Background: an optimization exercise with open tools, aiming at small area and a short achievable clock period. Do not read the settings as production practice.
Where RTL was checked, it was by simulation tests only, not by an equivalence proof against the original.
Not every run is shown, and edits may drop behaviour that the tests do not exercise.
Function not checked in runs 5 to 7: the RTL went through the layout flow alone.
No activity file was given, so power comes from the tool's default toggle rates.

==> design.v <==
module fa(input x,y,z,output sum2,cy2);
assign sum2=x^y^z;
assign cy2=(x&y) | (y&z) | (z&x);
endmodule
module ha(input a,b,output sum1,cy1);
assign sum1=a^b;
assign cy1=a&b;
endmodule
module bk_adder(inp_a,inp_b,out,inp_carry);
parameter nLayer=5;
parameter N=2**(nLayer-1);
input [N-1:0] inp_a,inp_b;
input inp_carry;
output [N:0] out;
wire [N-1:0] P [N-1:0]; 
wire [N-1:0] G [N-1:0];
wire [N-1:0] carry_intermediate;
assign carry_intermediate[0] = inp_carry;
assign P[0] = inp_a ^ inp_b;
assign G[0] = inp_a & inp_b;
genvar i,j;
generate
	for(i=1;i<nLayer;i=i+1) begin : outer
		for(j=0;j<(N/(2**i));j=j+1) begin : inner
			assign P[i][j]=P[i-1][2*j] & P[i-1][(2*j)+1];
			assign G[i][j]=G[i-1][(2*j)+1] | (P[i-1][(2*j)+1] & G[i-1][2*j]);
		end
	end
endgenerate
assign out[N]= G[nLayer-1][0] | (P[nLayer-1][0] & inp_carry);	
genvar l;
generate
	for(l=1;l<N;l=l+2) begin : odd_carry
		assign carry_intermediate[l] = G[0][l-1] | (P[0][l-1] & carry_intermediate[l-1]);
	end
endgenerate
generate
	for(l=2;l<N;l=l+2) begin : even_carry
		assign carry_intermediate[l] = G[1][(l/2)-1] | (P[1][(l/2)-1] & carry_intermediate[l-2]);
	end
endgenerate
assign out[N-1:0] = P[0] ^ carry_intermediate;
endmodule
module dadda_16_16(mpd_in,mpr_in,op_out,clk);
input clk; 
input [15:0] mpd_in,mpr_in;
output reg [32:0] op_out;
reg [15:0] mpd,mpr;
wire [32:0] op;
wire [31:0] partial_prod [15:0];
wire [29:0]cout;
wire [31:0] l1 [12:0];
wire [31:0] l2 [8:0];
wire [31:0] l3 [5:0];
wire [31:0] l4 [3:0];
wire [31:0] l5 [2:0];
wire [31:0] l6 [1:0];
genvar i,j,k,l,m,n,p,p1,p2,p3,p4,p5,p6,a1,b1,a12,b12,a13,a14,a15,a16,a17,a18,c1,d1,e1,f1,g1;
always @(posedge clk) begin
mpd<=mpd_in;
mpr<=mpr_in;
op_out<=op;
end
generate
 for(i=0;i<=15;i=i+1)
	begin:Loop1
		for(j=0;j<=15;j=j+1)
		begin:loop1a
			assign partial_prod[i][j+i]=mpd[i] & mpr[j];
		end
	end
 endgenerate
 generate
	for(i=1;i<=15;i=i+1)
		begin: loop50
			for(j=0;j<i;j=j+1)
				begin:loop51
					assign partial_prod[i][j]=1'b0;
				end
			end
		endgenerate	
generate 
 for(k=0;k<=15;k=k+1)
 begin:loop52
	for(l=16+k;l<=30;l=l+1)
	 begin:loop2a
	  assign partial_prod[k][l]=1'b0;
	  end
 end 
  endgenerate
generate 
 for(k=0;k<=12;k=k+1)
 begin:loop2
	for(l=0;l<=12;l=l+1)
	 begin:loop2a
	  assign l1[k][l]=partial_prod[k][l];
	  end
 end 
  endgenerate
generate 
 for(m=2;m<=12;m=m+1)
  begin:loop3
    for(n=20;n<=30;n=n+1)
	  begin:loop3a
	   assign l1[m][n]=partial_prod[m+3][n];
		end
  end 
 endgenerate
 ha ha1(partial_prod[0][13],partial_prod[1][13],l1[0][13],l1[1][14]);
 fa fa1(partial_prod[0][14],partial_prod[1][14],partial_prod[2][14],l1[0][14],l1[1][15]);
 ha ha2(partial_prod[3][14],partial_prod[4][14],l1[2][14],l1[3][15]);
 fa fa2(partial_prod[0][15],partial_prod[1][15],partial_prod[2][15],l1[0][15],l1[1][16]);
 fa fa3(partial_prod[3][15],partial_prod[4][15],partial_prod[5][15],l1[2][15],l1[3][16]);
 ha ha3(partial_prod[6][15],partial_prod[7][15],l1[4][15],l1[5][16]);
 fa fa4(partial_prod[1][16],partial_prod[2][16],partial_prod[3][16],l1[0][16],l1[1][17]);
 fa fa5(partial_prod[4][16],partial_prod[5][16],partial_prod[6][16],l1[2][16],l1[3][17]);
 ha ha4(partial_prod[7][16],partial_prod[8][16],l1[4][16],l1[5][17]);
 fa fa6(partial_prod[2][17],partial_prod[3][17],partial_prod[4][17],l1[0][17],l1[1][18]);
 fa fa7(partial_prod[5][17],partial_prod[6][17],partial_prod[7][17],l1[2][17],l1[3][18]);
 fa fa8(partial_prod[3][18],partial_prod[4][18],partial_prod[5][18],l1[0][18],l1[1][19]);
 generate 
 for(p=1;p<=12;p=p+1)begin:loop4
	assign l1[p][13]=partial_prod[p+1][13];end
endgenerate
 generate 
 for(p1=3;p1<=12;p1=p1+1)begin:loop5
	assign l1[p1][14]=partial_prod[p1+2][14];end
endgenerate
 generate 
 for(p2=5;p2<=12;p2=p2+1)begin:loop6
	assign l1[p2][15]=partial_prod[p2+3][15];end
endgenerate 
 generate 
 for(p3=6;p3<=12;p3=p3+1)begin:loop7
	assign l1[p3][16]=partial_prod[p3+3][16];end
endgenerate
 generate 
 for(p4=6;p4<=12;p4=p4+1)begin:loop8
	assign l1[p4][17]=partial_prod[p4+3][17];end
endgenerate
 assign l1[4][17]=partial_prod[8][17];
  generate 
 for(p5=4;p5<=12;p5=p5+1)begin:loop9
	assign l1[p5][18]=partial_prod[p5+3][18];end
endgenerate
assign l1[2][18]=partial_prod[6][18];
 generate 
 for(p6=2;p6<=12;p6=p6+1)begin:loop10
	assign l1[p6][19]=partial_prod[p6+3][19];end
endgenerate
assign l1[0][19]=partial_prod[4][19];
generate 
 for(a1=0;a1<=8;a1=a1+1)
 begin:loop11
	for(b1=0;b1<=8;b1=b1+1)begin:loop11a
	  assign l2[a1][b1]=l1[a1][b1];end
 end 
endgenerate
generate 
 for(a12=2;a12<=8;a12=a12+1)
 begin:loop12
	for(b12=24;b12<=30;b12=b12+1)begin:loop12a
	  assign l2[a12][b12]=l1[a12+4][b12];end
 end 
endgenerate
ha ha5(l1[0][9],l1[1][9],l2[0][9],l2[1][10]);
fa fa9(l1[0][10],l1[1][10],l1[2][10],l2[0][10],l2[1][11]);
ha ha6(l1[3][10],l1[4][10],l2[2][10],l2[3][11]);
fa fa10(l1[0][11],l1[1][11],l1[2][11],l2[0][11],l2[1][12]);
fa fa11(l1[3][11],l1[4][11],l1[5][11],l2[2][11],l2[3][12]);
ha ha7(l1[6][11],l1[7][11],l2[4][11],l2[5][12]);
fa fa12(l1[0][12],l1[1][12],l1[2][12],l2[0][12],l2[1][13]);
fa fa13(l1[3][12],l1[4][12],l1[5][12],l2[2][12],l2[3][13]);
fa fa14(l1[6][12],l1[7][12],l1[8][12],l2[4][12],l2[5][13]);
ha ha8(l1[9][12],l1[10][12],l2[6][12],l2[7][13]);
fa fa15(l1[0][13],l1[1][13],l1[2][13],l2[0][13],l2[1][14]);
fa fa16(l1[3][13],l1[4][13],l1[5][13],l2[2][13],l2[3][14]);
fa fa17(l1[6][13],l1[7][13],l1[8][13],l2[4][13],l2[5][14]);
fa fa18(l1[9][13],l1[10][13],l1[11][13],l2[6][13],l2[7][14]);
fa fa19(l1[0][14],l1[1][14],l1[2][14],l2[0][14],l2[1][15]);
fa fa20(l1[3][14],l1[4][14],l1[5][14],l2[2][14],l2[3][15]);
fa fa21(l1[6][14],l1[7][14],l1[8][14],l2[4][14],l2[5][15]);
fa fa22(l1[9][14],l1[10][14],l1[11][14],l2[6][14],l2[7][15]);
fa fa23(l1[0][15],l1[1][15],l1[2][15],l2[0][15],l2[1][16]);
fa fa24(l1[3][15],l1[4][15],l1[5][15],l2[2][15],l2[3][16]);
fa fa25(l1[6][15],l1[7][15],l1[8][15],l2[4][15],l2[5][16]);
fa fa26(l1[9][15],l1[10][15],l1[11][15],l2[6][15],l2[7][16]);
fa fa27(l1[0][16],l1[1][16],l1[2][16],l2[0][16],l2[1][17]);
fa fa28(l1[3][16],l1[4][16],l1[5][16],l2[2][16],l2[3][17]);
fa fa29(l1[6][16],l1[7][16],l1[8][16],l2[4][16],l2[5][17]);
fa fa30(l1[9][16],l1[10][16],l1[11][16],l2[6][16],l2[7][17]);
fa fa31(l1[0][17],l1[1][17],l1[2][17],l2[0][17],l2[1][18]);
fa fa32(l1[3][17],l1[4][17],l1[5][17],l2[2][17],l2[3][18]);
fa fa33(l1[6][17],l1[7][17],l1[8][17],l2[4][17],l2[5][18]);
fa fa34(l1[9][17],l1[10][17],l1[11][17],l2[6][17],l2[7][18]);
fa fa35(l1[0][18],l1[1][18],l1[2][18],l2[0][18],l2[1][19]);
fa fa36(l1[3][18],l1[4][18],l1[5][18],l2[2][18],l2[3][19]);
fa fa37(l1[6][18],l1[7][18],l1[8][18],l2[4][18],l2[5][19]);
fa fa38(l1[9][18],l1[10][18],l1[11][18],l2[6][18],l2[7][19]);
fa fa39(l1[0][19],l1[1][19],l1[2][19],l2[0][19],l2[1][20]);
fa fa40(l1[3][19],l1[4][19],l1[5][19],l2[2][19],l2[3][20]);
fa fa41(l1[6][19],l1[7][19],l1[8][19],l2[4][19],l2[5][20]);
fa fa42(l1[9][19],l1[10][19],l1[11][19],l2[6][19],l2[7][20]);
fa fa43(l1[2][20],l1[3][20],l1[4][20],l2[0][20],l2[1][21]);
fa fa44(l1[5][20],l1[6][20],l1[7][20],l2[2][20],l2[3][21]);
fa fa45(l1[8][20],l1[9][20],l1[10][20],l2[4][20],l2[5][21]);
fa fa46(l1[3][21],l1[4][21],l1[5][21],l2[0][21],l2[1][22]);
fa fa47(l1[6][21],l1[7][21],l1[8][21],l2[2][21],l2[3][22]);
fa fa48(l1[4][22],l1[5][22],l1[6][22],l2[0][22],l2[1][23]);
generate 
 for(a13=1;a13<=8;a13=a13+1)begin:loop13
	  assign l2[a13][9]=l1[a13+1][9];end 
endgenerate
generate 
 for(a14=3;a14<=8;a14=a14+1)begin:loop14
	  assign l2[a14][10]=l1[a14+2][10];end 
endgenerate
generate 
 for(a15=5;a15<=8;a15=a15+1)begin:loop15
	  assign l2[a15][11]=l1[a15+3][11];end 
endgenerate
assign l2[7][12]=l1[11][12];
generate 
 for(a16=12;a16<=20;a16=a16+1)begin:loop16
	  assign l2[8][a16]=l1[12][a16]; end
endgenerate
assign l2[6][20]=l1[11][20];
generate 
 for(a17=2;a17<=8;a17=a17+1)begin:loop17
	  assign l2[a17][23]=l1[a17+4][23]; end
endgenerate
assign l2[0][23]=l1[5][23];
generate 
 for(a18=4;a18<=8;a18=a18+1)begin:loop18
	  assign l2[a18][22]=l1[a18+4][22];end 
endgenerate
assign l2[2][22]=l1[7][22];
assign l2[4][21]=l1[9][21];
assign l2[6][21]=l1[10][21];
assign l2[7][21]=l1[11][21];
assign l2[8][21]=l1[12][21];
generate 
 for(c1=0;c1<=5;c1=c1+1)
 begin:loop19
	for(d1=0;d1<=5;d1=d1+1)begin:loop19a
	  assign l3[c1][d1]=l2[c1][d1];end
 end 
endgenerate
assign l3[1][6]=l2[2][6];
assign l3[2][6]=l2[3][6];
assign l3[3][6]=l2[4][6];
assign l3[4][6]=l2[5][6];
assign l3[5][6]=l2[6][6];
assign l3[3][7]=l2[5][7];
assign l3[4][7]=l2[6][7];
assign l3[5][7]=l2[7][7];
assign l3[5][8]=l2[8][8];
ha ha9(l2[0][6],l2[1][6],l3[0][6],l3[1][7]);
fa fa49(l2[0][7],l2[1][7],l2[2][7],l3[0][7],l3[1][8]);
ha ha10(l2[3][7],l2[4][7],l3[2][7],l3[3][8]);
fa fa50(l2[0][8],l2[1][8],l2[2][8],l3[0][8],l3[1][9]); 
fa fa51(l2[3][8],l2[4][8],l2[5][8],l3[2][8],l3[3][9]);
ha ha11(l2[6][8],l2[7][8],l3[4][8],l3[5][9]);
fa fa52(l2[0][9],l2[1][9],l2[2][9],l3[0][9],l3[1][10]);
fa fa53(l2[3][9],l2[4][9],l2[5][9],l3[2][9],l3[3][10]);
fa fa54(l2[6][9],l2[7][9],l2[8][9],l3[4][9],l3[5][10]);
fa fa55(l2[0][10],l2[1][10],l2[2][10],l3[0][10],l3[1][11]);
fa fa56(l2[3][10],l2[4][10],l2[5][10],l3[2][10],l3[3][11]);
fa fa57(l2[6][10],l2[7][10],l2[8][10],l3[4][10],l3[5][11]);
fa fa58(l2[0][11],l2[1][11],l2[2][11],l3[0][11],l3[1][12]);
fa fa59(l2[3][11],l2[4][11],l2[5][11],l3[2][11],l3[3][12]);
fa fa60(l2[6][11],l2[7][11],l2[8][11],l3[4][11],l3[5][12]);
fa fa61(l2[0][12],l2[1][12],l2[2][12],l3[0][12],l3[1][13]);
fa fa62(l2[3][12],l2[4][12],l2[5][12],l3[2][12],l3[3][13]);
fa fa63(l2[6][12],l2[7][12],l2[8][12],l3[4][12],l3[5][13]);
fa fa64(l2[0][13],l2[1][13],l2[2][13],l3[0][13],l3[1][14]);
fa fa65(l2[3][13],l2[4][13],l2[5][13],l3[2][13],l3[3][14]);
fa fa66(l2[6][13],l2[7][13],l2[8][13],l3[4][13],l3[5][14]);
fa fa67(l2[0][14],l2[1][14],l2[2][14],l3[0][14],l3[1][15]);
fa fa68(l2[3][14],l2[4][14],l2[5][14],l3[2][14],l3[3][15]);
fa fa69(l2[6][14],l2[7][14],l2[8][14],l3[4][14],l3[5][15]); 
fa fa70(l2[0][15],l2[1][15],l2[2][15],l3[0][15],l3[1][16]);
fa fa71(l2[3][15],l2[4][15],l2[5][15],l3[2][15],l3[3][16]);
fa fa72(l2[6][15],l2[7][15],l2[8][15],l3[4][15],l3[5][16]); 
fa fa73(l2[0][16],l2[1][16],l2[2][16],l3[0][16],l3[1][17]);
fa fa74(l2[3][16],l2[4][16],l2[5][16],l3[2][16],l3[3][17]);
fa fa75(l2[6][16],l2[7][16],l2[8][16],l3[4][16],l3[5][17]);
fa fa76(l2[0][17],l2[1][17],l2[2][17],l3[0][17],l3[1][18]);
fa fa77(l2[3][17],l2[4][17],l2[5][17],l3[2][17],l3[3][18]);
fa fa78(l2[6][17],l2[7][17],l2[8][17],l3[4][17],l3[5][18]);
fa fa79(l2[0][18],l2[1][18],l2[2][18],l3[0][18],l3[1][19]);
fa fa80(l2[3][18],l2[4][18],l2[5][18],l3[2][18],l3[3][19]);
fa fa81(l2[6][18],l2[7][18],l2[8][18],l3[4][18],l3[5][19]);
fa fa82(l2[0][19],l2[1][19],l2[2][19],l3[0][19],l3[1][20]);
fa fa83(l2[3][19],l2[4][19],l2[5][19],l3[2][19],l3[3][20]);
fa fa84(l2[6][19],l2[7][19],l2[8][19],l3[4][19],l3[5][20]);
fa fa85(l2[0][20],l2[1][20],l2[2][20],l3[0][20],l3[1][21]);
fa fa86(l2[3][20],l2[4][20],l2[5][20],l3[2][20],l3[3][21]);
fa fa87(l2[6][20],l2[7][20],l2[8][20],l3[4][20],l3[5][21]);
fa fa88(l2[0][21],l2[1][21],l2[2][21],l3[0][21],l3[1][22]);
fa fa89(l2[3][21],l2[4][21],l2[5][21],l3[2][21],l3[3][22]);
fa fa90(l2[6][21],l2[7][21],l2[8][21],l3[4][21],l3[5][22]);
fa fa91(l2[0][22],l2[1][22],l2[2][22],l3[0][22],l3[1][23]);
fa fa92(l2[3][22],l2[4][22],l2[5][22],l3[2][22],l3[3][23]);
fa fa93(l2[6][22],l2[7][22],l2[8][22],l3[4][22],l3[5][23]);
fa fa94(l2[0][23],l2[1][23],l2[2][23],l3[0][23],l3[1][24]);
fa fa95(l2[3][23],l2[4][23],l2[5][23],l3[2][23],l3[3][24]);
fa fa96(l2[6][23],l2[7][23],l2[8][23],l3[4][23],l3[5][24]);
fa fa97(l2[3][24],l2[4][24],l2[5][24],l3[2][24],l3[3][25]);
fa fa98(l2[6][24],l2[7][24],l2[8][24],l3[4][24],l3[5][25]);
assign l3[0][24]=l2[2][24];
fa fa99(l2[3][25],l2[4][25],l2[5][25],l3[0][25],l3[1][26]); 
assign l3[1][25]=l2[6][25];
assign l3[2][25]=l2[7][25];
assign l3[4][25]=l2[8][25];
assign l3[0][26]=l2[4][26]; 
assign l3[2][26]=l2[5][26];
assign l3[3][26]=l2[6][26];
assign l3[4][26]=l2[7][26]; 
assign l3[5][26]=l2[8][26];
assign l3[2][27]=l2[5][27];
assign l3[3][27]=l2[6][27];
assign l3[4][27]=l2[7][27];
assign l3[5][27]=l2[8][27];
assign l3[3][28]=l2[6][28];
assign l3[4][28]=l2[7][28];
assign l3[5][28]=l2[8][28];
assign l3[4][29]=l2[7][29];
assign l3[5][29]=l2[8][29];
assign l3[5][30]=l2[8][30];
generate 
 for(e1=0;e1<=3;e1=e1+1)
 begin:loop20
	for(f1=0;f1<=3;f1=f1+1)begin:loop20a
	  assign l4[e1][f1]=l3[e1][f1];end
 end 
endgenerate
ha ha12(l3[0][4],l3[1][4],l4[0][4],l4[1][5]);
assign l4[1][4]=l3[2][4];
assign l4[2][4]=l3[3][4];
assign l4[3][4]=l3[4][4];
fa fa100(l3[0][5],l3[1][5],l3[2][5],l4[0][5],l4[1][6]);
ha ha13(l3[3][5],l3[4][5],l4[2][5],l4[3][6]);
assign l4[3][5]=l3[5][5];
fa fa102(l3[0][6],l3[1][6],l3[2][6],l4[0][6],l4[1][7]);
fa fa103(l3[3][6],l3[4][6],l3[5][6],l4[2][6],l4[3][7]);
fa fa104(l3[0][7],l3[1][7],l3[2][7],l4[0][7],l4[1][8]);
fa fa105(l3[3][7],l3[4][7],l3[5][7],l4[2][7],l4[3][8]);
fa fa106(l3[0][8],l3[1][8],l3[2][8],l4[0][8],l4[1][9]);
fa fa107(l3[3][8],l3[4][8],l3[5][8],l4[2][8],l4[3][9]);
fa fa108(l3[0][9],l3[1][9],l3[2][9],l4[0][9],l4[1][10]);
fa fa109(l3[3][9],l3[4][9],l3[5][9],l4[2][9],l4[3][10]);
fa fa110(l3[0][10],l3[1][10],l3[2][10],l4[0][10],l4[1][11]);
fa fa111(l3[3][10],l3[4][10],l3[5][10],l4[2][10],l4[3][11]);
fa fa112(l3[0][11],l3[1][11],l3[2][11],l4[0][11],l4[1][12]);
fa fa113(l3[3][11],l3[4][11],l3[5][11],l4[2][11],l4[3][12]);
fa fa114(l3[0][12],l3[1][12],l3[2][12],l4[0][12],l4[1][13]);
fa fa115(l3[3][12],l3[4][12],l3[5][12],l4[2][12],l4[3][13]);
fa fa116(l3[0][13],l3[1][13],l3[2][13],l4[0][13],l4[1][14]);
fa fa117(l3[3][13],l3[4][13],l3[5][13],l4[2][13],l4[3][14]);
fa fa118(l3[0][14],l3[1][14],l3[2][14],l4[0][14],l4[1][15]);
fa fa119(l3[3][14],l3[4][14],l3[5][14],l4[2][14],l4[3][15]);
fa fa120(l3[0][15],l3[1][15],l3[2][15],l4[0][15],l4[1][16]);
fa fa121(l3[3][15],l3[4][15],l3[5][15],l4[2][15],l4[3][16]);
fa fa122(l3[0][16],l3[1][16],l3[2][16],l4[0][16],l4[1][17]);
fa fa123(l3[3][16],l3[4][16],l3[5][16],l4[2][16],l4[3][17]);
fa fa124(l3[0][17],l3[1][17],l3[2][17],l4[0][17],l4[1][18]);
fa fa125(l3[3][17],l3[4][17],l3[5][17],l4[2][17],l4[3][18]);
fa fa126(l3[0][18],l3[1][18],l3[2][18],l4[0][18],l4[1][19]);
fa fa127(l3[3][18],l3[4][18],l3[5][18],l4[2][18],l4[3][19]);
fa fa128(l3[0][19],l3[1][19],l3[2][19],l4[0][19],l4[1][20]);
fa fa129(l3[3][19],l3[4][19],l3[5][19],l4[2][19],l4[3][20]);
fa fa130(l3[0][20],l3[1][20],l3[2][20],l4[0][20],l4[1][21]);
fa fa131(l3[3][20],l3[4][20],l3[5][20],l4[2][20],l4[3][21]);
fa fa132(l3[0][21],l3[1][21],l3[2][21],l4[0][21],l4[1][22]);
fa fa133(l3[3][21],l3[4][21],l3[5][21],l4[2][21],l4[3][22]);
fa fa134(l3[0][22],l3[1][22],l3[2][22],l4[0][22],l4[1][23]);
fa fa135(l3[3][22],l3[4][22],l3[5][22],l4[2][22],l4[3][23]);
fa fa136(l3[0][23],l3[1][23],l3[2][23],l4[0][23],l4[1][24]);
fa fa137(l3[3][23],l3[4][23],l3[5][23],l4[2][23],l4[3][24]);
fa fa138(l3[0][24],l3[1][24],l3[2][24],l4[0][24],l4[1][25]);
fa fa139(l3[3][24],l3[4][24],l3[5][24],l4[2][24],l4[3][25]);
fa fa140(l3[0][25],l3[1][25],l3[2][25],l4[0][25],l4[1][26]);
fa fa141(l3[3][25],l3[4][25],l3[5][25],l4[2][25],l4[3][26]);
fa fa142(l3[0][26],l3[1][26],l3[2][26],l4[0][26],l4[1][27]);
fa fa143(l3[3][26],l3[4][26],l3[5][26],l4[2][26],l4[3][27]);
fa fa144(l3[2][27],l3[3][27],l3[4][27],l4[0][27],l4[1][28]);
assign l4[2][27]=l3[5][27];
assign l4[0][28]=l3[3][28];
assign l4[2][28]=l3[4][28];
assign l4[3][28]=l3[5][28];
assign l4[2][29]=l3[4][29];
assign l4[3][29]=l3[5][29];
assign l4[3][30]=l3[5][30];
assign l5[0][0]=l4[0][0];
assign l5[0][1]=l4[0][1];
assign l5[1][1]=l4[1][1];
assign l5[0][2]=l4[0][2];
assign l5[1][2]=l4[1][2];
assign l5[2][2]=l4[2][2];
ha ha14(l4[0][3],l4[1][3],l5[0][3],l5[1][4]);
assign l5[1][3]=l4[2][3];
assign l5[2][3]=l4[3][3];
fa fa145(l4[0][4],l4[1][4],l4[2][4],l5[0][4],l5[1][5]);
fa fa146(l4[0][5],l4[1][5],l4[2][5],l5[0][5],l5[1][6]);
fa fa147(l4[0][6],l4[1][6],l4[2][6],l5[0][6],l5[1][7]);
fa fa148(l4[0][7],l4[1][7],l4[2][7],l5[0][7],l5[1][8]);
fa fa149(l4[0][8],l4[1][8],l4[2][8],l5[0][8],l5[1][9]);
fa fa150(l4[0][9],l4[1][9],l4[2][9],l5[0][9],l5[1][10]);
fa fa151(l4[0][10],l4[1][10],l4[2][10],l5[0][10],l5[1][11]);
fa fa152(l4[0][11],l4[1][11],l4[2][11],l5[0][11],l5[1][12]);
fa fa153(l4[0][12],l4[1][12],l4[2][12],l5[0][12],l5[1][13]);
fa fa154(l4[0][13],l4[1][13],l4[2][13],l5[0][13],l5[1][14]);
fa fa155(l4[0][14],l4[1][14],l4[2][14],l5[0][14],l5[1][15]);
fa fa156(l4[0][15],l4[1][15],l4[2][15],l5[0][15],l5[1][16]);
fa fa157(l4[0][16],l4[1][16],l4[2][16],l5[0][16],l5[1][17]);
fa fa158(l4[0][17],l4[1][17],l4[2][17],l5[0][17],l5[1][18]);
fa fa159(l4[0][18],l4[1][18],l4[2][18],l5[0][18],l5[1][19]);
fa fa160(l4[0][19],l4[1][19],l4[2][19],l5[0][19],l5[1][20]);
fa fa161(l4[0][20],l4[1][20],l4[2][20],l5[0][20],l5[1][21]);
fa fa162(l4[0][21],l4[1][21],l4[2][21],l5[0][21],l5[1][22]);
fa fa163(l4[0][22],l4[1][22],l4[2][22],l5[0][22],l5[1][23]);
fa fa164(l4[0][23],l4[1][23],l4[2][23],l5[0][23],l5[1][24]);
fa fa165(l4[0][24],l4[1][24],l4[2][24],l5[0][24],l5[1][25]);
fa fa166(l4[0][25],l4[1][25],l4[2][25],l5[0][25],l5[1][26]);
fa fa167(l4[0][26],l4[1][26],l4[2][26],l5[0][26],l5[1][27]);
fa fa168(l4[0][27],l4[1][27],l4[2][27],l5[0][27],l5[1][28]);
fa fa169(l4[0][28],l4[1][28],l4[2][28],l5[0][28],l5[1][29]);
assign l5[0][29]=l4[2][29];
generate
for(g1=4;g1<=30;g1=g1+1)begin:loop21
	assign l5[2][g1]=l4[3][g1];end
endgenerate
assign l6[1][0]=1'b0;
assign l6[0][0]=l5[0][0];
assign l6[0][1]=l5[0][1];
assign l6[1][1]=l5[1][1];
ha ha15(l5[0][2],l5[1][2],l6[0][2],l6[1][3]);
assign l6[1][2]=l5[2][2];
fa fa170(l5[0][3],l5[1][3],l5[2][3],l6[0][3],l6[1][4]);
fa fa171(l5[0][4],l5[1][4],l5[2][4],l6[0][4],l6[1][5]);
fa fa172(l5[0][5],l5[1][5],l5[2][5],l6[0][5],l6[1][6]);
fa fa173(l5[0][6],l5[1][6],l5[2][6],l6[0][6],l6[1][7]);
fa fa174(l5[0][7],l5[1][7],l5[2][7],l6[0][7],l6[1][8]);
fa fa175(l5[0][8],l5[1][8],l5[2][8],l6[0][8],l6[1][9]);
fa fa176(l5[0][9],l5[1][9],l5[2][9],l6[0][9],l6[1][10]);
fa fa177(l5[0][10],l5[1][10],l5[2][10],l6[0][10],l6[1][11]);
fa fa178(l5[0][11],l5[1][11],l5[2][11],l6[0][11],l6[1][12]);
fa fa179(l5[0][12],l5[1][12],l5[2][12],l6[0][12],l6[1][13]);
fa fa180(l5[0][13],l5[1][13],l5[2][13],l6[0][13],l6[1][14]);
fa fa181(l5[0][14],l5[1][14],l5[2][14],l6[0][14],l6[1][15]);
fa fa182(l5[0][15],l5[1][15],l5[2][15],l6[0][15],l6[1][16]);
fa fa183(l5[0][16],l5[1][16],l5[2][16],l6[0][16],l6[1][17]);
fa fa184(l5[0][17],l5[1][17],l5[2][17],l6[0][17],l6[1][18]);
fa fa185(l5[0][18],l5[1][18],l5[2][18],l6[0][18],l6[1][19]);
fa fa186(l5[0][19],l5[1][19],l5[2][19],l6[0][19],l6[1][20]);
fa fa187(l5[0][20],l5[1][20],l5[2][20],l6[0][20],l6[1][21]);
fa fa188(l5[0][21],l5[1][21],l5[2][21],l6[0][21],l6[1][22]);
fa fa189(l5[0][22],l5[1][22],l5[2][22],l6[0][22],l6[1][23]);
fa fa190(l5[0][23],l5[1][23],l5[2][23],l6[0][23],l6[1][24]);
fa fa191(l5[0][24],l5[1][24],l5[2][24],l6[0][24],l6[1][25]);
fa fa192(l5[0][25],l5[1][25],l5[2][25],l6[0][25],l6[1][26]);
fa fa193(l5[0][26],l5[1][26],l5[2][26],l6[0][26],l6[1][27]);
fa fa194(l5[0][27],l5[1][27],l5[2][27],l6[0][27],l6[1][28]);
fa fa195(l5[0][28],l5[1][28],l5[2][28],l6[0][28],l6[1][29]);
fa fa196(l5[0][29],l5[1][29],l5[2][29],l6[0][29],l6[1][30]);
assign l6[0][30]=l5[2][30];
assign l6[0][31]=1'b0;
assign l6[1][31]=1'b0;
bk_adder #(.nLayer(6)) bk(l6[0],l6[1],op,1'b0);
endmodule
==> run.sh <==
#!/bin/bash
# synth_recipe.tcl (not shown) runs the flow's synth.tcl, then flattens the netlist and writes it again
# the make line also repeats each setting of config.mk as NAME=value (left out here)
make -C /OpenROAD-flow-scripts/flow DESIGN_CONFIG=/design/flow/config.mk WORK_HOME=/design/flow/orfs CLKGATE_MAP_FILE= SYNTH_SCRIPT=/design/flow/synth_recipe.tcl finish
==> config.mk <==
export PLATFORM = sky130hd
export DESIGN_NAME = dadda_16_16
export DESIGN_NICKNAME = dadda_16_16
export VERILOG_FILES = /design/flow/design.v
export SDC_FILE = /design/flow/constraint.sdc
export NUM_CORES = 4
export LEC_CHECK = 0
export CAP_MARGIN = 20
export CORE_MARGIN = 2
export CORE_UTILIZATION = 40
export SLEW_MARGIN = 20
==> constraint.sdc <==
create_clock -name core_clock -period 7.0 [get_ports {clk}]
set_input_delay 1.4000 -clock core_clock [delete_from_list [all_inputs] [get_ports {clk}]]
set_output_delay 1.4000 -clock core_clock [all_outputs]
set_load 0.01 [all_outputs]
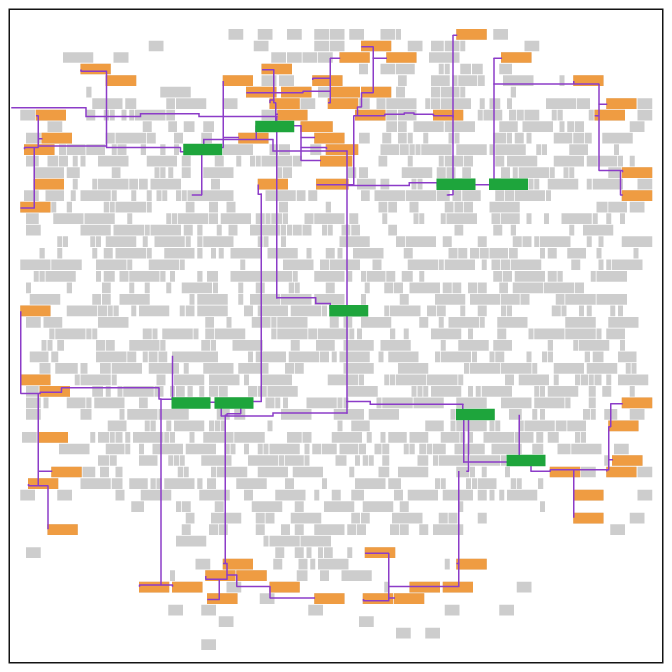
**Above:** run 1 (clock wires, drivers and flops).
[green] clock drivers | count: 9
[purple] clock wires | length: 1260 um
[orange] flip-flops | count: 64
flops lie: spread over the die
routed clock nets: 10
clock latency on the worst-skew pair: 350 ps
Clock Skews: 11.1 ps

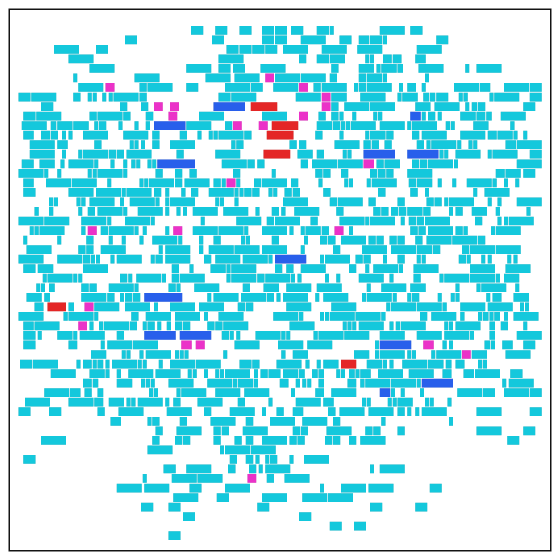
**Above:** run 1 (cell sizes after repair).
| colour | size | cells | share |
|---|---|---|---|
| blue | _6 and larger | 13 | 1.3% |
| cyan | _0 and _1 cells | 951 | 96% |
| red | _2 cells | 6 | 0.60% |
| magenta | _3 and _4 cells | 23 | 2.3% |
final non-filler cell area: 0.0103 sq mm
worst setup margin: 363 ps
Area growth, synth to finish: 15.0%

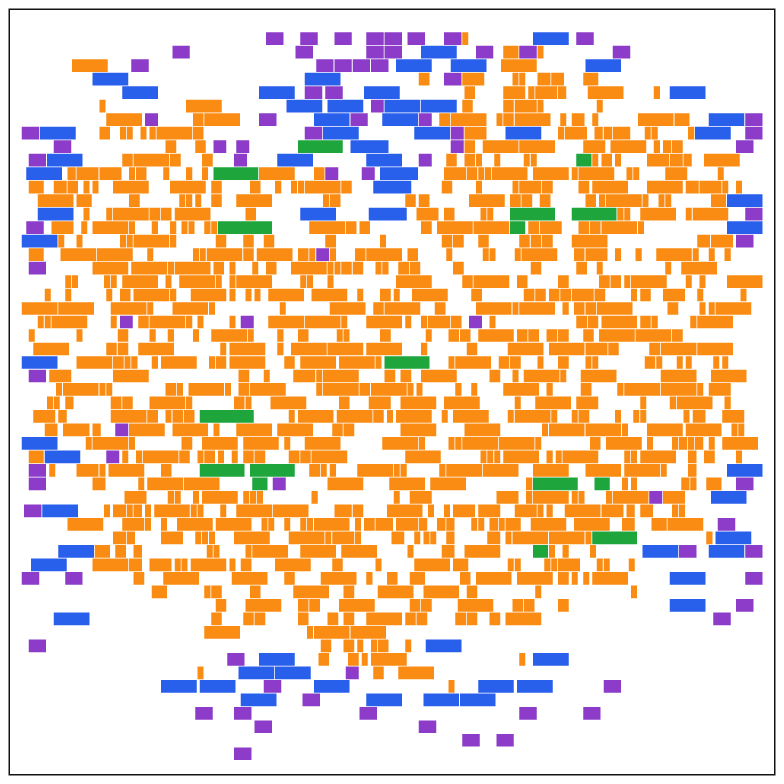
**Above:** run 1 (cells coloured by class).
| colour | class | cells | share of their area |
|---|---|---|---|
| green | clock drivers and dummy loads | 16 | 3.3% |
| purple | remaining buffers and delay cells | 84 | 7.9% |
| orange | combinational and other logic | 829 | 76% |
| blue | sequential cells | 64 | 13% |
Placeable Area: 0.0220 sq mm
register share of the cell area: 0.124
utilization after layout: 0.471

==> results list, run 1 <==
* Result of the run: timing/DRC/antenna clean
- In the layout the commonest cells are 237 x sky130_fd_sc_hd__inv_1, 210 x sky130_fd_sc_hd__fa_1, 183 x sky130_fd_sc_hd__and2_1, 83 x sky130_fd_sc_hd__nand2_1, 64 x sky130_fd_sc_hd__clkdlybuf4s50_1.
- In this run the number of cells on the critical path is 18.
- Power Sequential: 0.000590 W
* Highest clock frequency the design can meet: 151 MHz
- Of all nets on the critical path, the largest fanout is 16.
- Top cell type by total area after synthesis: sky130_fd_sc_hd__fa_1
- The first global-routing pass estimated 33400 um of wire.
- STA puts the critical path data arrival time at 6870 ps.
* Largest Pwr Group: combinational cells
* Fraction of the yosys area taken by sequential cells: 0.142
* Placed cell count: 1257
- Share of the synthesized area in compound gates (AO/OA/AOI/OAI): 0.0325
- The detailed router finished its first iteration with 197 violations.
* Cell Chain, Critical Path: nand2_1, fa_1, fa_1, fa_1, fa_1, fa_1, inv_1, fa_1, ha_1, o21ai_0, o21ai_1, a221o_1, a311o_1, a2111oi_2, nor3_1, a21o_1, fa_1, xor2_1
* Shortest period the worst path allows: 6640 ps
- In this design, the stage delay of the slowest critical-path cell is 700 ps.
- met2 is the most crowded layer.
- Initial antenna violation count: 0
* Maximum number of pins on one net before global-route repair: 17
* Start point of the critical path: mpd[7]
- Critical-path top delay cell: sky130_fd_sc_hd__dfxtp_1
- Power per Cell Area: 470 mW/mm^2
- Setup bufs post-CTS: 0
- Using the TritonRoute via totals, the vias-per-cell ratio works out to 4.64.
* Routed length on met1: 8170 um
- After synthesis the cells add up to 0.00900 sq mm.
- Number of flip-flops and latches in the synthesized netlist: 64
- Clock buffers: 9
* Hold-fix buffer count after cts: 0
* TritonCTS clock tree: built
- Cell internal power dissipation: 0.00256 W
- Of the total synthesized cell area, the portion taken by full adders, half adders and majority gates is 0.528.
- Die Ht: 154 um
- Input and output buffers added on the ports amount to 64.
- The design draws 0.00487 W.
* Worst reg2reg path endpoint: op_out[29]
* Top register by number of flip-flops: op_out
- Net count, final: 1275
* Final Hold Vio Count: 0
- The layout contains a multi-input combinational cell count of 592.
- Multi-input combinational area share: 0.648
- After synthesis, the largest family of logic cells by area is adder cells.
- Drt first pass iters: 4
- Slew Viols, Final: 0
- Synth top area share: 0.467
* Total number of placement rows: 54
- Proportion of final cell area spent on non-clock buffers: 0.0764
* Max-slew headroom at the worst pin: 0.536
* Registers with the highest flip-flop counts: op_out: 32 flops, mpd: 16 flops, mpr: 16 flops
* Footprint of the multi-input gates: 0.00670 sq mm
- The netlist uses 33 different library cells.
* Clock network power: 0.000510 W
* Share of total power in combinational logic: 0.774
- Die Footprint: 0.0237 sq mm
- The most numerous cell type found on the critical path is sky130_fd_sc_hd__fa_1.
- Non-clock inverters in the final layout number 237.
- By instance count, the leading cell after synthesis is sky130_fd_sc_hd__inv_1.
- Family with the most delay on the worst path: adder cells
- Per report_power, the Combinational row totals 0.00377 W.
- Number of filler cells placed in the layout: 2093
* Max clock buf depth: 2
- Of the total synthesized cell area, the portion taken by AND, OR, NAND and NOR gates is 0.170.
- After clock tree synthesis, the clock-pin slew on the worst setup and hold paths is 60 ps.
* Endpoint required time on the critical path: 7230 ps
* Setup slack after placement: 234 ps
* Width of the chip: 154 um
- In the global route stage, overall resource usage came out at 0.181.
- Start point of the worst min-delay path: mpd[0]
- Number of global-route vias before repair: 6566
* Kind of launch point of the worst setup path: register
- Remaining antenna violation count: 0
- Cell chosen for the clock root: sky130_fd_sc_hd__clkbuf_16
* Flip-flop count of the largest register, all copies and words added: 32
* Min Hold Slack: 709 ps
* Layout clock area frac: 0.0318
- The analysis attributes to cell leakage a power of 5.02 nW.
- CP Capture Type: register
* Critical Setup Path Class: register to register
- Depth of the worst register-to-register path: 18
- Synth Flop Type: sky130_fd_sc_hd__dfxtp_1
- Met1 capacity usage during global routing: 0.225
* Clock buffer count from CTS: 9
- In this run the cell area measured after placement is 0.0100 sq mm.
- N_diodes: 0
- For this run, asynchronously set or reset flops after synthesis account for 0.
- Signal routing reaches up to met4.
* WL final: 19500 um
- Met3 WL: 640 um
- Layout sequential cell count: 64
- Setup repair after global routing left no endpoint under its margin.
- Worst Max-Slew Pin Slew: 695 ps
- Summed over all failing endpoints, the final setup total negative slack is 0 ps.
* Tap cell instance count: 280
- The number of gates resized after CTS was 0.
* Power share of the sequential group: 0.121
- Summed over all nets, the switching power comes to 0.00231 W.
* Final HPWL from detailed placement: 16300 um
- Final RePlAce weighted congestion: 0.837
- Ranked by total cell area, the synthesized netlist is headed by sky130_fd_sc_hd__fa_1 47%, sky130_fd_sc_hd__dfxtp_1 14%, sky130_fd_sc_hd__and2_1 13%, sky130_fd_sc_hd__inv_1 9.9%, sky130_fd_sc_hd__ha_1 6.1%.
* Final routed DRC violation total: 0
* Top cells by count, synth: 237 x sky130_fd_sc_hd__inv_1, 210 x sky130_fd_sc_hd__fa_1, 183 x sky130_fd_sc_hd__and2_1
- Setup slack on the worst reg-to-reg path comes out at 360 ps.
* Cell Count, Final, Fillers Out: 1273
- Dividing the final minimum period by the clock period gives 0.948.
* Sw Share: 0.475
- Startpoint of the worst-slack reg-to-reg timing path: mpd[7]
- Proportion of power drawn by the clock network: 0.105
* H-tree levels: 3
==> run 2: a larger rewrite; changed files in full <==
==> design.v <==
module fa(input x, y, z, output s, c);
  assign s = x ^ y ^ z;
  assign c = (x & y) | (z & (x | y));
endmodule
module hac(input xn, yn, output sn, cn);
  assign sn = ~(xn ^ yn);
  assign cn = xn | yn;
endmodule
module dadda_16_16(mpd_in, mpr_in, op_out, clk);
  input clk;
  input [15:0] mpd_in, mpr_in;
  output [32:0] op_out;
  wire [17:0] ye = {2'b00, mpr_in};
  wire [7:0] e_one, e_two;
  genvar gi, gj;
  generate for (gi = 0; gi < 8; gi = gi + 1) begin : g_enc
    wire ym1 = (gi == 0) ? 1'b0 : ye[2*gi-1];
    assign e_one[gi] = ye[2*gi] ^ ym1;
    assign e_two[gi] = (ye[2*gi+1] & ~ye[2*gi] & ~ym1) | (~ye[2*gi+1] & ye[2*gi] & ym1);
  end endgenerate
  reg [15:0] x;
  reg [7:0] one, two, neg;
  reg [31:0] q0, q1;
  wire [31:0] r0n, r1n;
  always @(posedge clk) begin
    x <= mpd_in;
    one <= e_one;
    two <= e_two;
    neg <= {mpr_in[15], mpr_in[13], mpr_in[11], mpr_in[9], mpr_in[7], mpr_in[5], mpr_in[3], mpr_in[1]};
    q0 <= r0n;
    q1 <= r1n;
  end
  wire [7:0] negn = ~neg;
  wire [16:0] ppn [0:7];
  wire [17:0] xe = {1'b0, x, 1'b0};
  generate for (gi = 0; gi < 8; gi = gi + 1) begin : g_pp
    for (gj = 0; gj < 17; gj = gj + 1) begin : g_ppj
      assign ppn[gi][gj] = ~(((xe[gj+1] & one[gi]) | (xe[gj] & two[gi])) ^ neg[gi]);
    end
  end endgenerate
  wire [15:0] r8n = ~(x & {16{neg[7]}});
  wire ci1;
  wire ci2;
  wire ci3;
  wire ci4;
  wire ci5;
  wire ci6;
  wire w7;
  wire w8;
  wire w9;
  wire w10;
  wire w11;
  wire w12;
  wire w13;
  wire w14;
  wire w15;
  wire w16;
  wire w17;
  wire w18;
  wire w19;
  wire w20;
  wire w21;
  wire w22;
  wire w23;
  wire w24;
  wire w25;
  wire w26;
  wire w27;
  wire w28;
  wire w29;
  wire w30;
  wire w31;
  wire w32;
  wire w33;
  wire w34;
  wire w35;
  wire w36;
  wire w37;
  wire w38;
  wire w39;
  wire w40;
  wire w41;
  wire w42;
  wire w43;
  wire w44;
  wire w45;
  wire w46;
  wire w47;
  wire w48;
  wire w49;
  wire w50;
  wire w51;
  wire w52;
  wire w53;
  wire w54;
  wire w55;
  wire w56;
  wire w57;
  wire w58;
  wire w59;
  wire w60;
  wire w61;
  wire w62;
  wire w63;
  wire w64;
  wire w65;
  wire w66;
  wire w67;
  wire w68;
  wire w69;
  wire w70;
  wire w71;
  wire w72;
  wire w73;
  wire w74;
  wire w75;
  wire w76;
  wire w77;
  wire w78;
  wire w79;
  wire w80;
  wire w81;
  wire w82;
  wire w83;
  wire w84;
  wire w85;
  wire w86;
  wire w87;
  wire w88;
  wire w89;
  wire w90;
  wire w91;
  wire w92;
  wire w93;
  wire w94;
  wire w95;
  wire w96;
  wire w97;
  wire w98;
  wire w99;
  wire w100;
  wire w101;
  wire w102;
  wire w103;
  wire w104;
  wire w105;
  wire w106;
  wire w107;
  wire w108;
  wire w109;
  wire w110;
  wire w111;
  wire w112;
  wire w113;
  wire w114;
  wire w115;
  wire w116;
  wire w117;
  wire w118;
  wire w119;
  wire w120;
  wire w121;
  wire w122;
  wire w123;
  wire w124;
  wire w125;
  wire w126;
  wire w127;
  wire w128;
  wire w129;
  wire w130;
  wire w131;
  wire w132;
  wire w133;
  wire w134;
  wire w135;
  wire w136;
  wire w137;
  wire w138;
  wire w139;
  wire w140;
  wire w141;
  wire w142;
  wire w143;
  wire w144;
  wire w145;
  wire w146;
  wire w147;
  wire w148;
  wire w149;
  wire w150;
  wire w151;
  wire w152;
  wire w153;
  wire w154;
  wire w155;
  wire w156;
  wire w157;
  wire w158;
  wire w159;
  wire w160;
  wire w161;
  wire w162;
  wire w163;
  wire w164;
  wire w165;
  wire w166;
  wire w167;
  wire w168;
  wire w169;
  wire w170;
  wire w171;
  wire w172;
  wire w173;
  wire w174;
  wire w175;
  wire w176;
  wire w177;
  wire w178;
  wire w179;
  wire w180;
  wire w181;
  wire w182;
  wire w183;
  wire w184;
  wire w185;
  wire w186;
  wire w187;
  wire w188;
  wire w189;
  wire w190;
  wire w191;
  wire w192;
  wire w193;
  wire w194;
  wire w195;
  wire w196;
  wire w197;
  wire w198;
  wire w199;
  wire w200;
  wire w201;
  wire w202;
  wire w203;
  wire w204;
  wire w205;
  wire w206;
  wire w207;
  wire w208;
  wire w209;
  wire w210;
  wire w211;
  wire w212;
  wire w213;
  wire w214;
  wire w215;
  wire w216;
  wire w217;
  wire w218;
  wire w219;
  wire w220;
  wire w221;
  wire w222;
  wire w223;
  wire w224;
  wire w225;
  wire w226;
  wire w227;
  wire w228;
  wire w229;
  wire w230;
  wire w231;
  wire w232;
  wire w233;
  wire w234;
  wire w235;
  wire w236;
  wire w237;
  wire w238;
  wire w239;
  wire w240;
  wire w241;
  wire w242;
  wire w243;
  wire w244;
  wire w245;
  wire w246;
  wire w247;
  wire w248;
  wire w249;
  wire w250;
  wire w251;
  wire w252;
  wire w253;
  wire w254;
  wire w255;
  wire w256;
  wire w257;
  wire w258;
  assign ci1 = ~r8n[4];
  assign ci2 = ~r8n[6];
  assign ci3 = ~r8n[8];
  assign ci4 = ~r8n[10];
  assign ci5 = ~r8n[12];
  assign ci6 = ~r8n[14];
  hac u_w7 (.xn(negn[5]), .yn(ppn[0][10]), .sn(w7), .cn(w8));
  hac u_w9 (.xn(ppn[0][11]), .yn(ppn[1][9]), .sn(w9), .cn(w10));
  fa u_w11 (.x(negn[6]), .y(ppn[0][12]), .z(ppn[1][10]), .s(w11), .c(w12));
  hac u_w13 (.xn(ppn[2][8]), .yn(ppn[3][6]), .sn(w13), .cn(w14));
  fa u_w15 (.x(ppn[0][13]), .y(ppn[1][11]), .z(ppn[2][9]), .s(w15), .c(w16));
  hac u_w17 (.xn(ppn[3][7]), .yn(ppn[4][5]), .sn(w17), .cn(w18));
  fa u_w19 (.x(negn[7]), .y(ppn[0][14]), .z(ppn[1][12]), .s(w19), .c(w20));
  fa u_w21 (.x(ppn[2][10]), .y(ppn[3][8]), .z(ppn[4][6]), .s(w21), .c(w22));
  hac u_w23 (.xn(ppn[5][4]), .yn(ppn[6][2]), .sn(w23), .cn(w24));
  fa u_w25 (.x(ppn[0][15]), .y(ppn[1][13]), .z(ppn[2][11]), .s(w25), .c(w26));
  fa u_w27 (.x(ppn[3][9]), .y(ppn[4][7]), .z(ppn[5][5]), .s(w27), .c(w28));
  hac u_w29 (.xn(ppn[6][3]), .yn(ppn[7][1]), .sn(w29), .cn(w30));
  fa u_w31 (.x(r8n[0]), .y(ppn[0][16]), .z(ppn[1][14]), .s(w31), .c(w32));
  fa u_w33 (.x(ppn[2][12]), .y(ppn[3][10]), .z(ppn[4][8]), .s(w33), .c(w34));
  fa u_w35 (.x(ppn[5][6]), .y(ppn[6][4]), .z(ppn[7][2]), .s(w35), .c(w36));
  fa u_w37 (.x(r8n[1]), .y(negn[0]), .z(ppn[1][15]), .s(w37), .c(w38));
  fa u_w39 (.x(ppn[2][13]), .y(ppn[3][11]), .z(ppn[4][9]), .s(w39), .c(w40));
  fa u_w41 (.x(ppn[5][7]), .y(ppn[6][5]), .z(ppn[7][3]), .s(w41), .c(w42));
  fa u_w43 (.x(r8n[2]), .y(negn[0]), .z(ppn[1][16]), .s(w43), .c(w44));
  fa u_w45 (.x(ppn[2][14]), .y(ppn[3][12]), .z(ppn[4][10]), .s(w45), .c(w46));
  fa u_w47 (.x(ppn[5][8]), .y(ppn[6][6]), .z(ppn[7][4]), .s(w47), .c(w48));
  fa u_w49 (.x(r8n[3]), .y(neg[0]), .z(neg[1]), .s(w49), .c(w50));
  fa u_w51 (.x(ppn[2][15]), .y(ppn[3][13]), .z(ppn[4][11]), .s(w51), .c(w52));
  fa u_w53 (.x(ppn[5][9]), .y(ppn[6][7]), .z(ppn[7][5]), .s(w53), .c(w54));
  fa u_w55 (.x(ci1), .y(ppn[2][16]), .z(ppn[3][14]), .s(w55), .c(w56));
  fa u_w57 (.x(ppn[4][12]), .y(ppn[5][10]), .z(ppn[6][8]), .s(w57), .c(w58));
  fa u_w59 (.x(r8n[5]), .y(r8n[4]), .z(neg[2]), .s(w59), .c(w60));
  fa u_w61 (.x(ppn[3][15]), .y(ppn[4][13]), .z(ppn[5][11]), .s(w61), .c(w62));
  fa u_w63 (.x(ci2), .y(ppn[3][16]), .z(ppn[4][14]), .s(w63), .c(w64));
  fa u_w65 (.x(r8n[7]), .y(r8n[6]), .z(neg[3]), .s(w65), .c(w66));
  hac u_w67 (.xn(negn[3]), .yn(ppn[0][6]), .sn(w67), .cn(w68));
  hac u_w69 (.xn(ppn[0][7]), .yn(ppn[1][5]), .sn(w69), .cn(w70));
  fa u_w71 (.x(negn[4]), .y(ppn[0][8]), .z(ppn[1][6]), .s(w71), .c(w72));
  hac u_w73 (.xn(ppn[2][4]), .yn(ppn[3][2]), .sn(w73), .cn(w74));
  fa u_w75 (.x(ppn[0][9]), .y(ppn[1][7]), .z(ppn[2][5]), .s(w75), .c(w76));
  hac u_w77 (.xn(ppn[3][3]), .yn(ppn[4][1]), .sn(w77), .cn(w78));
  fa u_w79 (.x(ppn[1][8]), .y(ppn[2][6]), .z(ppn[3][4]), .s(w79), .c(w80));
  fa u_w81 (.x(ppn[4][2]), .y(ppn[5][0]), .z(w7), .s(w81), .c(w82));
  fa u_w83 (.x(ppn[2][7]), .y(ppn[3][5]), .z(ppn[4][3]), .s(w83), .c(w84));
  fa u_w85 (.x(ppn[5][1]), .y(w8), .z(w9), .s(w85), .c(w86));
  fa u_w87 (.x(ppn[4][4]), .y(ppn[5][2]), .z(ppn[6][0]), .s(w87), .c(w88));
  fa u_w89 (.x(w10), .y(w13), .z(w11), .s(w89), .c(w90));
  fa u_w91 (.x(ppn[5][3]), .y(ppn[6][1]), .z(w14), .s(w91), .c(w92));
  fa u_w93 (.x(w17), .y(w12), .z(w15), .s(w93), .c(w94));
  fa u_w95 (.x(ppn[7][0]), .y(w18), .z(w23), .s(w95), .c(w96));
  fa u_w97 (.x(w16), .y(w19), .z(w21), .s(w97), .c(w98));
  fa u_w99 (.x(w24), .y(w29), .z(w20), .s(w99), .c(w100));
  fa u_w101 (.x(w22), .y(w25), .z(w27), .s(w101), .c(w102));
  fa u_w103 (.x(w30), .y(w26), .z(w28), .s(w103), .c(w104));
  fa u_w105 (.x(w31), .y(w33), .z(w35), .s(w105), .c(w106));
  fa u_w107 (.x(w32), .y(w34), .z(w36), .s(w107), .c(w108));
  fa u_w109 (.x(w37), .y(w39), .z(w41), .s(w109), .c(w110));
  fa u_w111 (.x(w38), .y(w40), .z(w42), .s(w111), .c(w112));
  fa u_w113 (.x(w43), .y(w45), .z(w47), .s(w113), .c(w114));
  fa u_w115 (.x(w44), .y(w46), .z(w48), .s(w115), .c(w116));
  fa u_w117 (.x(w49), .y(w51), .z(w53), .s(w117), .c(w118));
  fa u_w119 (.x(ppn[7][6]), .y(w50), .z(w52), .s(w119), .c(w120));
  fa u_w121 (.x(w54), .y(w55), .z(w57), .s(w121), .c(w122));
  fa u_w123 (.x(ppn[6][9]), .y(ppn[7][7]), .z(w56), .s(w123), .c(w124));
  fa u_w125 (.x(w58), .y(w59), .z(w61), .s(w125), .c(w126));
  fa u_w127 (.x(ppn[5][12]), .y(ppn[6][10]), .z(ppn[7][8]), .s(w127), .c(w128));
  fa u_w129 (.x(w60), .y(w62), .z(w63), .s(w129), .c(w130));
  fa u_w131 (.x(ppn[4][15]), .y(ppn[5][13]), .z(ppn[6][11]), .s(w131), .c(w132));
  fa u_w133 (.x(ppn[7][9]), .y(w64), .z(w65), .s(w133), .c(w134));
  fa u_w135 (.x(ci3), .y(ppn[4][16]), .z(ppn[5][14]), .s(w135), .c(w136));
  fa u_w137 (.x(ppn[6][12]), .y(ppn[7][10]), .z(w66), .s(w137), .c(w138));
  fa u_w139 (.x(r8n[9]), .y(r8n[8]), .z(neg[4]), .s(w139), .c(w140));
  fa u_w141 (.x(ppn[5][15]), .y(ppn[6][13]), .z(ppn[7][11]), .s(w141), .c(w142));
  fa u_w143 (.x(ci4), .y(ppn[5][16]), .z(ppn[6][14]), .s(w143), .c(w144));
  fa u_w145 (.x(r8n[11]), .y(r8n[10]), .z(neg[5]), .s(w145), .c(w146));
  hac u_w147 (.xn(negn[2]), .yn(ppn[0][4]), .sn(w147), .cn(w148));
  hac u_w149 (.xn(ppn[0][5]), .yn(ppn[1][3]), .sn(w149), .cn(w150));
  fa u_w151 (.x(ppn[1][4]), .y(ppn[2][2]), .z(ppn[3][0]), .s(w151), .c(w152));
  fa u_w153 (.x(ppn[2][3]), .y(ppn[3][1]), .z(w68), .s(w153), .c(w154));
  fa u_w155 (.x(ppn[4][0]), .y(w70), .z(w73), .s(w155), .c(w156));
  fa u_w157 (.x(w74), .y(w77), .z(w72), .s(w157), .c(w158));
  fa u_w159 (.x(w78), .y(w76), .z(w79), .s(w159), .c(w160));
  fa u_w161 (.x(w80), .y(w83), .z(w82), .s(w161), .c(w162));
  fa u_w163 (.x(w84), .y(w87), .z(w86), .s(w163), .c(w164));
  fa u_w165 (.x(w88), .y(w91), .z(w90), .s(w165), .c(w166));
  fa u_w167 (.x(w92), .y(w95), .z(w94), .s(w167), .c(w168));
  fa u_w169 (.x(w96), .y(w98), .z(w99), .s(w169), .c(w170));
  fa u_w171 (.x(w100), .y(w102), .z(w103), .s(w171), .c(w172));
  fa u_w173 (.x(w104), .y(w106), .z(w107), .s(w173), .c(w174));
  fa u_w175 (.x(w108), .y(w110), .z(w111), .s(w175), .c(w176));
  fa u_w177 (.x(w112), .y(w114), .z(w115), .s(w177), .c(w178));
  fa u_w179 (.x(w116), .y(w118), .z(w119), .s(w179), .c(w180));
  fa u_w181 (.x(w120), .y(w122), .z(w123), .s(w181), .c(w182));
  fa u_w183 (.x(w127), .y(w124), .z(w126), .s(w183), .c(w184));
  fa u_w185 (.x(w128), .y(w131), .z(w130), .s(w185), .c(w186));
  fa u_w187 (.x(w132), .y(w135), .z(w137), .s(w187), .c(w188));
  fa u_w189 (.x(w136), .y(w139), .z(w141), .s(w189), .c(w190));
  fa u_w191 (.x(ppn[7][12]), .y(w140), .z(w142), .s(w191), .c(w192));
  fa u_w193 (.x(ppn[6][15]), .y(ppn[7][13]), .z(w144), .s(w193), .c(w194));
  fa u_w195 (.x(ci5), .y(ppn[6][16]), .z(ppn[7][14]), .s(w195), .c(w196));
  fa u_w197 (.x(r8n[13]), .y(r8n[12]), .z(neg[6]), .s(w197), .c(w198));
  hac u_w199 (.xn(negn[1]), .yn(ppn[0][2]), .sn(w199), .cn(w200));
  hac u_w201 (.xn(ppn[0][3]), .yn(ppn[1][1]), .sn(w201), .cn(w202));
  fa u_w203 (.x(ppn[1][2]), .y(ppn[2][0]), .z(w147), .s(w203), .c(w204));
  fa u_w205 (.x(ppn[2][1]), .y(w148), .z(w149), .s(w205), .c(w206));
  fa u_w207 (.x(w150), .y(w67), .z(w151), .s(w207), .c(w208));
  fa u_w209 (.x(w69), .y(w152), .z(w153), .s(w209), .c(w210));
  fa u_w211 (.x(w71), .y(w154), .z(w155), .s(w211), .c(w212));
  fa u_w213 (.x(w75), .y(w156), .z(w157), .s(w213), .c(w214));
  fa u_w215 (.x(w81), .y(w158), .z(w159), .s(w215), .c(w216));
  fa u_w217 (.x(w85), .y(w160), .z(w161), .s(w217), .c(w218));
  fa u_w219 (.x(w89), .y(w162), .z(w163), .s(w219), .c(w220));
  fa u_w221 (.x(w93), .y(w164), .z(w165), .s(w221), .c(w222));
  fa u_w223 (.x(w97), .y(w166), .z(w167), .s(w223), .c(w224));
  fa u_w225 (.x(w101), .y(w168), .z(w169), .s(w225), .c(w226));
  fa u_w227 (.x(w105), .y(w170), .z(w171), .s(w227), .c(w228));
  fa u_w229 (.x(w109), .y(w172), .z(w173), .s(w229), .c(w230));
  fa u_w231 (.x(w113), .y(w174), .z(w175), .s(w231), .c(w232));
  fa u_w233 (.x(w117), .y(w176), .z(w177), .s(w233), .c(w234));
  fa u_w235 (.x(w121), .y(w178), .z(w179), .s(w235), .c(w236));
  fa u_w237 (.x(w125), .y(w180), .z(w181), .s(w237), .c(w238));
  fa u_w239 (.x(w129), .y(w182), .z(w183), .s(w239), .c(w240));
  fa u_w241 (.x(w133), .y(w184), .z(w185), .s(w241), .c(w242));
  fa u_w243 (.x(w134), .y(w186), .z(w187), .s(w243), .c(w244));
  fa u_w245 (.x(w138), .y(w189), .z(w188), .s(w245), .c(w246));
  fa u_w247 (.x(w143), .y(w190), .z(w191), .s(w247), .c(w248));
  fa u_w249 (.x(w145), .y(w192), .z(w193), .s(w249), .c(w250));
  fa u_w251 (.x(w146), .y(w195), .z(w194), .s(w251), .c(w252));
  fa u_w253 (.x(ppn[7][15]), .y(w196), .z(w197), .s(w253), .c(w254));
  fa u_w255 (.x(ci6), .y(ppn[7][16]), .z(w198), .s(w255), .c(w256));
  fa u_w257 (.x(r8n[15]), .y(r8n[14]), .z(neg[7]), .s(w257), .c(w258));
  assign r0n[0] = negn[0];
  assign r1n[0] = ppn[0][0];
  assign r0n[1] = ppn[0][1];
  assign r1n[1] = 1'b1;
  assign r0n[2] = w199;
  assign r1n[2] = ppn[1][0];
  assign r0n[3] = w200;
  assign r1n[3] = w201;
  assign r0n[4] = w202;
  assign r1n[4] = w203;
  assign r0n[5] = w204;
  assign r1n[5] = w205;
  assign r0n[6] = w206;
  assign r1n[6] = w207;
  assign r0n[7] = w208;
  assign r1n[7] = w209;
  assign r0n[8] = w210;
  assign r1n[8] = w211;
  assign r0n[9] = w212;
  assign r1n[9] = w213;
  assign r0n[10] = w214;
  assign r1n[10] = w215;
  assign r0n[11] = w216;
  assign r1n[11] = w217;
  assign r0n[12] = w218;
  assign r1n[12] = w219;
  assign r0n[13] = w220;
  assign r1n[13] = w221;
  assign r0n[14] = w222;
  assign r1n[14] = w223;
  assign r0n[15] = w224;
  assign r1n[15] = w225;
  assign r0n[16] = w226;
  assign r1n[16] = w227;
  assign r0n[17] = w228;
  assign r1n[17] = w229;
  assign r0n[18] = w230;
  assign r1n[18] = w231;
  assign r0n[19] = w232;
  assign r1n[19] = w233;
  assign r0n[20] = w234;
  assign r1n[20] = w235;
  assign r0n[21] = w236;
  assign r1n[21] = w237;
  assign r0n[22] = w238;
  assign r1n[22] = w239;
  assign r0n[23] = w240;
  assign r1n[23] = w241;
  assign r0n[24] = w242;
  assign r1n[24] = w243;
  assign r0n[25] = w244;
  assign r1n[25] = w245;
  assign r0n[26] = w246;
  assign r1n[26] = w247;
  assign r0n[27] = w248;
  assign r1n[27] = w249;
  assign r0n[28] = w250;
  assign r1n[28] = w251;
  assign r0n[29] = w252;
  assign r1n[29] = w253;
  assign r0n[30] = w254;
  assign r1n[30] = w255;
  assign r0n[31] = w256;
  assign r1n[31] = w257;
  wire [31:0] hi = ~q0 + ~q1;
  assign op_out = {1'b0, hi};
endmodule
==> config.mk <==
export PLATFORM = sky130hd
export DESIGN_NAME = dadda_16_16
export DESIGN_NICKNAME = dadda_16_16
export VERILOG_FILES = /design/flow/design.v
export SDC_FILE = /design/flow/constraint.sdc
export NUM_CORES = 4
export LEC_CHECK = 0
export CAP_MARGIN = 20
export CORE_MARGIN = 2
export CORE_UTILIZATION = 40
export SETUP_SLACK_MARGIN = 4.2
export SLEW_MARGIN = 20
export SYNTH_HIERARCHICAL = 1
==> results list, run 2 <==
- The run finished with no timing, DRC or antenna violations.
* Footprint of the multi-input gates: 0.00767 sq mm
* Largest Pwr Group: combinational cells
- Kind of launch point of the worst setup path: register
- Number of resized instances in the post-cts repair step: 325
- The share of total power dissipated in combinational logic is 0.757.
* Area growth, synth to finish: 37.3%
- For this run, design rule violations remaining after detail routing come to 0.
* Tap cell instance count: 313
- The share of synthesized area in the top cell type comes to 0.240.
* Layout sequential cell count: 103
- Family with the most delay on the worst path: compound AO/OA/AOI/OAI gates
* Area fraction in and, or, nand and nor cells after synthesis: 0.0584
* Total number of placement rows: 55
- Setup repair after global routing missed its margin: true
* Cell Count, Final, Fillers Out: 1432
* Startpoint of the worst-slack reg-to-reg timing path: one[4]
- Registers with the highest flip-flop counts: q0: 32 flops, q1: 31 flops, x: 16 flops
* Clk pin slew, worst setup/hold paths: 70 ps
- After the last flow step, the layout net total stands at 1304.
* Synth Flop Type: sky130_fd_sc_hd__dfxtp_1
* Library cells used by synthesis: 53
- In the post-route analysis, the smallest setup slack over all paths is 3060 ps.
* Highest clock frequency the design can meet: 254 MHz
- After routing the design area is 0.0128 sq mm.
- Summed over all nets, the switching power comes to 0.00257 W.
- More flip-flops sit in one register than any other, and that register is q0.
- Of all cell types, the one taking the most synthesized area is sky130_fd_sc_hd__fa_1.
* Clock buffer count from CTS: 9
- Multi-input combinational area share: 0.599
- Sum Neg Setup Slack: 0 ps
* Number of flip-flops and latches in the synthesized netlist: 103
* Adder and majority cell fraction of the synthesized area: 0.300
- Number of global-route vias before repair: 7546
- Buffers added to address setup during post-CTS repair amount to 108.
- Measured on the finished design, the core utilization comes to 0.563.
* Cell Chain, Critical Path: inv_2, ha_4, ha_4, a21o_1, nand4_1, a2111oi_4, a211oi_2, buf_4, nand3_4, a21boi_2, xnor2_1, buf_2
* Setup slack after placement: 2820 ps
* Die Footprint: 0.0246 sq mm
- STA puts the critical path data required time at 5600 ps.
- GRT Overall Usage: 0.219
- Worst reg2reg path endpoint: q1[21]
- Final HPWL from detailed placement: 16900 um
- Routability-driven placement finished with a final weighted congestion of 0.837.
- In this run the top signal layer used is met4.
- Layer with the highest usage after global routing: met2
* Final Hold Vio Count: 0
- Initial antenna violation count: 0
* Most instantiated library cell after synthesis: sky130_fd_sc_hd__xnor2_1
- Of the available clock period, the critical path in the final layout requires 0.563.
- In this run the number of cells on the critical path is 12.
- Cell mode on critical path: sky130_fd_sc_hd__ha_4
- Along the worst path, the maximum fanout reaches 7.
- Cell chosen for the clock root: sky130_fd_sc_hd__clkbuf_16
* Sw Share: 0.451
- After detailed routing, the wire length on met1 is 12000 um.
* N_diodes: 0
- TritonCTS clock tree: built
- After the first detailed-routing iteration, the DRC count stood at 496.
* Number of non-clock inverters: 135
- Start point of the critical path: q1[0]
* Drt first pass iters: 5
- The count of nets left with antenna violations once routing finished came out at 0.
- For this design, the slowest cell found on the critical path is sky130_fd_sc_hd__a2111oi_4.
- Standby leakage power: 5.21 nW
- The worst setup path is captured at an output pin.
- Vias per std cell: 5.20
- Maximum number of pins on one net before global-route repair: 21
- Counting the fill cells in the layout gives 1943.
- The first global-routing pass estimated 41700 um of wire.
* Hold-fix buffer count after cts: 0
- Async set or reset register ratio after synthesis: 0
- The share of the Yosys chip area taken by registers is 0.221.
* Share of the synthesized area in compound gates (AO/OA/AOI/OAI): 0.169
- The die is 157 um tall.
* Power Sequential: 0.000901 W
- Final hold analysis gives a worst-case slack of 635 ps.
* R2r setup slk: 4080 ps
* Post-Place Cell Area: 0.0105 sq mm
- Highest-count cells in the layout ignoring fill and taps: 125 x sky130_fd_sc_hd__xnor2_1, 112 x sky130_fd_sc_hd__buf_4, 108 x sky130_fd_sc_hd__inv_1, 68 x sky130_fd_sc_hd__fa_1
- The fraction of final cell area spent on clock buffers and inverters in this run is 0.0226.
* PortBufs: 64
* Top cells by count, synth: 154 x sky130_fd_sc_hd__xnor2_1, 127 x sky130_fd_sc_hd__inv_1, 122 x sky130_fd_sc_hd__a22oi_1
* Total power draw: 0.00570 W
- In the detailed route, the total length drawn on met3 is 1990 um.
* Critical Setup Path Class: register to output pin
- In this run the horizontal extent of the chip is 157 um.
* Max clock buf depth: 2
* Multi-input combinational gate total: 664
- Power share of the sequential group: 0.158
- Depth of the worst register-to-register path: 7
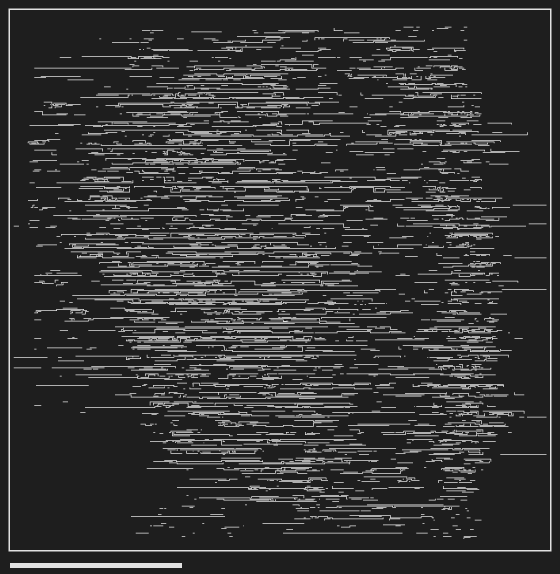
**Above:** run 2 (the metal 1 layer).
Bar = 50 um.
share of all routed wire: 45%
nets with wire on the layer: 1195
main direction: horizontal
routed vias: 7445
met1 capacity usage during global routing: 0.309
WL final: 26500 um

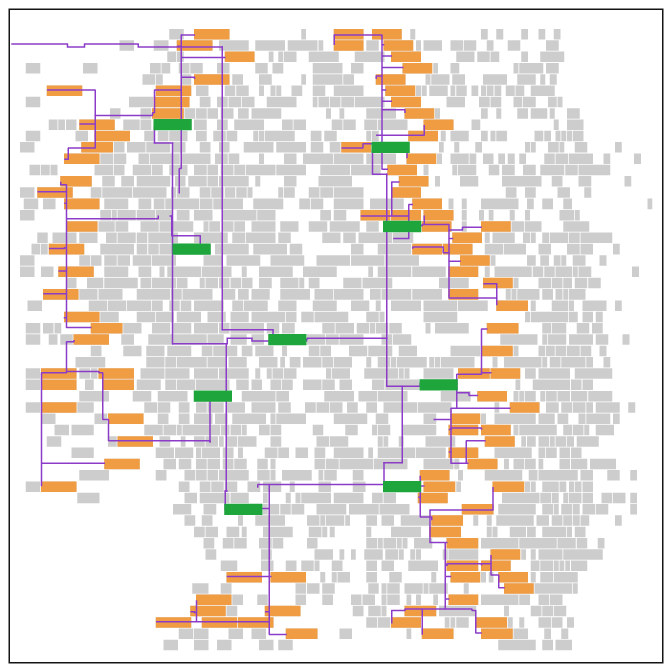
**Above:** run 2 (clock wires, drivers and flops).
[green] clock drivers | count: 9
[orange] flip-flops | count: 103
[purple] clock wires | length: 1280 um
flops lie: spread over the die
Clock Skews: 6.17 ps
clock network power: 0.000487 W
proportion of power drawn by the clock network: 0.085
clock latency on the worst-skew pair: 360 ps

==> run 3, diff against run 2 <==
--- a/config.mk
+++ b/config.mk
@@ -9,5 +9,5 @@
 export CORE_MARGIN = 2
 export CORE_UTILIZATION = 40
-export SETUP_SLACK_MARGIN = 4.2
+export SETUP_SLACK_MARGIN = 3.5
 export SLEW_MARGIN = 20
 export SYNTH_HIERARCHICAL = 1
==> results list, run 3 <==
- The cell that appears most often on the critical path is sky130_fd_sc_hd__ha_4.
* Largest Pwr Group: combinational cells
- Critical Setup Path Class: register to output pin
- Setup bufs post-CTS: 23
- Worst Max-Slew Pin Slew: 826 ps
- Power share of the sequential group: 0.168
- CP Capture Type: output pin
- Share of the synthesized area in compound gates (AO/OA/AOI/OAI): 0.169
- The tightest hold path in the finished design has a slack of 698 ps.
- Across every metal layer, demand over resource in global routing totals 0.197.
- Die Footprint: 0.0246 sq mm
- Initial antenna violation count: 0
* Footprint of the multi-input gates: 0.00697 sq mm
- The register with the most flip-flops in the layout has 32 of them.
- In this run the power density over the cells is 494 mW/mm^2.
- Of the total synthesized cell area, the portion taken by AND, OR, NAND and NOR gates is 0.0584.
* Post-Syn Area: 0.00934 sq mm
* Top cells by count, synth: 154 x sky130_fd_sc_hd__xnor2_1, 127 x sky130_fd_sc_hd__inv_1, 122 x sky130_fd_sc_hd__a22oi_1
* Drt first pass iters: 6
- Measured along the y axis, the die boundary spans 157 um.
- Worst reg2reg path endpoint: q1[16]
- Along the worst path, the maximum fanout reaches 5.
- Clock-pin slew was measured on the worst setup and hold paths at 70 ps.
- Setup slack after placement: 2800 ps
* Share of total power in combinational logic: 0.739
- The congestion estimate from routability-driven global placement came to 0.863.
- Tap cell instance count: 313
* Top layer reached by signal wires: met4
- Start point of the worst min-delay path: one[1]
- Ranked by total cell area, the synthesized netlist is headed by sky130_fd_sc_hd__fa_1 24%, sky130_fd_sc_hd__dfxtp_1 22%, sky130_fd_sc_hd__xnor2_1 14%, sky130_fd_sc_hd__a22oi_1 9.8%, sky130_fd_sc_hd__ha_1 6.0%.
- Vias per std cell: 5.26
- In the layout the commonest cells are 152 x sky130_fd_sc_hd__xnor2_1, 120 x sky130_fd_sc_hd__a22oi_1, 116 x sky130_fd_sc_hd__inv_1, 112 x sky130_fd_sc_hd__fa_1, 78 x sky130_fd_sc_hd__dfxtp_1.
- Of the post-synthesis cell area, the dominant cell type holds 0.240.
- In the synthesized netlist the dominant register cell turns out to be sky130_fd_sc_hd__dfxtp_1.
* Clock latency on the worst-skew pair: 360 ps
* Met3 routing resource usage after global routing: 0.0338
- Total number of placement rows: 55
- After detailed placement, the design holds a cell count of 1279.
- TritonCTS clock tree: built
- After clock tree synthesis, the flow added hold-fix buffers numbering 0.
- Async set or reset register ratio after synthesis: 0
- The fraction of final cell area spent on non-clock buffers in this run is 0.0752.
* Startpoint of the worst-slack reg-to-reg timing path: one[5]
* R2r setup slk: 3600 ps
* Final routed DRC violation total: 0
- Post-Place Cell Area: 0.0100 sq mm
* Number of resized instances in the post-cts repair step: 186
* Power Sequential: 0.000920 W
* Start point of the critical path: q0[0]
- Cell chosen for the clock root: sky130_fd_sc_hd__clkbuf_16
- Remaining antenna violation count: 0
- Layout clock area frac: 0.0275
- The clock passes through at most 2 buffers.
* Total power draw: 0.00548 W
- Routed length on met1: 11100 um
- Cell Chain, Critical Path: inv_2, ha_4, ha_4, a21o_1, nand4_1, a2111oi_4, a211oi_2, nand3_4, buf_6, a31oi_4, xnor2_1, buf_2
- Derived from the worst setup path, the maximum achievable clock frequency is 241 MHz.
* Met3 WL: 1850 um
- The core region is 0.0228 sq mm.
- Proportion of power drawn by the clock network: 0.093
* Registers with the highest flip-flop counts: q0: 32 flops, q1: 31 flops, x: 16 flops
- STA classifies the critical path startpoint as a register.
- The number of hold-slack violations in the final timing report was 0.
* Met2 layer usage reported by global route: 0.291
* Register share of the cell area: 0.189
* Area growth, synth to finish: 18.9%
* Shortest period the worst path allows: 4150 ps
- The floorplan step set the die width to 157 um.
* Clock buffers: 9
- By instance count, the leading cell after synthesis is sky130_fd_sc_hd__xnor2_1.
- Data on the critical path arrives at its endpoint at 2750 ps.
- Maximum cell stage delay along the critical path: 410 ps
- N_diodes: 0
- In the layout the tool counted multi-input logic cells amounting to 664.
- The internal power of the cells totals 0.00301 W.
* Number of flip-flops and latches in the synthesized netlist: 103
* First-pass GRT wire length: 37900 um
- Number of non-clock inverters: 135
* Net switching component of the power: 0.00247 W
* Clock network power: 0.000511 W
- More flip-flops sit in one register than any other, and that register is q0.
* Utilization after layout: 0.487
- Endpoint required time on the critical path: 5600 ps
* Adder and majority cell fraction of the synthesized area: 0.300
* Fraction of the yosys area taken by sequential cells: 0.221
* Sum Neg Setup Slack: 0 ps
- Once detailed placement completed, the half-perimeter wirelength came to 16700 um.
- Maximum number of pins on one net before global-route repair: 21
- In this run, the number of DRC markers left after iteration 0 of detailed routing was 585.
- Setup repair after global routing could not meet its margin everywhere.
- sky130_fd_sc_hd__fa_1 takes more of the synthesized area than any other cell.
- Tcrit/Tclk final: 0.592
- Grouping stages by cell kind, the critical path spends the most delay in compound AO/OA/AOI/OAI gates.
- Per report_power, the Combinational row totals 0.00405 W.
- Max-slew headroom at the worst pin: 0.449
* Cell Count, Final, Fillers Out: 1333
- Standby leakage power: 4.51 nW
- PortBufs: 64
- Of the total power, the share spent switching nets is 0.451.
* H-tree levels: 3
* Multi-input combinational area share: 0.628
- Clock buffer count from CTS: 9
- The clock arrives with 7.17 ps of skew.
* Post-synth EDFFs: 0
* Library cells used by synthesis: 53
- The worst register-to-register path has a depth of 6.
- The run finished with no timing, DRC or antenna violations.
* Critical-path top delay cell: sky130_fd_sc_hd__a211oi_2
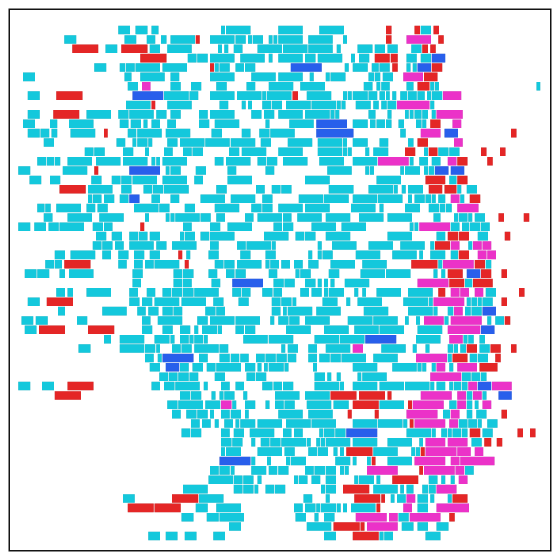
**Above:** run 3 (cell sizes after repair).
| colour | size | cells | share |
|---|---|---|---|
| magenta | _3 and _4 cells | 68 | 6.7% |
| cyan | _0 and _1 cells | 827 | 81% |
| red | _2 cells | 103 | 10% |
| blue | _6 and larger | 22 | 2.2% |
Plain + repair buffers: 102
worst setup margin: 2850 ps
final non-filler cell area: 0.0111 sq mm

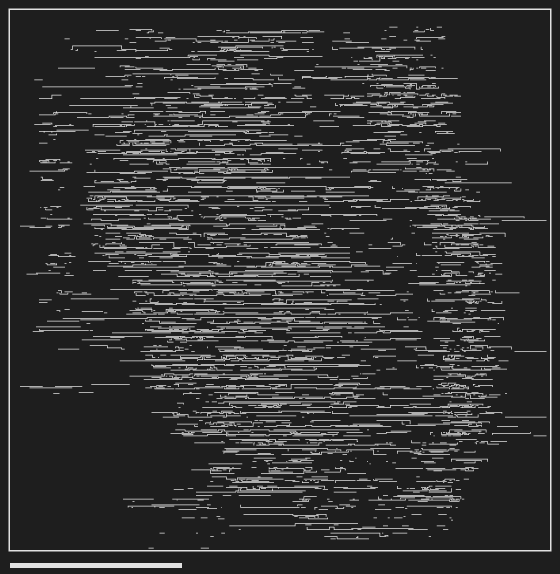
**Above:** run 3 (the metal 1 layer).
Bar = 50 um.
main direction: horizontal
wire length on this layer: 11100 um
longest straight run: 42.8 um
nets with wire on the layer: 1094
routed vias: 7014
met1 capacity usage during global routing: 0.286
WL final: 23700 um

==> run 4, diff against run 3 <==
--- a/config.mk
+++ b/config.mk
@@ -9,5 +9,4 @@
 export CORE_MARGIN = 2
 export CORE_UTILIZATION = 40
-export SETUP_SLACK_MARGIN = 3.5
 export SLEW_MARGIN = 20
 export SYNTH_HIERARCHICAL = 1
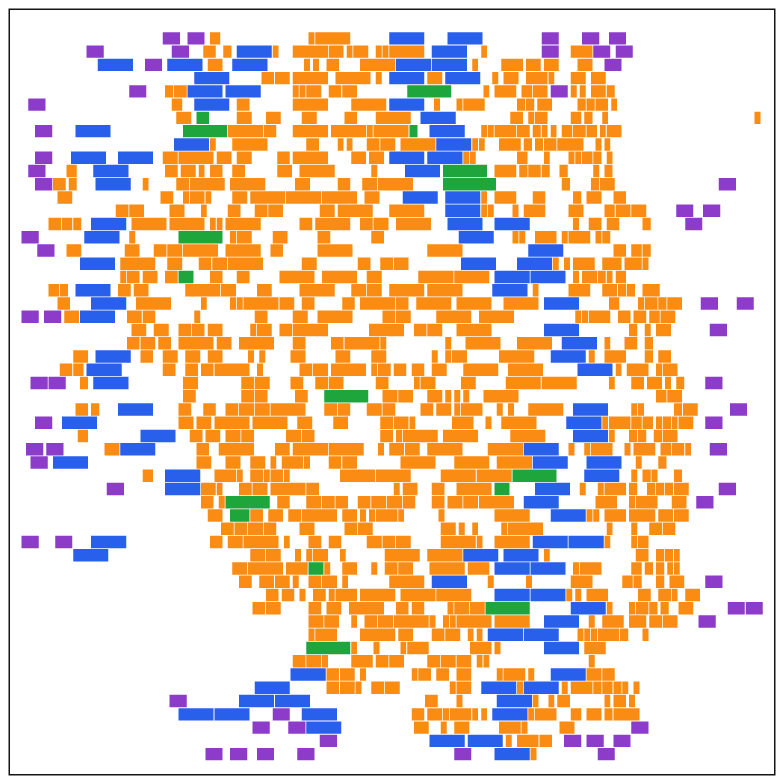
**Above:** run 4 (cells coloured by class).
| colour | class | cells | share of their area |
|---|---|---|---|
| orange | combinational and other logic | 799 | 70% |
| blue | sequential cells | 103 | 21% |
| green | clock drivers and dummy loads | 16 | 3.1% |
| purple | remaining buffers and delay cells | 64 | 6.4% |
total number of placement rows: 55
register share of the cell area: 0.199

==> results list, run 4 <==
* Result of the run: timing/DRC/antenna clean
- Multi-input combinational gate total: 664
- Area fraction in and, or, nand and nor cells after synthesis: 0.0584
- Of the post-synthesis cell area, the dominant cell type holds 0.240.
- Cell Chain, Critical Path: inv_1, ha_1, nand4_1, a2111oi_1, a211oi_2, nand3_2, a31oi_1, xnor2_1, clkdlybuf4s50_1
- Endpoint required time on the critical path: 5600 ps
* Clock buffer count from CTS: 9
- Die Ht: 157 um
- Multi-input combinational area share: 0.622
- Signal routing reaches up to met4.
- Summing internal, switching and leakage power gives 0.00491 W.
* Depth of the worst register-to-register path: 6
* Number of filler cells placed in the layout: 2212
- Async set or reset register ratio after synthesis: 0
- Net switching component of the power: 0.00212 W
- Layer with the highest usage after global routing: met1
* Standby leakage power: 4.24 nW
- After synthesis the netlist holds a flip-flop and latch count of 103.
- Hold-fix buffer count after cts: 0
- For the sequential group, total power comes out at 0.000911 W.
* Post-Syn Area: 0.00934 sq mm
* Final HPWL from detailed placement: 16700 um
- Clock buffers: 9
- Across all setup checks in the final design, the least slack found is 2350 ps.
- The slowest stage of the critical path belongs to the cell sky130_fd_sc_hd__a2111oi_1.
- Cell internal power dissipation: 0.00278 W
- The initial antenna violation count was 0.
- Flip-flop count of the largest register, all copies and words added: 32
- By instance count, the leading cell after synthesis is sky130_fd_sc_hd__xnor2_1.
* Cell Count, Final, Fillers Out: 1295
- WL final: 22300 um
- After clock tree synthesis, the clock-pin slew on the worst setup and hold paths is 70 ps.
- In the final design database the tool counted 1167 nets.
* Largest Pwr Group: combinational cells
- Drt first pass iters: 7
- Maximum number of pins on one net before global-route repair: 21
* Routed length on met1: 10800 um
* H-tree levels: 3
- The layout has 64 buffers outside the clock class.
* Final RePlAce weighted congestion: 0.863
- For this run, global-route usage on met2 was measured as 0.277.
* Share of the synthesized area in compound gates (AO/OA/AOI/OAI): 0.169
- In this design, the stage delay of the slowest critical-path cell is 650 ps.
* Number of resized instances in the post-cts repair step: 0
* Power share of the sequential group: 0.186
* Top register by number of flip-flops: q0
* Critical Setup Path Class: register to output pin
* Met3 routing resource usage after global routing: 0.0316
- Counting tap cells, the placed design contains a total of 1279 instances.
* Setup repair after global routing missed its margin: false
- Main combinational cell family by area after synthesis: adder cells
- Relative to the synthesized area, the layout overhead comes to 10.7%.
- Main area contributors after synthesis: sky130_fd_sc_hd__fa_1 24%, sky130_fd_sc_hd__dfxtp_1 22%, sky130_fd_sc_hd__xnor2_1 14%, sky130_fd_sc_hd__a22oi_1 9.8%, sky130_fd_sc_hd__ha_1 6.0%
* Width of the chip: 157 um
- After layout, the inverter instance count without clock inverters stands at 135.
- There are 103 flip-flops and latches.
* Top cell type by total area after synthesis: sky130_fd_sc_hd__fa_1
- In this run the deepest clock path goes through 2 buffers.
* Remaining antenna violation count: 0
* Number of global-route vias before repair: 6691
* Met3 WL: 1710 um
- The worst setup path is captured at an output pin.
- Family with the most delay on the worst path: compound AO/OA/AOI/OAI gates
* Share of total power in combinational logic: 0.710
- The floorplan step defined a die boundary enclosing 0.0246 sq mm.
- Max-slew headroom at the worst pin: 0.434
* Top cells by count, synth: 154 x sky130_fd_sc_hd__xnor2_1, 127 x sky130_fd_sc_hd__inv_1, 122 x sky130_fd_sc_hd__a22oi_1
- Of the total synthesized cell area, the portion taken by full adders, half adders and majority gates is 0.300.
- The worst hold path begins at neg[5].
* Setup slack after placement: 2800 ps
* Post-Place Cell Area: 0.0100 sq mm
* First-pass GRT wire length: 36300 um
- After routing the design area is 0.0103 sq mm.
- The repair_antennas step left the layout with diodes totalling 0.
- The first routing iteration left 622 violations.
- Highest-count cells in the layout ignoring fill and taps: 154 x sky130_fd_sc_hd__xnor2_1, 127 x sky130_fd_sc_hd__inv_1, 122 x sky130_fd_sc_hd__a22oi_1, 112 x sky130_fd_sc_hd__fa_1, 103 x sky130_fd_sc_hd__dfxtp_1
- Startpoint of the worst-slack reg-to-reg timing path: neg[7]
- In this run, power in combinational logic comes to 0.00348 W.
* Sw Share: 0.433
* Layout clock area frac: 0.0295
- Synth Flop Type: sky130_fd_sc_hd__dfxtp_1
- Tcrit/Tclk final: 0.665
- Endpoint arrival time on the critical path: 3250 ps
* Fraction of the yosys area taken by sequential cells: 0.221
- For the final routed database, the setup TNS stands at 0 ps.
* R2r setup slk: 3370 ps
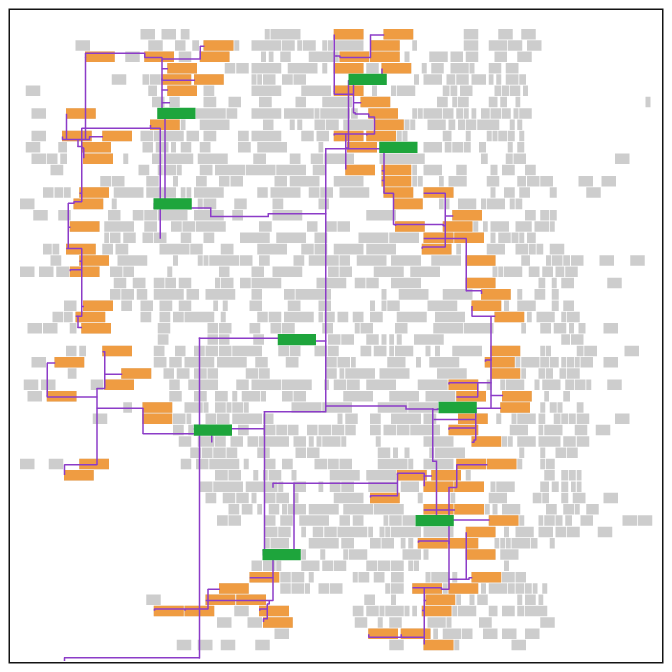
**Above:** run 4 (clock wires, drivers and flops).
[purple] clock wires | length: 1270 um
[orange] flip-flops | count: 103
[green] clock drivers | count: 9
routed clock nets: 10
clock network power: 0.000514 W
Clock Skews: 9.44 ps
clock latency on the worst-skew pair: 370 ps
proportion of power drawn by the clock network: 0.105

--- run 5: outline of the changes from run 4 ---
design.v: 498 -> 910 lines; modules unchanged: 1
  bsel: new, 3 lines
  bsel1: new, 3 lines
  hac: edited, 4 -> 4 lines
  xnor_m: new, 3 lines
  or_m: new, 3 lines
  g_inv: new, 3 lines
  g_nand2: new, 3 lines
  g_nor2: new, 3 lines
  g_xor2: new, 3 lines
  g_xnor2: new, 3 lines
  g_aoi21: new, 3 lines
  g_oai21: new, 3 lines
  dadda_16_16: edited, 490 -> 869 lines
==> module g_nand2 as of run 5 <==
module g_nand2(input a, b, output y);
  assign y = ~(a & b);
endmodule
==> module or_m as of run 5 <==
module or_m(input a, b, output y);
  assign y = a | b;
endmodule
==> module bsel1 as of run 5 <==
module bsel1(input a, s, neg, output pn);
  assign pn = ~((a & s) ^ neg);
endmodule
==> module xnor_m as of run 5 <==
module xnor_m(input a, b, output y);
  assign y = ~(a ^ b);
endmodule
==> module g_oai21 as of run 5 <==
module g_oai21(input a, b, c, output y);
  assign y = ~(c & (a | b));
endmodule
==> module g_xor2 as of run 5 <==
module g_xor2(input a, b, output y);
  assign y = a ^ b;
endmodule
==> module g_aoi21 as of run 5 <==
module g_aoi21(input a, b, c, output y);
  assign y = ~(c | (a & b));
endmodule
==> module bsel as of run 5 <==
module bsel(input a, b, one, two, neg, output pn);
  assign pn = ~(((a & one) | (b & two)) ^ neg);
endmodule
==> module g_inv as of run 5 <==
module g_inv(input a, output y);
  assign y = ~a;
endmodule
==> module g_nor2 as of run 5 <==
module g_nor2(input a, b, output y);
  assign y = ~(a | b);
endmodule
==> module g_xnor2 as of run 5 <==
module g_xnor2(input a, b, output y);
  assign y = ~(a ^ b);
endmodule
==> module hac as of run 5 <==
module hac(input xn, yn, output sn, cn);
  xnor_m u_s (.a(xn), .b(yn), .y(sn));
  or_m u_c (.a(xn), .b(yn), .y(cn));
endmodule
==> flow/run.sh (new file) <==
#!/bin/bash
# Standard layout (standard.sh) with two changes:
#  - after synthesis, flow/post_synth.tcl takes logic cells down to their
#    smallest drive strength (timing repair later sizes up what it needs);
#  - the port buffers are buf_1 cells (sized up by repair where needed).
set -euo pipefail
here=$(pwd)
bash standard.sh POST_SYNTH_TCL=$here/flow/post_synth.tcl \
  "BUFFER_PORTS_ARGS=-buffer_cell sky130_fd_sc_hd__buf_1" finish > $here/standard_flow.log 2>&1
==> flow/post_synth.tcl (new file) <==
# After synthesis: take every logic cell down to the smallest drive strength
# of its own kind and drop the buffers synthesis inserted; timing repair in the
# later steps sizes up what the critical paths need.
set n_resized 0
foreach inst [get_cells *] {
  set master [get_property $inst ref_name]
  if {![regexp {^(sky130_fd_sc_hd__[a-z0-9]+)_([0-9]+)$} $master -> base size]} { continue }
  if {[regexp {__(df|dl|sdf|edf|conb|tap|fill|decap|clk)} $base]} { continue }
  set best ""
  set best_area 1e9
  foreach s {0 1 2 4} {
    set lc [get_lib_cells -quiet */${base}_$s]
    if {$lc eq ""} { continue }
    if {[get_property $lc dont_use]} { continue }
    set a [get_property $lc area]
    if {$a < $best_area} { set best_area $a; set best [get_name $lc] }
  }
  if {$best ne "" && $best ne $master} {
    replace_cell $inst $best
    incr n_resized
  }
}
puts "post_synth: resized $n_resized cells"
remove_buffers
# The first-stage registers each drive a row or column of Booth selectors
# (16-17 loads): give them the strongest flip-flop of their kind.
set n_up 0
foreach inst [get_cells *] {
  if {[regexp {^(x|one|two|neg)\[} [get_name $inst]] && [get_property $inst ref_name] eq "sky130_fd_sc_hd__dfxtp_1"} {
    replace_cell $inst sky130_fd_sc_hd__dfxtp_4
    incr n_up
  }
}
puts "post_synth: upsized $n_up first-stage flip-flops"
==> standard.sh (new file) <==
#!/bin/bash
# synth_recipe.tcl (not shown) runs the flow's synth.tcl, then flattens the netlist and writes it again
# the make line also repeats each setting of config.mk as NAME=value (left out here)
make -C /OpenROAD-flow-scripts/flow DESIGN_CONFIG=/design/flow/config.mk WORK_HOME=/design/flow/orfs CLKGATE_MAP_FILE= SYNTH_SCRIPT=/design/flow/synth_recipe.tcl "${@:-finish}"
--- a/config.mk
+++ b/config.mk
@@ -8,5 +8,9 @@
 export CAP_MARGIN = 20
 export CORE_MARGIN = 2
-export CORE_UTILIZATION = 40
+export CORE_UTILIZATION = 55
+export CTS_BUF_LIST = sky130_fd_sc_hd__clkbuf_8 sky130_fd_sc_hd__clkbuf_16
+export CTS_CLUSTER_DIAMETER = 60
+export CTS_CLUSTER_SIZE = 30
+export SETUP_SLACK_MARGIN = 3.5
 export SLEW_MARGIN = 20
 export SYNTH_HIERARCHICAL = 1
removed: run.sh
==> results list, run 5 <==
- The run finished with no timing, DRC or antenna violations.
- N_diodes: 0
* Post-Place Cell Area: 0.00876 sq mm
* Area growth, synth to finish: 12.1%
- Of the total power, the share spent switching nets is 0.449.
- Vias per std cell: 5.81
- The number of multi-input combinational cells in the layout is 644.
- Largest Pwr Group: combinational cells
- Once routing completed, OpenROAD measured the worst setup slack at 3510 ps.
- Of all the cell area in the finished design, non-clock buffers hold 0.0335.
- After layout, the design draws a total of 0.00405 W.
- The max-slew violation count was 0.
- The startpoint identified for the worst register-to-register timing path is x[12].
* GRT Overall Usage: 0.261
- Number of filler cells placed in the layout: 1207
- Multi-input combinational area share: 0.658
* Start point of the critical path: qc
- After global routing, the most crowded layer is met2.
* Remaining antenna violation count: 0
* H-tree levels: 3
- Number of global-route vias before repair: 6636
- Power Sequential: 0.00101 W
* Setup slack after placement: 2980 ps
* Die Ht: 127 um
- Endpoint required time on the critical path: 5600 ps
- The number of hold-slack violations in the final timing report came to 0.
- After detailed routing, no signal wire sits above met4.
* Cell chosen for the clock root: sky130_fd_sc_hd__clkbuf_16
* Final RePlAce weighted congestion: 0.817
- Clock buffers: 9
* Path length in cells of the critical path: 10
- Register share of the cell area: 0.230
* WL final: 20000 um
* Placeable Area: 0.0146 sq mm
* Shortest period the worst path allows: 3490 ps
- Layout clock area frac: 0.0343
- Share of total power in combinational logic: 0.625
* Initial antenna violation count: 0
* Cell Chain, Critical Path: inv_2, a21oi_4, o21ai_4, a21oi_2, buf_6, o21ai_4, inv_2, o21ai_2, xor2_1, buf_2
- Hold timing on the final database bottoms out at a slack of 738 ps.
- Summed over all nets, the switching power comes to 0.00182 W.
- Top register by number of flip-flops: q1
- R2r setup slk: 3780 ps
- Power per Cell Area: 435 mW/mm^2
* Worst reg2reg path endpoint: q1[14]
* Registers with the highest flip-flop counts: q1: 27 flops, q0: 26 flops, x: 16 flops
- For this run, design rule violations remaining after detail routing come to 0.
- The later pin in the worst-skew pair is clocked with a latency of 370 ps.
- In this design, the largest share of critical-path delay is due to compound AO/OA/AOI/OAI gates.
* Sum Neg Setup Slack: 0 ps
- Before antenna repair, the detailed router went through 8 iterations.
- Along the worst path, the maximum fanout reaches 6.
- Counting the inverters off the clock network in the layout gives 48.
* TritonCTS clock tree: built
* Start point of the worst min-delay path: one[0]
- The internal portion of the total power is 0.00223 W.
- For the clock group, total power comes out at 0.000510 W.
- Clock buffer count from CTS: 9
- Final HPWL from detailed placement: 14200 um
- Flip-flop count of the largest register, all copies and words added: 27
- Number of resized instances in the post-cts repair step: 25
- Routed vias: 6167
- For this run, the top clock speed supported by timing is 287 MHz.
- Per report_power, the Combinational row totals 0.00253 W.
* Depth of the worst register-to-register path: 7
- Layout sequential cell count: 99
- Setup repair after global routing could not meet its margin everywhere.
* Tap cell instance count: 184
- Footprint of the multi-input gates: 0.00611 sq mm
* Hold-fix buffer count after cts: 0
- The share of total power dissipated in sequential elements is 0.249.
- The mapped netlist covers 0.00829 sq mm.
- Clock Skews: 16.5 ps
- Maximum cell stage delay along the critical path: 340 ps
- The critical path is of the register to output pin type.
- Kind of launch point of the worst setup path: register
- The largest individual stage delay along the critical path comes from the cell sky130_fd_sc_hd__dfxtp_2.
- Met2 layer usage reported by global route: 0.479
* Initial detailed-routing violation count: 354
- PortBufs: 64
- Met3 WL: 1030 um
* Maximum number of pins on one net before global-route repair: 36
- Of the available clock period, the critical path in the final layout requires 0.498.
* Met1 capacity usage during global routing: 0.307
* Endpoint arrival time on the critical path: 2090 ps
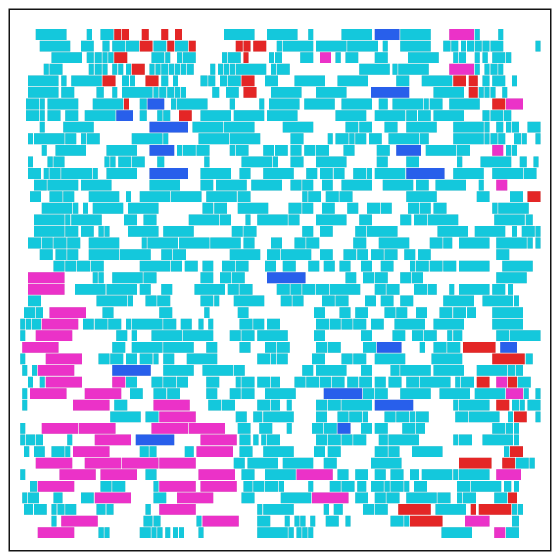
**Above:** run 5 (cell sizes after repair).
| colour | size | cells | share |
|---|---|---|---|
| magenta | _3 and _4 cells | 52 | 5.9% |
| cyan | _0 and _1 cells | 770 | 88% |
| red | _2 cells | 39 | 4.4% |
| blue | _6 and larger | 17 | 1.9% |
final non-filler cell area: 0.00930 sq mm
Plain + repair buffers: 71

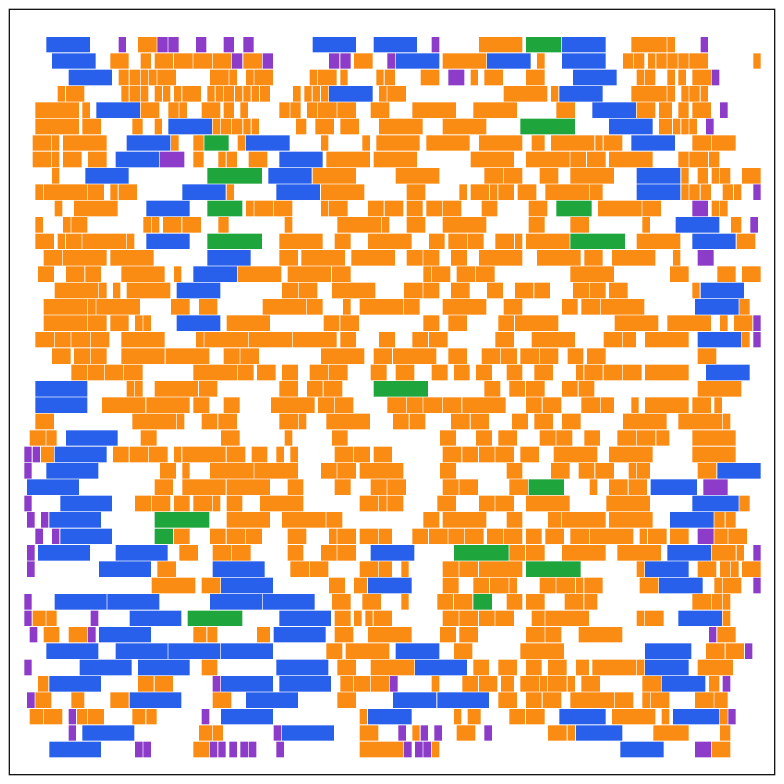
**Above:** run 5 (cells coloured by class).
total number of placement rows: 44
utilization after layout: 0.635

## Run 6: large edit since run 5, in outline
design.v: 910 -> 927 lines; modules unchanged: 12
  dadda_16_16: edited, 869 -> 889 lines
  removed: bsel1
==> flow/run.sh (replaced) <==
#!/bin/bash
# Standard layout, with a step after synthesis (flow/post_synth.tcl) that
# downsizes logic cells and removes synthesis buffers before placement.
set -euo pipefail
here=$(pwd)
bash standard.sh POST_SYNTH_TCL=$here/flow/post_synth.tcl finish > $here/standard_flow.log 2>&1
--- a/flow/post_synth.tcl
+++ b/flow/post_synth.tcl
@@ -23,12 +23,2 @@
 puts "post_synth: resized $n_resized cells"
 remove_buffers
-# The first-stage registers each drive a row or column of Booth selectors
-# (16-17 loads): give them the strongest flip-flop of their kind.
-set n_up 0
-foreach inst [get_cells *] {
-  if {[regexp {^(x|one|two|neg)\[} [get_name $inst]] && [get_property $inst ref_name] eq "sky130_fd_sc_hd__dfxtp_1"} {
-    replace_cell $inst sky130_fd_sc_hd__dfxtp_4
-    incr n_up
-  }
-}
-puts "post_synth: upsized $n_up first-stage flip-flops"
==> config.mk (replaced) <==
export PLATFORM = sky130hd
export DESIGN_NAME = dadda_16_16
export DESIGN_NICKNAME = dadda_16_16
export VERILOG_FILES = /design/flow/design.v
export SDC_FILE = /design/flow/constraint.sdc
export NUM_CORES = 4
export LEC_CHECK = 0
export CAP_MARGIN = 20
export CORE_MARGIN = 2
export CORE_UTILIZATION = 40
export SETUP_SLACK_MARGIN = 4.0
export SLEW_MARGIN = 20
export SYNTH_HIERARCHICAL = 1
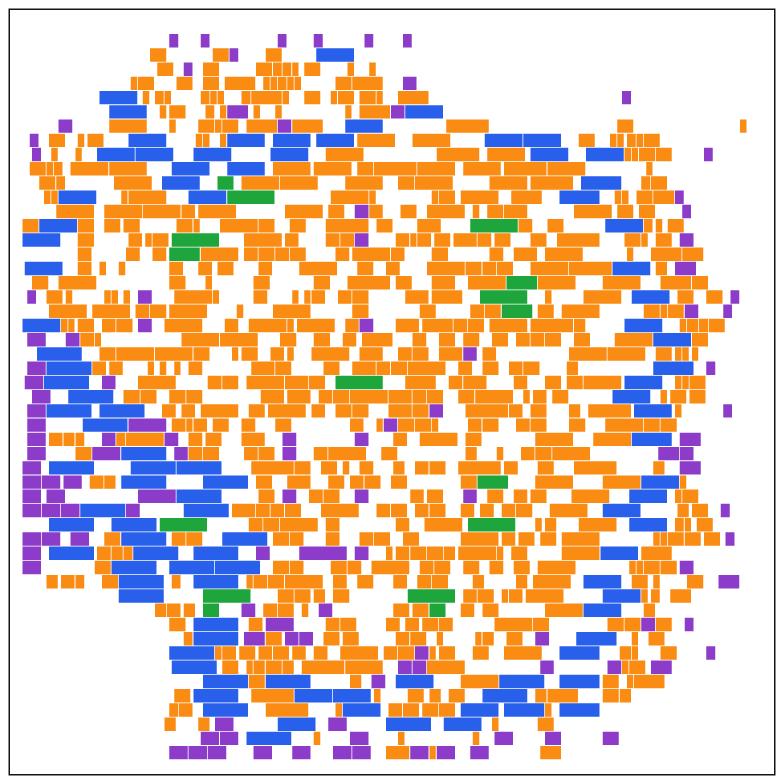
**Above:** run 6 (cells coloured by class).
| colour | class | cells | share of their area |
|---|---|---|---|
| blue | sequential cells | 99 | 21% |
| green | clock drivers and dummy loads | 16 | 3.1% |
| orange | combinational and other logic | 675 | 65% |
| purple | remaining buffers and delay cells | 118 | 10% |
utilization after layout: 0.530
total number of placement rows: 51
Placeable Area: 0.0196 sq mm

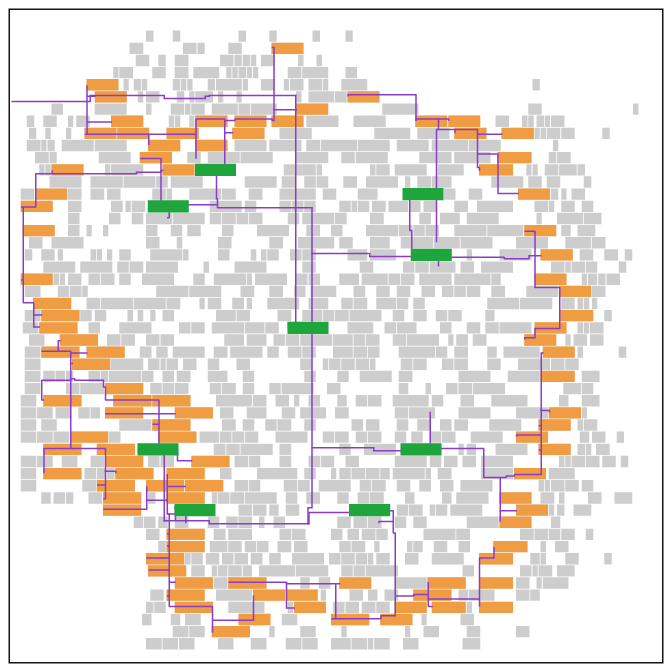
**Above:** run 6 (clock wires, drivers and flops).
[purple] clock wires | length: 1200 um
[orange] flip-flops | count: 99
[green] clock drivers | count: 9
flops lie: spread over the die
Clock Skews: 11.2 ps
clock network power: 0.000505 W

==> results list, run 6 <==
- Of the total power, the clock network draws 0.114.
- In the global route stage, met1 resource usage came out at 0.267.
- Measured on the final layout, the clock distribution area share stands at 0.0305.
- Critical Setup Path Class: register to output pin
- The analysis attributes to net switching a power of 0.00196 W.
- The area growth from synthesis to layout is 28.9%.
- Endpoint required time on the critical path: 5600 ps
- For this run, the slowest stage of the critical path takes 370 ps.
* Setup slack after placement: 3040 ps
- The number of multi-input combinational cells in the layout is 647.
- Number of global-route vias before repair: 6338
- PortBufs: 64
* Layout sequential cell count: 99
- Final hold analysis gives a worst-case slack of 708 ps.
- TritonCTS built the clock tree.
* Placed cell count: 1104
- Power spread over the standard cell area amounts to 427 mW/mm^2.
- Final non-filler cell area: 0.0104 sq mm
* H-tree levels: 3
* Start point of the worst min-delay path: neg[0]
- Final routed DRC violation total: 0
- Clock buffer count from CTS: 9
- For met2 alone, demand over resource in global routing was 0.319.
- The completed layout was analyzed and its total power is 0.00444 W.
- Kind of launch point of the worst setup path: register
- In this run the worst path has a maximum fanout of 3.
- Tap insertion was completed with 265 tapcells.
* Setup bufs post-CTS: 18
* Highest-count cells in the layout ignoring fill and taps: 172 x sky130_fd_sc_hd__xor2_1, 115 x sky130_fd_sc_hd__a22oi_1, 98 x sky130_fd_sc_hd__fa_1, 50 x sky130_fd_sc_hd__nand2_1, 49 x sky130_fd_sc_hd__dfxtp_1
* Vias per std cell: 5.30
- After detailed routing, no signal wire sits above met4.
* Result of the run: timing/DRC/antenna clean
* Cell internal power dissipation: 0.00247 W
- Startpoint of the worst-slack reg-to-reg timing path: x[8]
- The cell family contributing the most delay on the critical path is compound AO/OA/AOI/OAI gates.
- The floorplan step set the die height to 146 um.
- The first global-routing pass estimated 33700 um of wire.
* Number of non-clock inverters: 28
* Registers with the highest flip-flop counts: q0: 26 flops, q1: 26 flops, x: 16 flops
- Worst setup margin: 3390 ps
- Highest clock frequency the design can meet: 277 MHz
- Start point of the critical path: q1[0]
* Endpoint arrival time on the critical path: 2210 ps
- The critical path crosses 12 cells after its start point.
* Layer with the highest usage after global routing: met2
* Shortest period the worst path allows: 3610 ps
- The final layout contains routed wiring with a total length of 21300 um.
* Routed vias: 6214
- In the final routing, the length of wire on met1 measures 9230 um.
* Max clock buf depth: 2
- For this run, global-route usage on met3 was measured as 0.0524.
- The number of hold-slack violations in the final timing report is 0.
- Maximum number of pins on one net before global-route repair: 22
==> run 7, diff against run 6 <==
--- a/config.mk
+++ b/config.mk
@@ -9,5 +9,5 @@
 export CORE_MARGIN = 2
 export CORE_UTILIZATION = 40
-export SETUP_SLACK_MARGIN = 4.0
+export SETUP_SLACK_MARGIN = 3.5
 export SLEW_MARGIN = 20
 export SYNTH_HIERARCHICAL = 1
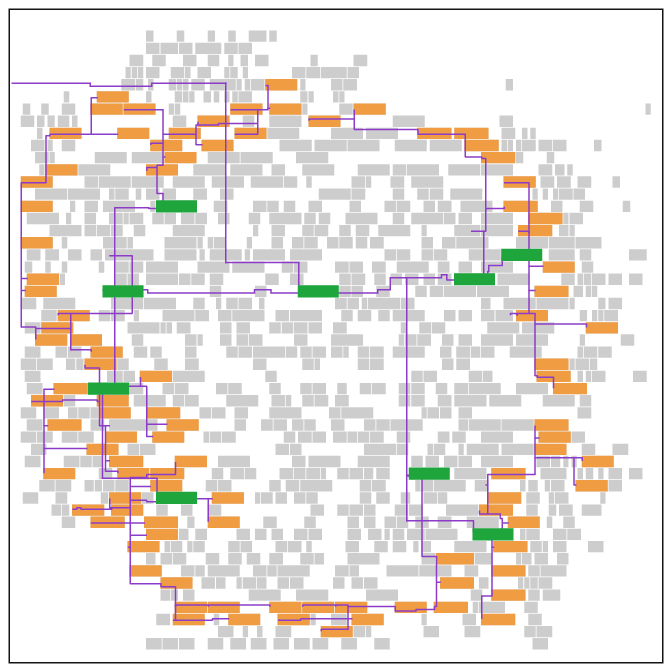
**Above:** run 7 (clock wires, drivers and flops).
[orange] flip-flops | count: 99
[green] clock drivers | count: 9
[purple] clock wires | length: 1220 um
flops lie: spread over the die
routed clock nets: 10
clock latency on the worst-skew pair: 360 ps
Clock Skews: 7.65 ps
proportion of power drawn by the clock network: 0.127
clock network power: 0.000557 W

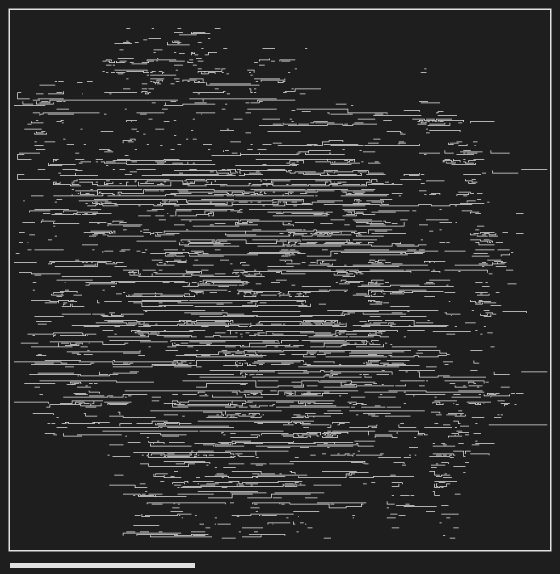
**Above:** run 7 (the metal 1 layer).
Bar = 50 um.
routed vias: 5966
WL final: 19700 um
met1 capacity usage during global routing: 0.264

==> results list, run 7 <==
- Across all register-to-register paths, the minimum setup slack is 3580 ps.
* Path length in cells of the critical path: 11
- At the worst endpoint, the required time is 5600 ps.
* Sw Share: 0.428
- Min Hold Slack: 883 ps
- Power Sequential: 0.00101 W
- In this run, placement finished with an instance count of 1112.
- Clock buffer count from CTS: 9
- Setup repair after global routing missed its margin: true
* Power per Cell Area: 448 mW/mm^2
- Worst reg2reg path endpoint: q1[9]
- The routed design uses 1190 um of met3 wire.
* Number of global-route vias before repair: 6254
- For this run, the top clock speed supported by timing is 272 MHz.
- The fraction of final cell area spent on clock buffers and inverters in this run is 0.0348.
- In this design, the stage delay of the slowest critical-path cell is 410 ps.
- The max-slew violation count came to 0.
- Before antenna repair, the detailed router went through 5 iterations.
* Proportion of final cell area spent on non-clock buffers: 0.0799
- For hold timing, the worst endpoint is q1[25].
- Depth of the worst register-to-register path: 6
- The share of total power dissipated in sequential elements is 0.230.
- The area growth from synthesis to layout is 21.7%.
- Start point of the critical path: q0[3]
- For the pin with the worst max-slew slack, the measured transition is 832 ps.
- CTS placed an instance of sky130_fd_sc_hd__clkbuf_16 at the clock tree root.
* Vias per std cell: 5.21
- The biggest slice of the area belongs to multi-input combinational cells.
- The completed layout was analyzed and its total power is 0.00439 W.
* Net count, final: 1025
- Layout sequential cell count: 99
- The startpoint identified for the worst register-to-register timing path is x[8].
* Number of resized instances in the post-cts repair step: 111
- Final Hold Vio Count: 0
- For this configuration, the core starts out at a cell density of 0.411.
- After detailed routing, the number of remaining DRC violations is 0.
* Routed length on met1: 8870 um
* Footprint of the multi-input gates: 0.00623 sq mm
- Multi-input combinational gate total: 647
- Final HPWL from detailed placement: 13600 um
- Cell internal power dissipation: 0.00251 W
- Synthesis handed over a netlist of 758 instances.
- Post-synthesis average cell area: 10.6 sq um
- Broken down by cell family, the worst path's largest delay share belongs to compound AO/OA/AOI/OAI gates.
- Start point of the worst min-delay path: x[15]
- The largest registers in the layout are q0: 26 flops, q1: 26 flops, x: 16 flops.
* Tcrit/Tclk final: 0.526
- Worst setup margin: 3320 ps
- Setup bufs post-CTS: 13
- The repair_antennas step left the layout with diodes totalling 0.
* Clk pin slew, worst setup/hold paths: 70 ps
- TritonCTS clock tree: built
- Total number of placement rows: 51
- Width of the chip: 146 um
* Hold-fix buffer count after cts: 0
* Placeable Area: 0.0196 sq mm
- Kind of launch point of the worst setup path: register
- Die Ht: 146 um
- The first global-routing pass estimated 32700 um of wire.
* Multi-input combinational area share: 0.635
* Met2 layer usage reported by global route: 0.312
- Net switching component of the power: 0.00188 W
* Shortest period the worst path allows: 3680 ps
* Plain + repair buffers: 91
- CP Capture Type: output pin
- Data arrives at the worst endpoint at 2280 ps.
* Clock buffers: 9
- The flow ran to the end and the layout has no timing, DRC or antenna violations.
- Summed over all combinational cells, the power is 0.00282 W.
* Die Footprint: 0.0213 sq mm
- Timing analysis after detailed placement gives a worst setup slack of 2330 ps.
- H-tree levels: 3
* Largest Pwr Group: combinational cells
* PortBufs: 64
- Met2 Routed Length: 9390 um
- For this run, the share of the core covered by cells in the final layout is 0.501.
- Register share of the cell area: 0.206
- Post-Syn Area: 0.00806 sq mm
* Number of filler cells placed in the layout: 1836
* Max clock buf depth: 2
- Once layout is complete, the cells apart from fillers number 1146.
- Tap insertion was completed with 265 tapcells.
- The library cells used most frequently in the layout, excluding fill and tap cells, are 178 x sky130_fd_sc_hd__xor2_1, 136 x sky130_fd_sc_hd__a22oi_1, 116 x sky130_fd_sc_hd__fa_1, 70 x sky130_fd_sc_hd__dfxtp_1, 52 x sky130_fd_sc_hd__nand2_1.
* Critical-path top delay cell: sky130_fd_sc_hd__dfxtp_1
- Critical Setup Path Class: register to output pin
* Layer with the highest usage after global routing: met2
- Final RePlAce weighted congestion: 0.816
- Top layer reached by signal wires: met4
- Remaining antenna violation count: 0
* Share of total power in combinational logic: 0.643
* Cell Chain, Critical Path: nor2_4, a21oi_2, o21ai_2, a21oi_4, o21ai_4, buf_4, a21oi_4, o21ai_2, a21oi_2, xnor2_1, buf_2
* Standby leakage power: 3.83 nW
- Max-cap violations in this run came to 0.
- Across every metal layer, demand over resource in global routing totals 0.193.
- End point of the critical path: op_out[28]
- Initial detailed-routing violation count: 406
- The finished cells cover 0.00981 sq mm.
- Initial antenna violation count: 0
- Largest fanout on the critical path: 3
* Post-Place Cell Area: 0.00916 sq mm
- Sum Neg Setup Slack: 0 ps
- Max-slew headroom at the worst pin: 0.445
* Grt total ovfl: 0
* Met3 routing resource usage after global routing: 0.0389
- Crit path buf inv count: 2
- Maximum number of pins on one net before global-route repair: 36
* Number of non-clock inverters: 28
==> run 8: too many edits to list; what changed since run 7 <==
design.v: 927 -> 1033 lines; modules unchanged: 12
  bsel1: new, 3 lines
  dadda_16_16: edited, 889 -> 992 lines
==> module bsel1 as of run 8 <==
module bsel1(input a, s, neg, output pn);
  assign pn = ~((a & s) ^ neg);
endmodule
==> flow/run.sh (replaced) <==
#!/bin/bash
# Standard layout (standard.sh) with two changes:
#  - after synthesis, flow/post_synth.tcl takes logic cells down to their
#    smallest drive strength (timing repair later sizes up what it needs);
#  - the port buffers are buf_1 cells (sized up by repair where needed).
set -euo pipefail
here=$(pwd)
bash standard.sh POST_SYNTH_TCL=$here/flow/post_synth.tcl \
  "BUFFER_PORTS_ARGS=-buffer_cell sky130_fd_sc_hd__buf_1" finish > $here/standard_flow.log 2>&1
--- a/config.mk
+++ b/config.mk
@@ -8,6 +8,7 @@
 export CAP_MARGIN = 20
 export CORE_MARGIN = 2
-export CORE_UTILIZATION = 40
-export SETUP_SLACK_MARGIN = 3.5
+export CORE_UTILIZATION = 55
+export CTS_BUF_LIST = sky130_fd_sc_hd__clkbuf_4 sky130_fd_sc_hd__clkbuf_8
+export SETUP_SLACK_MARGIN = 3.8
 export SLEW_MARGIN = 20
 export SYNTH_HIERARCHICAL = 1
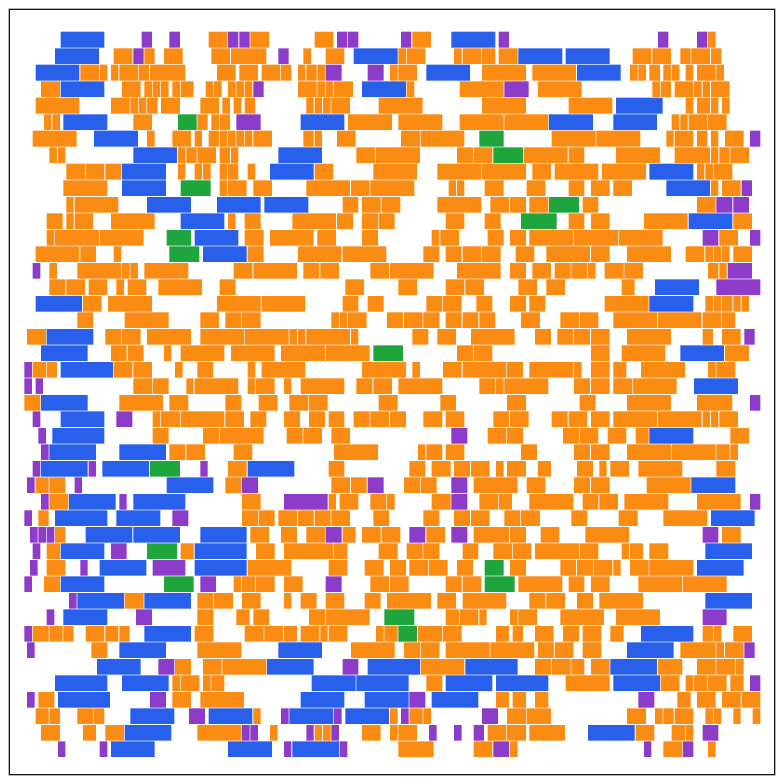
**Above:** run 8 (cells coloured by class).
| colour | class | cells | share of their area |
|---|---|---|---|
| green | clock drivers and dummy loads | 16 | 2.2% |
| orange | combinational and other logic | 702 | 69% |
| purple | remaining buffers and delay cells | 100 | 6.3% |
| blue | sequential cells | 99 | 22% |
total number of placement rows: 44
Placeable Area: 0.0145 sq mm

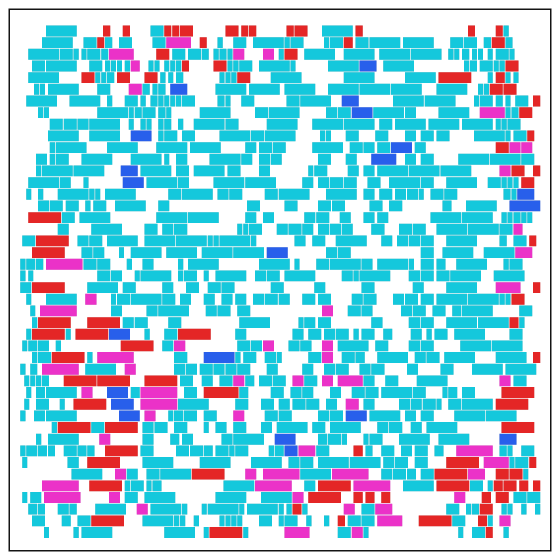
**Above:** run 8 (cell sizes after repair).
worst setup margin: 3470 ps
Plain + repair buffers: 100
final non-filler cell area: 0.00953 sq mm
Area growth, synth to finish: 16.6%

==> results list, run 8 <==
* Count of mapped cells out of synthesis: 801
- The number of hold-slack violations in the final timing report was 0.
- Based on the critical path, the design can be clocked at up to 283 MHz.
- Registers with the highest flip-flop counts: q0: 26 flops, q1: 26 flops, x: 16 flops
- Measured in cells, the most critical reg-to-reg path has a length of 6.
- The tightest hold path in the finished design has a slack of 727 ps.
- Clock buffer count from CTS: 9
- Largest Pwr Group: combinational cells
- Once layout is complete, the utilization of the core stands at 0.656.
- WL final: 20600 um
* Grt total ovfl: 0
- Multi-input logic gates represent a cell area share of 0.657.
- Start point of the critical path: q1[0]
- The count of nets left with antenna violations once routing finished came out at 0.
- Layout sequential cell count: 99
- Fill cells in the final layout number 1178.
* Yosys warning total: 7
* Vias per std cell: 5.72
- Slew Viols, Final: 0
- Startpoint of the worst-slack reg-to-reg timing path: one[6]
- The share of total power dissipated in sequential elements is 0.239.
- Measured along the y axis, the die boundary spans 126 um.
- Cell internal power dissipation: 0.00227 W
- Initial Utilization: 0.563
- Critical-path top delay cell: sky130_fd_sc_hd__dfxtp_4
- Of the total power, the clock network draws 0.086.
- Number of global-route vias before repair: 6651
* End point of the critical path: op_out[23]
- Start point of the worst min-delay path: one[0]
- Entering global routing, the biggest net connects 36 pins.
- Total power draw: 0.00427 W
* Cell Chain, Critical Path: nor2_4, a21oi_4, o21ai_4, a21oi_4, o21ai_4, inv_4, o21ai_2, xor2_1, buf_2
- The H-tree generated during clock tree synthesis spans 3 levels.
* PortBufs: 64
* Proportion of final cell area spent on non-clock buffers: 0.0615
- Power Sequential: 0.00102 W
* Cell chosen for the clock root: sky130_fd_sc_hd__clkbuf_8
* Worst reg2reg path endpoint: q1[11]
- Initial detailed-routing violation count: 398
- Once placement completed, the tool counted placed cells totaling 1058.
- The floorplan step defined a die boundary enclosing 0.0159 sq mm.
- Number of resized instances in the post-cts repair step: 125
* Drt first pass iters: 6
- For the worst-skew pair, the clock arrives at the later sink with an insertion delay of 390 ps.
* Tap cell instance count: 184
- Largest fanout on the critical path: 5
* Net switching component of the power: 0.00200 W
* Post-Syn Area: 0.00818 sq mm
- The critical path crosses 9 cells after its start point.
- The first global-routing pass estimated 33800 um of wire.
* Endpoint required time on the critical path: 5600 ps
- Comb group: 0.00288 W
* Power per Cell Area: 448 mW/mm^2
- The number of multi-input combinational cells in the layout is 657.
- Initial antenna violation count: 0
* Hold-fix buffer count after cts: 0
* Net count, final: 1061
* Footprint of the multi-input gates: 0.00627 sq mm
- Clock buffers: 10
* R2r setup slk: 3910 ps
- Crit path buf inv count: 2
- The run finished with no timing, DRC or antenna violations.
* Final HPWL from detailed placement: 14100 um
* Critical Setup Path Class: register to output pin
- Registers represent a cell area share of 0.217.
- Layer with the highest usage after global routing: met2
- Met2 layer usage reported by global route: 0.455
* Sw Share: 0.469
- For this run, global-route usage on met3 was measured as 0.0433.
* GRT Overall Usage: 0.270
* Routed length on met1: 8590 um
- CP Capture Type: output pin
- Counting the inverters off the clock network in the layout gives 45.
- Share of total power in combinational logic: 0.675
- Layout clock area frac: 0.0213
- Routed vias: 6303
* Standby leakage power: 3.81 nW
* Max_cap viols: 0
- Clock-pin slew was measured on the worst setup and hold paths at 110 ps.
* Kind of launch point of the worst setup path: register
* Post-Place Cell Area: 0.00872 sq mm
* Top layer reached by signal wires: met4
- Met3 WL: 1320 um
- Setup repair after global routing missed its margin: true
- Cell class ranked first by area: multi-input combinational cells
* Setup slack after placement: 3240 ps
* Final routed DRC violation total: 0
* Final RePlAce weighted congestion: 0.863
- Met1 capacity usage during global routing: 0.354
- TritonCTS built the clock tree.
- The clock period could shrink to 3530 ps.
- Post-synthesis average cell area: 10.2 sq um
- Clock skew on the completed layout was measured at 13.2 ps.
- Clock network power: 0.000369 W
- Of the available clock period, the critical path in the final layout requires 0.505.
- Width of the chip: 126 um

## static timing again, ports no longer ideal
How much do the figures lean on ideal ports? The routed layouts below were timed once more, with nothing changed but the port constraints. Step 1: set_driving_cell puts a clkbuf_16 on clk and a buf_2 on each other input, an assumption about the parent block. Step 2, shift: input delay + t, output delay - t, t = (earliest + latest rising clock arrival at the registers) / 2. This alone moves slack from input paths to output paths. a / b / c = ideal / step 1 / step 2; a / b = the first two.
run	t (ns)	setup slack, ns	hold WS [ns]	slew at the worst register clock pin (ns)	cell pins on the clock port's net
run 1	0.386	0.363 / 0.363 / 0.363	0.709 / 0.709 / 0.709	0.07 / 0.07	1
run 2	0.399	3.060 / 3.014 / 3.413	0.635 / 0.635 / 0.635	0.07 / 0.07	1
run 3	0.406	2.853 / 2.808 / 3.214	0.698 / 0.698 / 0.698	0.07 / 0.07	1
run 4	0.406	2.347 / 2.303 / 2.709	0.788 / 0.788 / 0.788	0.07 / 0.07	1
run 5	0.402	3.511 / 3.469 / 3.784	0.738 / 0.738 / 0.738	0.08 / 0.08	1
run 6	0.401	3.392 / 3.349 / 3.749	0.708 / 0.708 / 0.708	0.08 / 0.08	1
run 7	0.398	3.321 / 3.280 / 3.577	0.883 / 0.883 / 0.883	0.07 / 0.07	1
run 8	0.422	3.467 / 3.428 / 3.851	0.727 / 0.727 / 0.727	0.11 / 0.11	1
After both steps setup and hold are still met in every run listed.
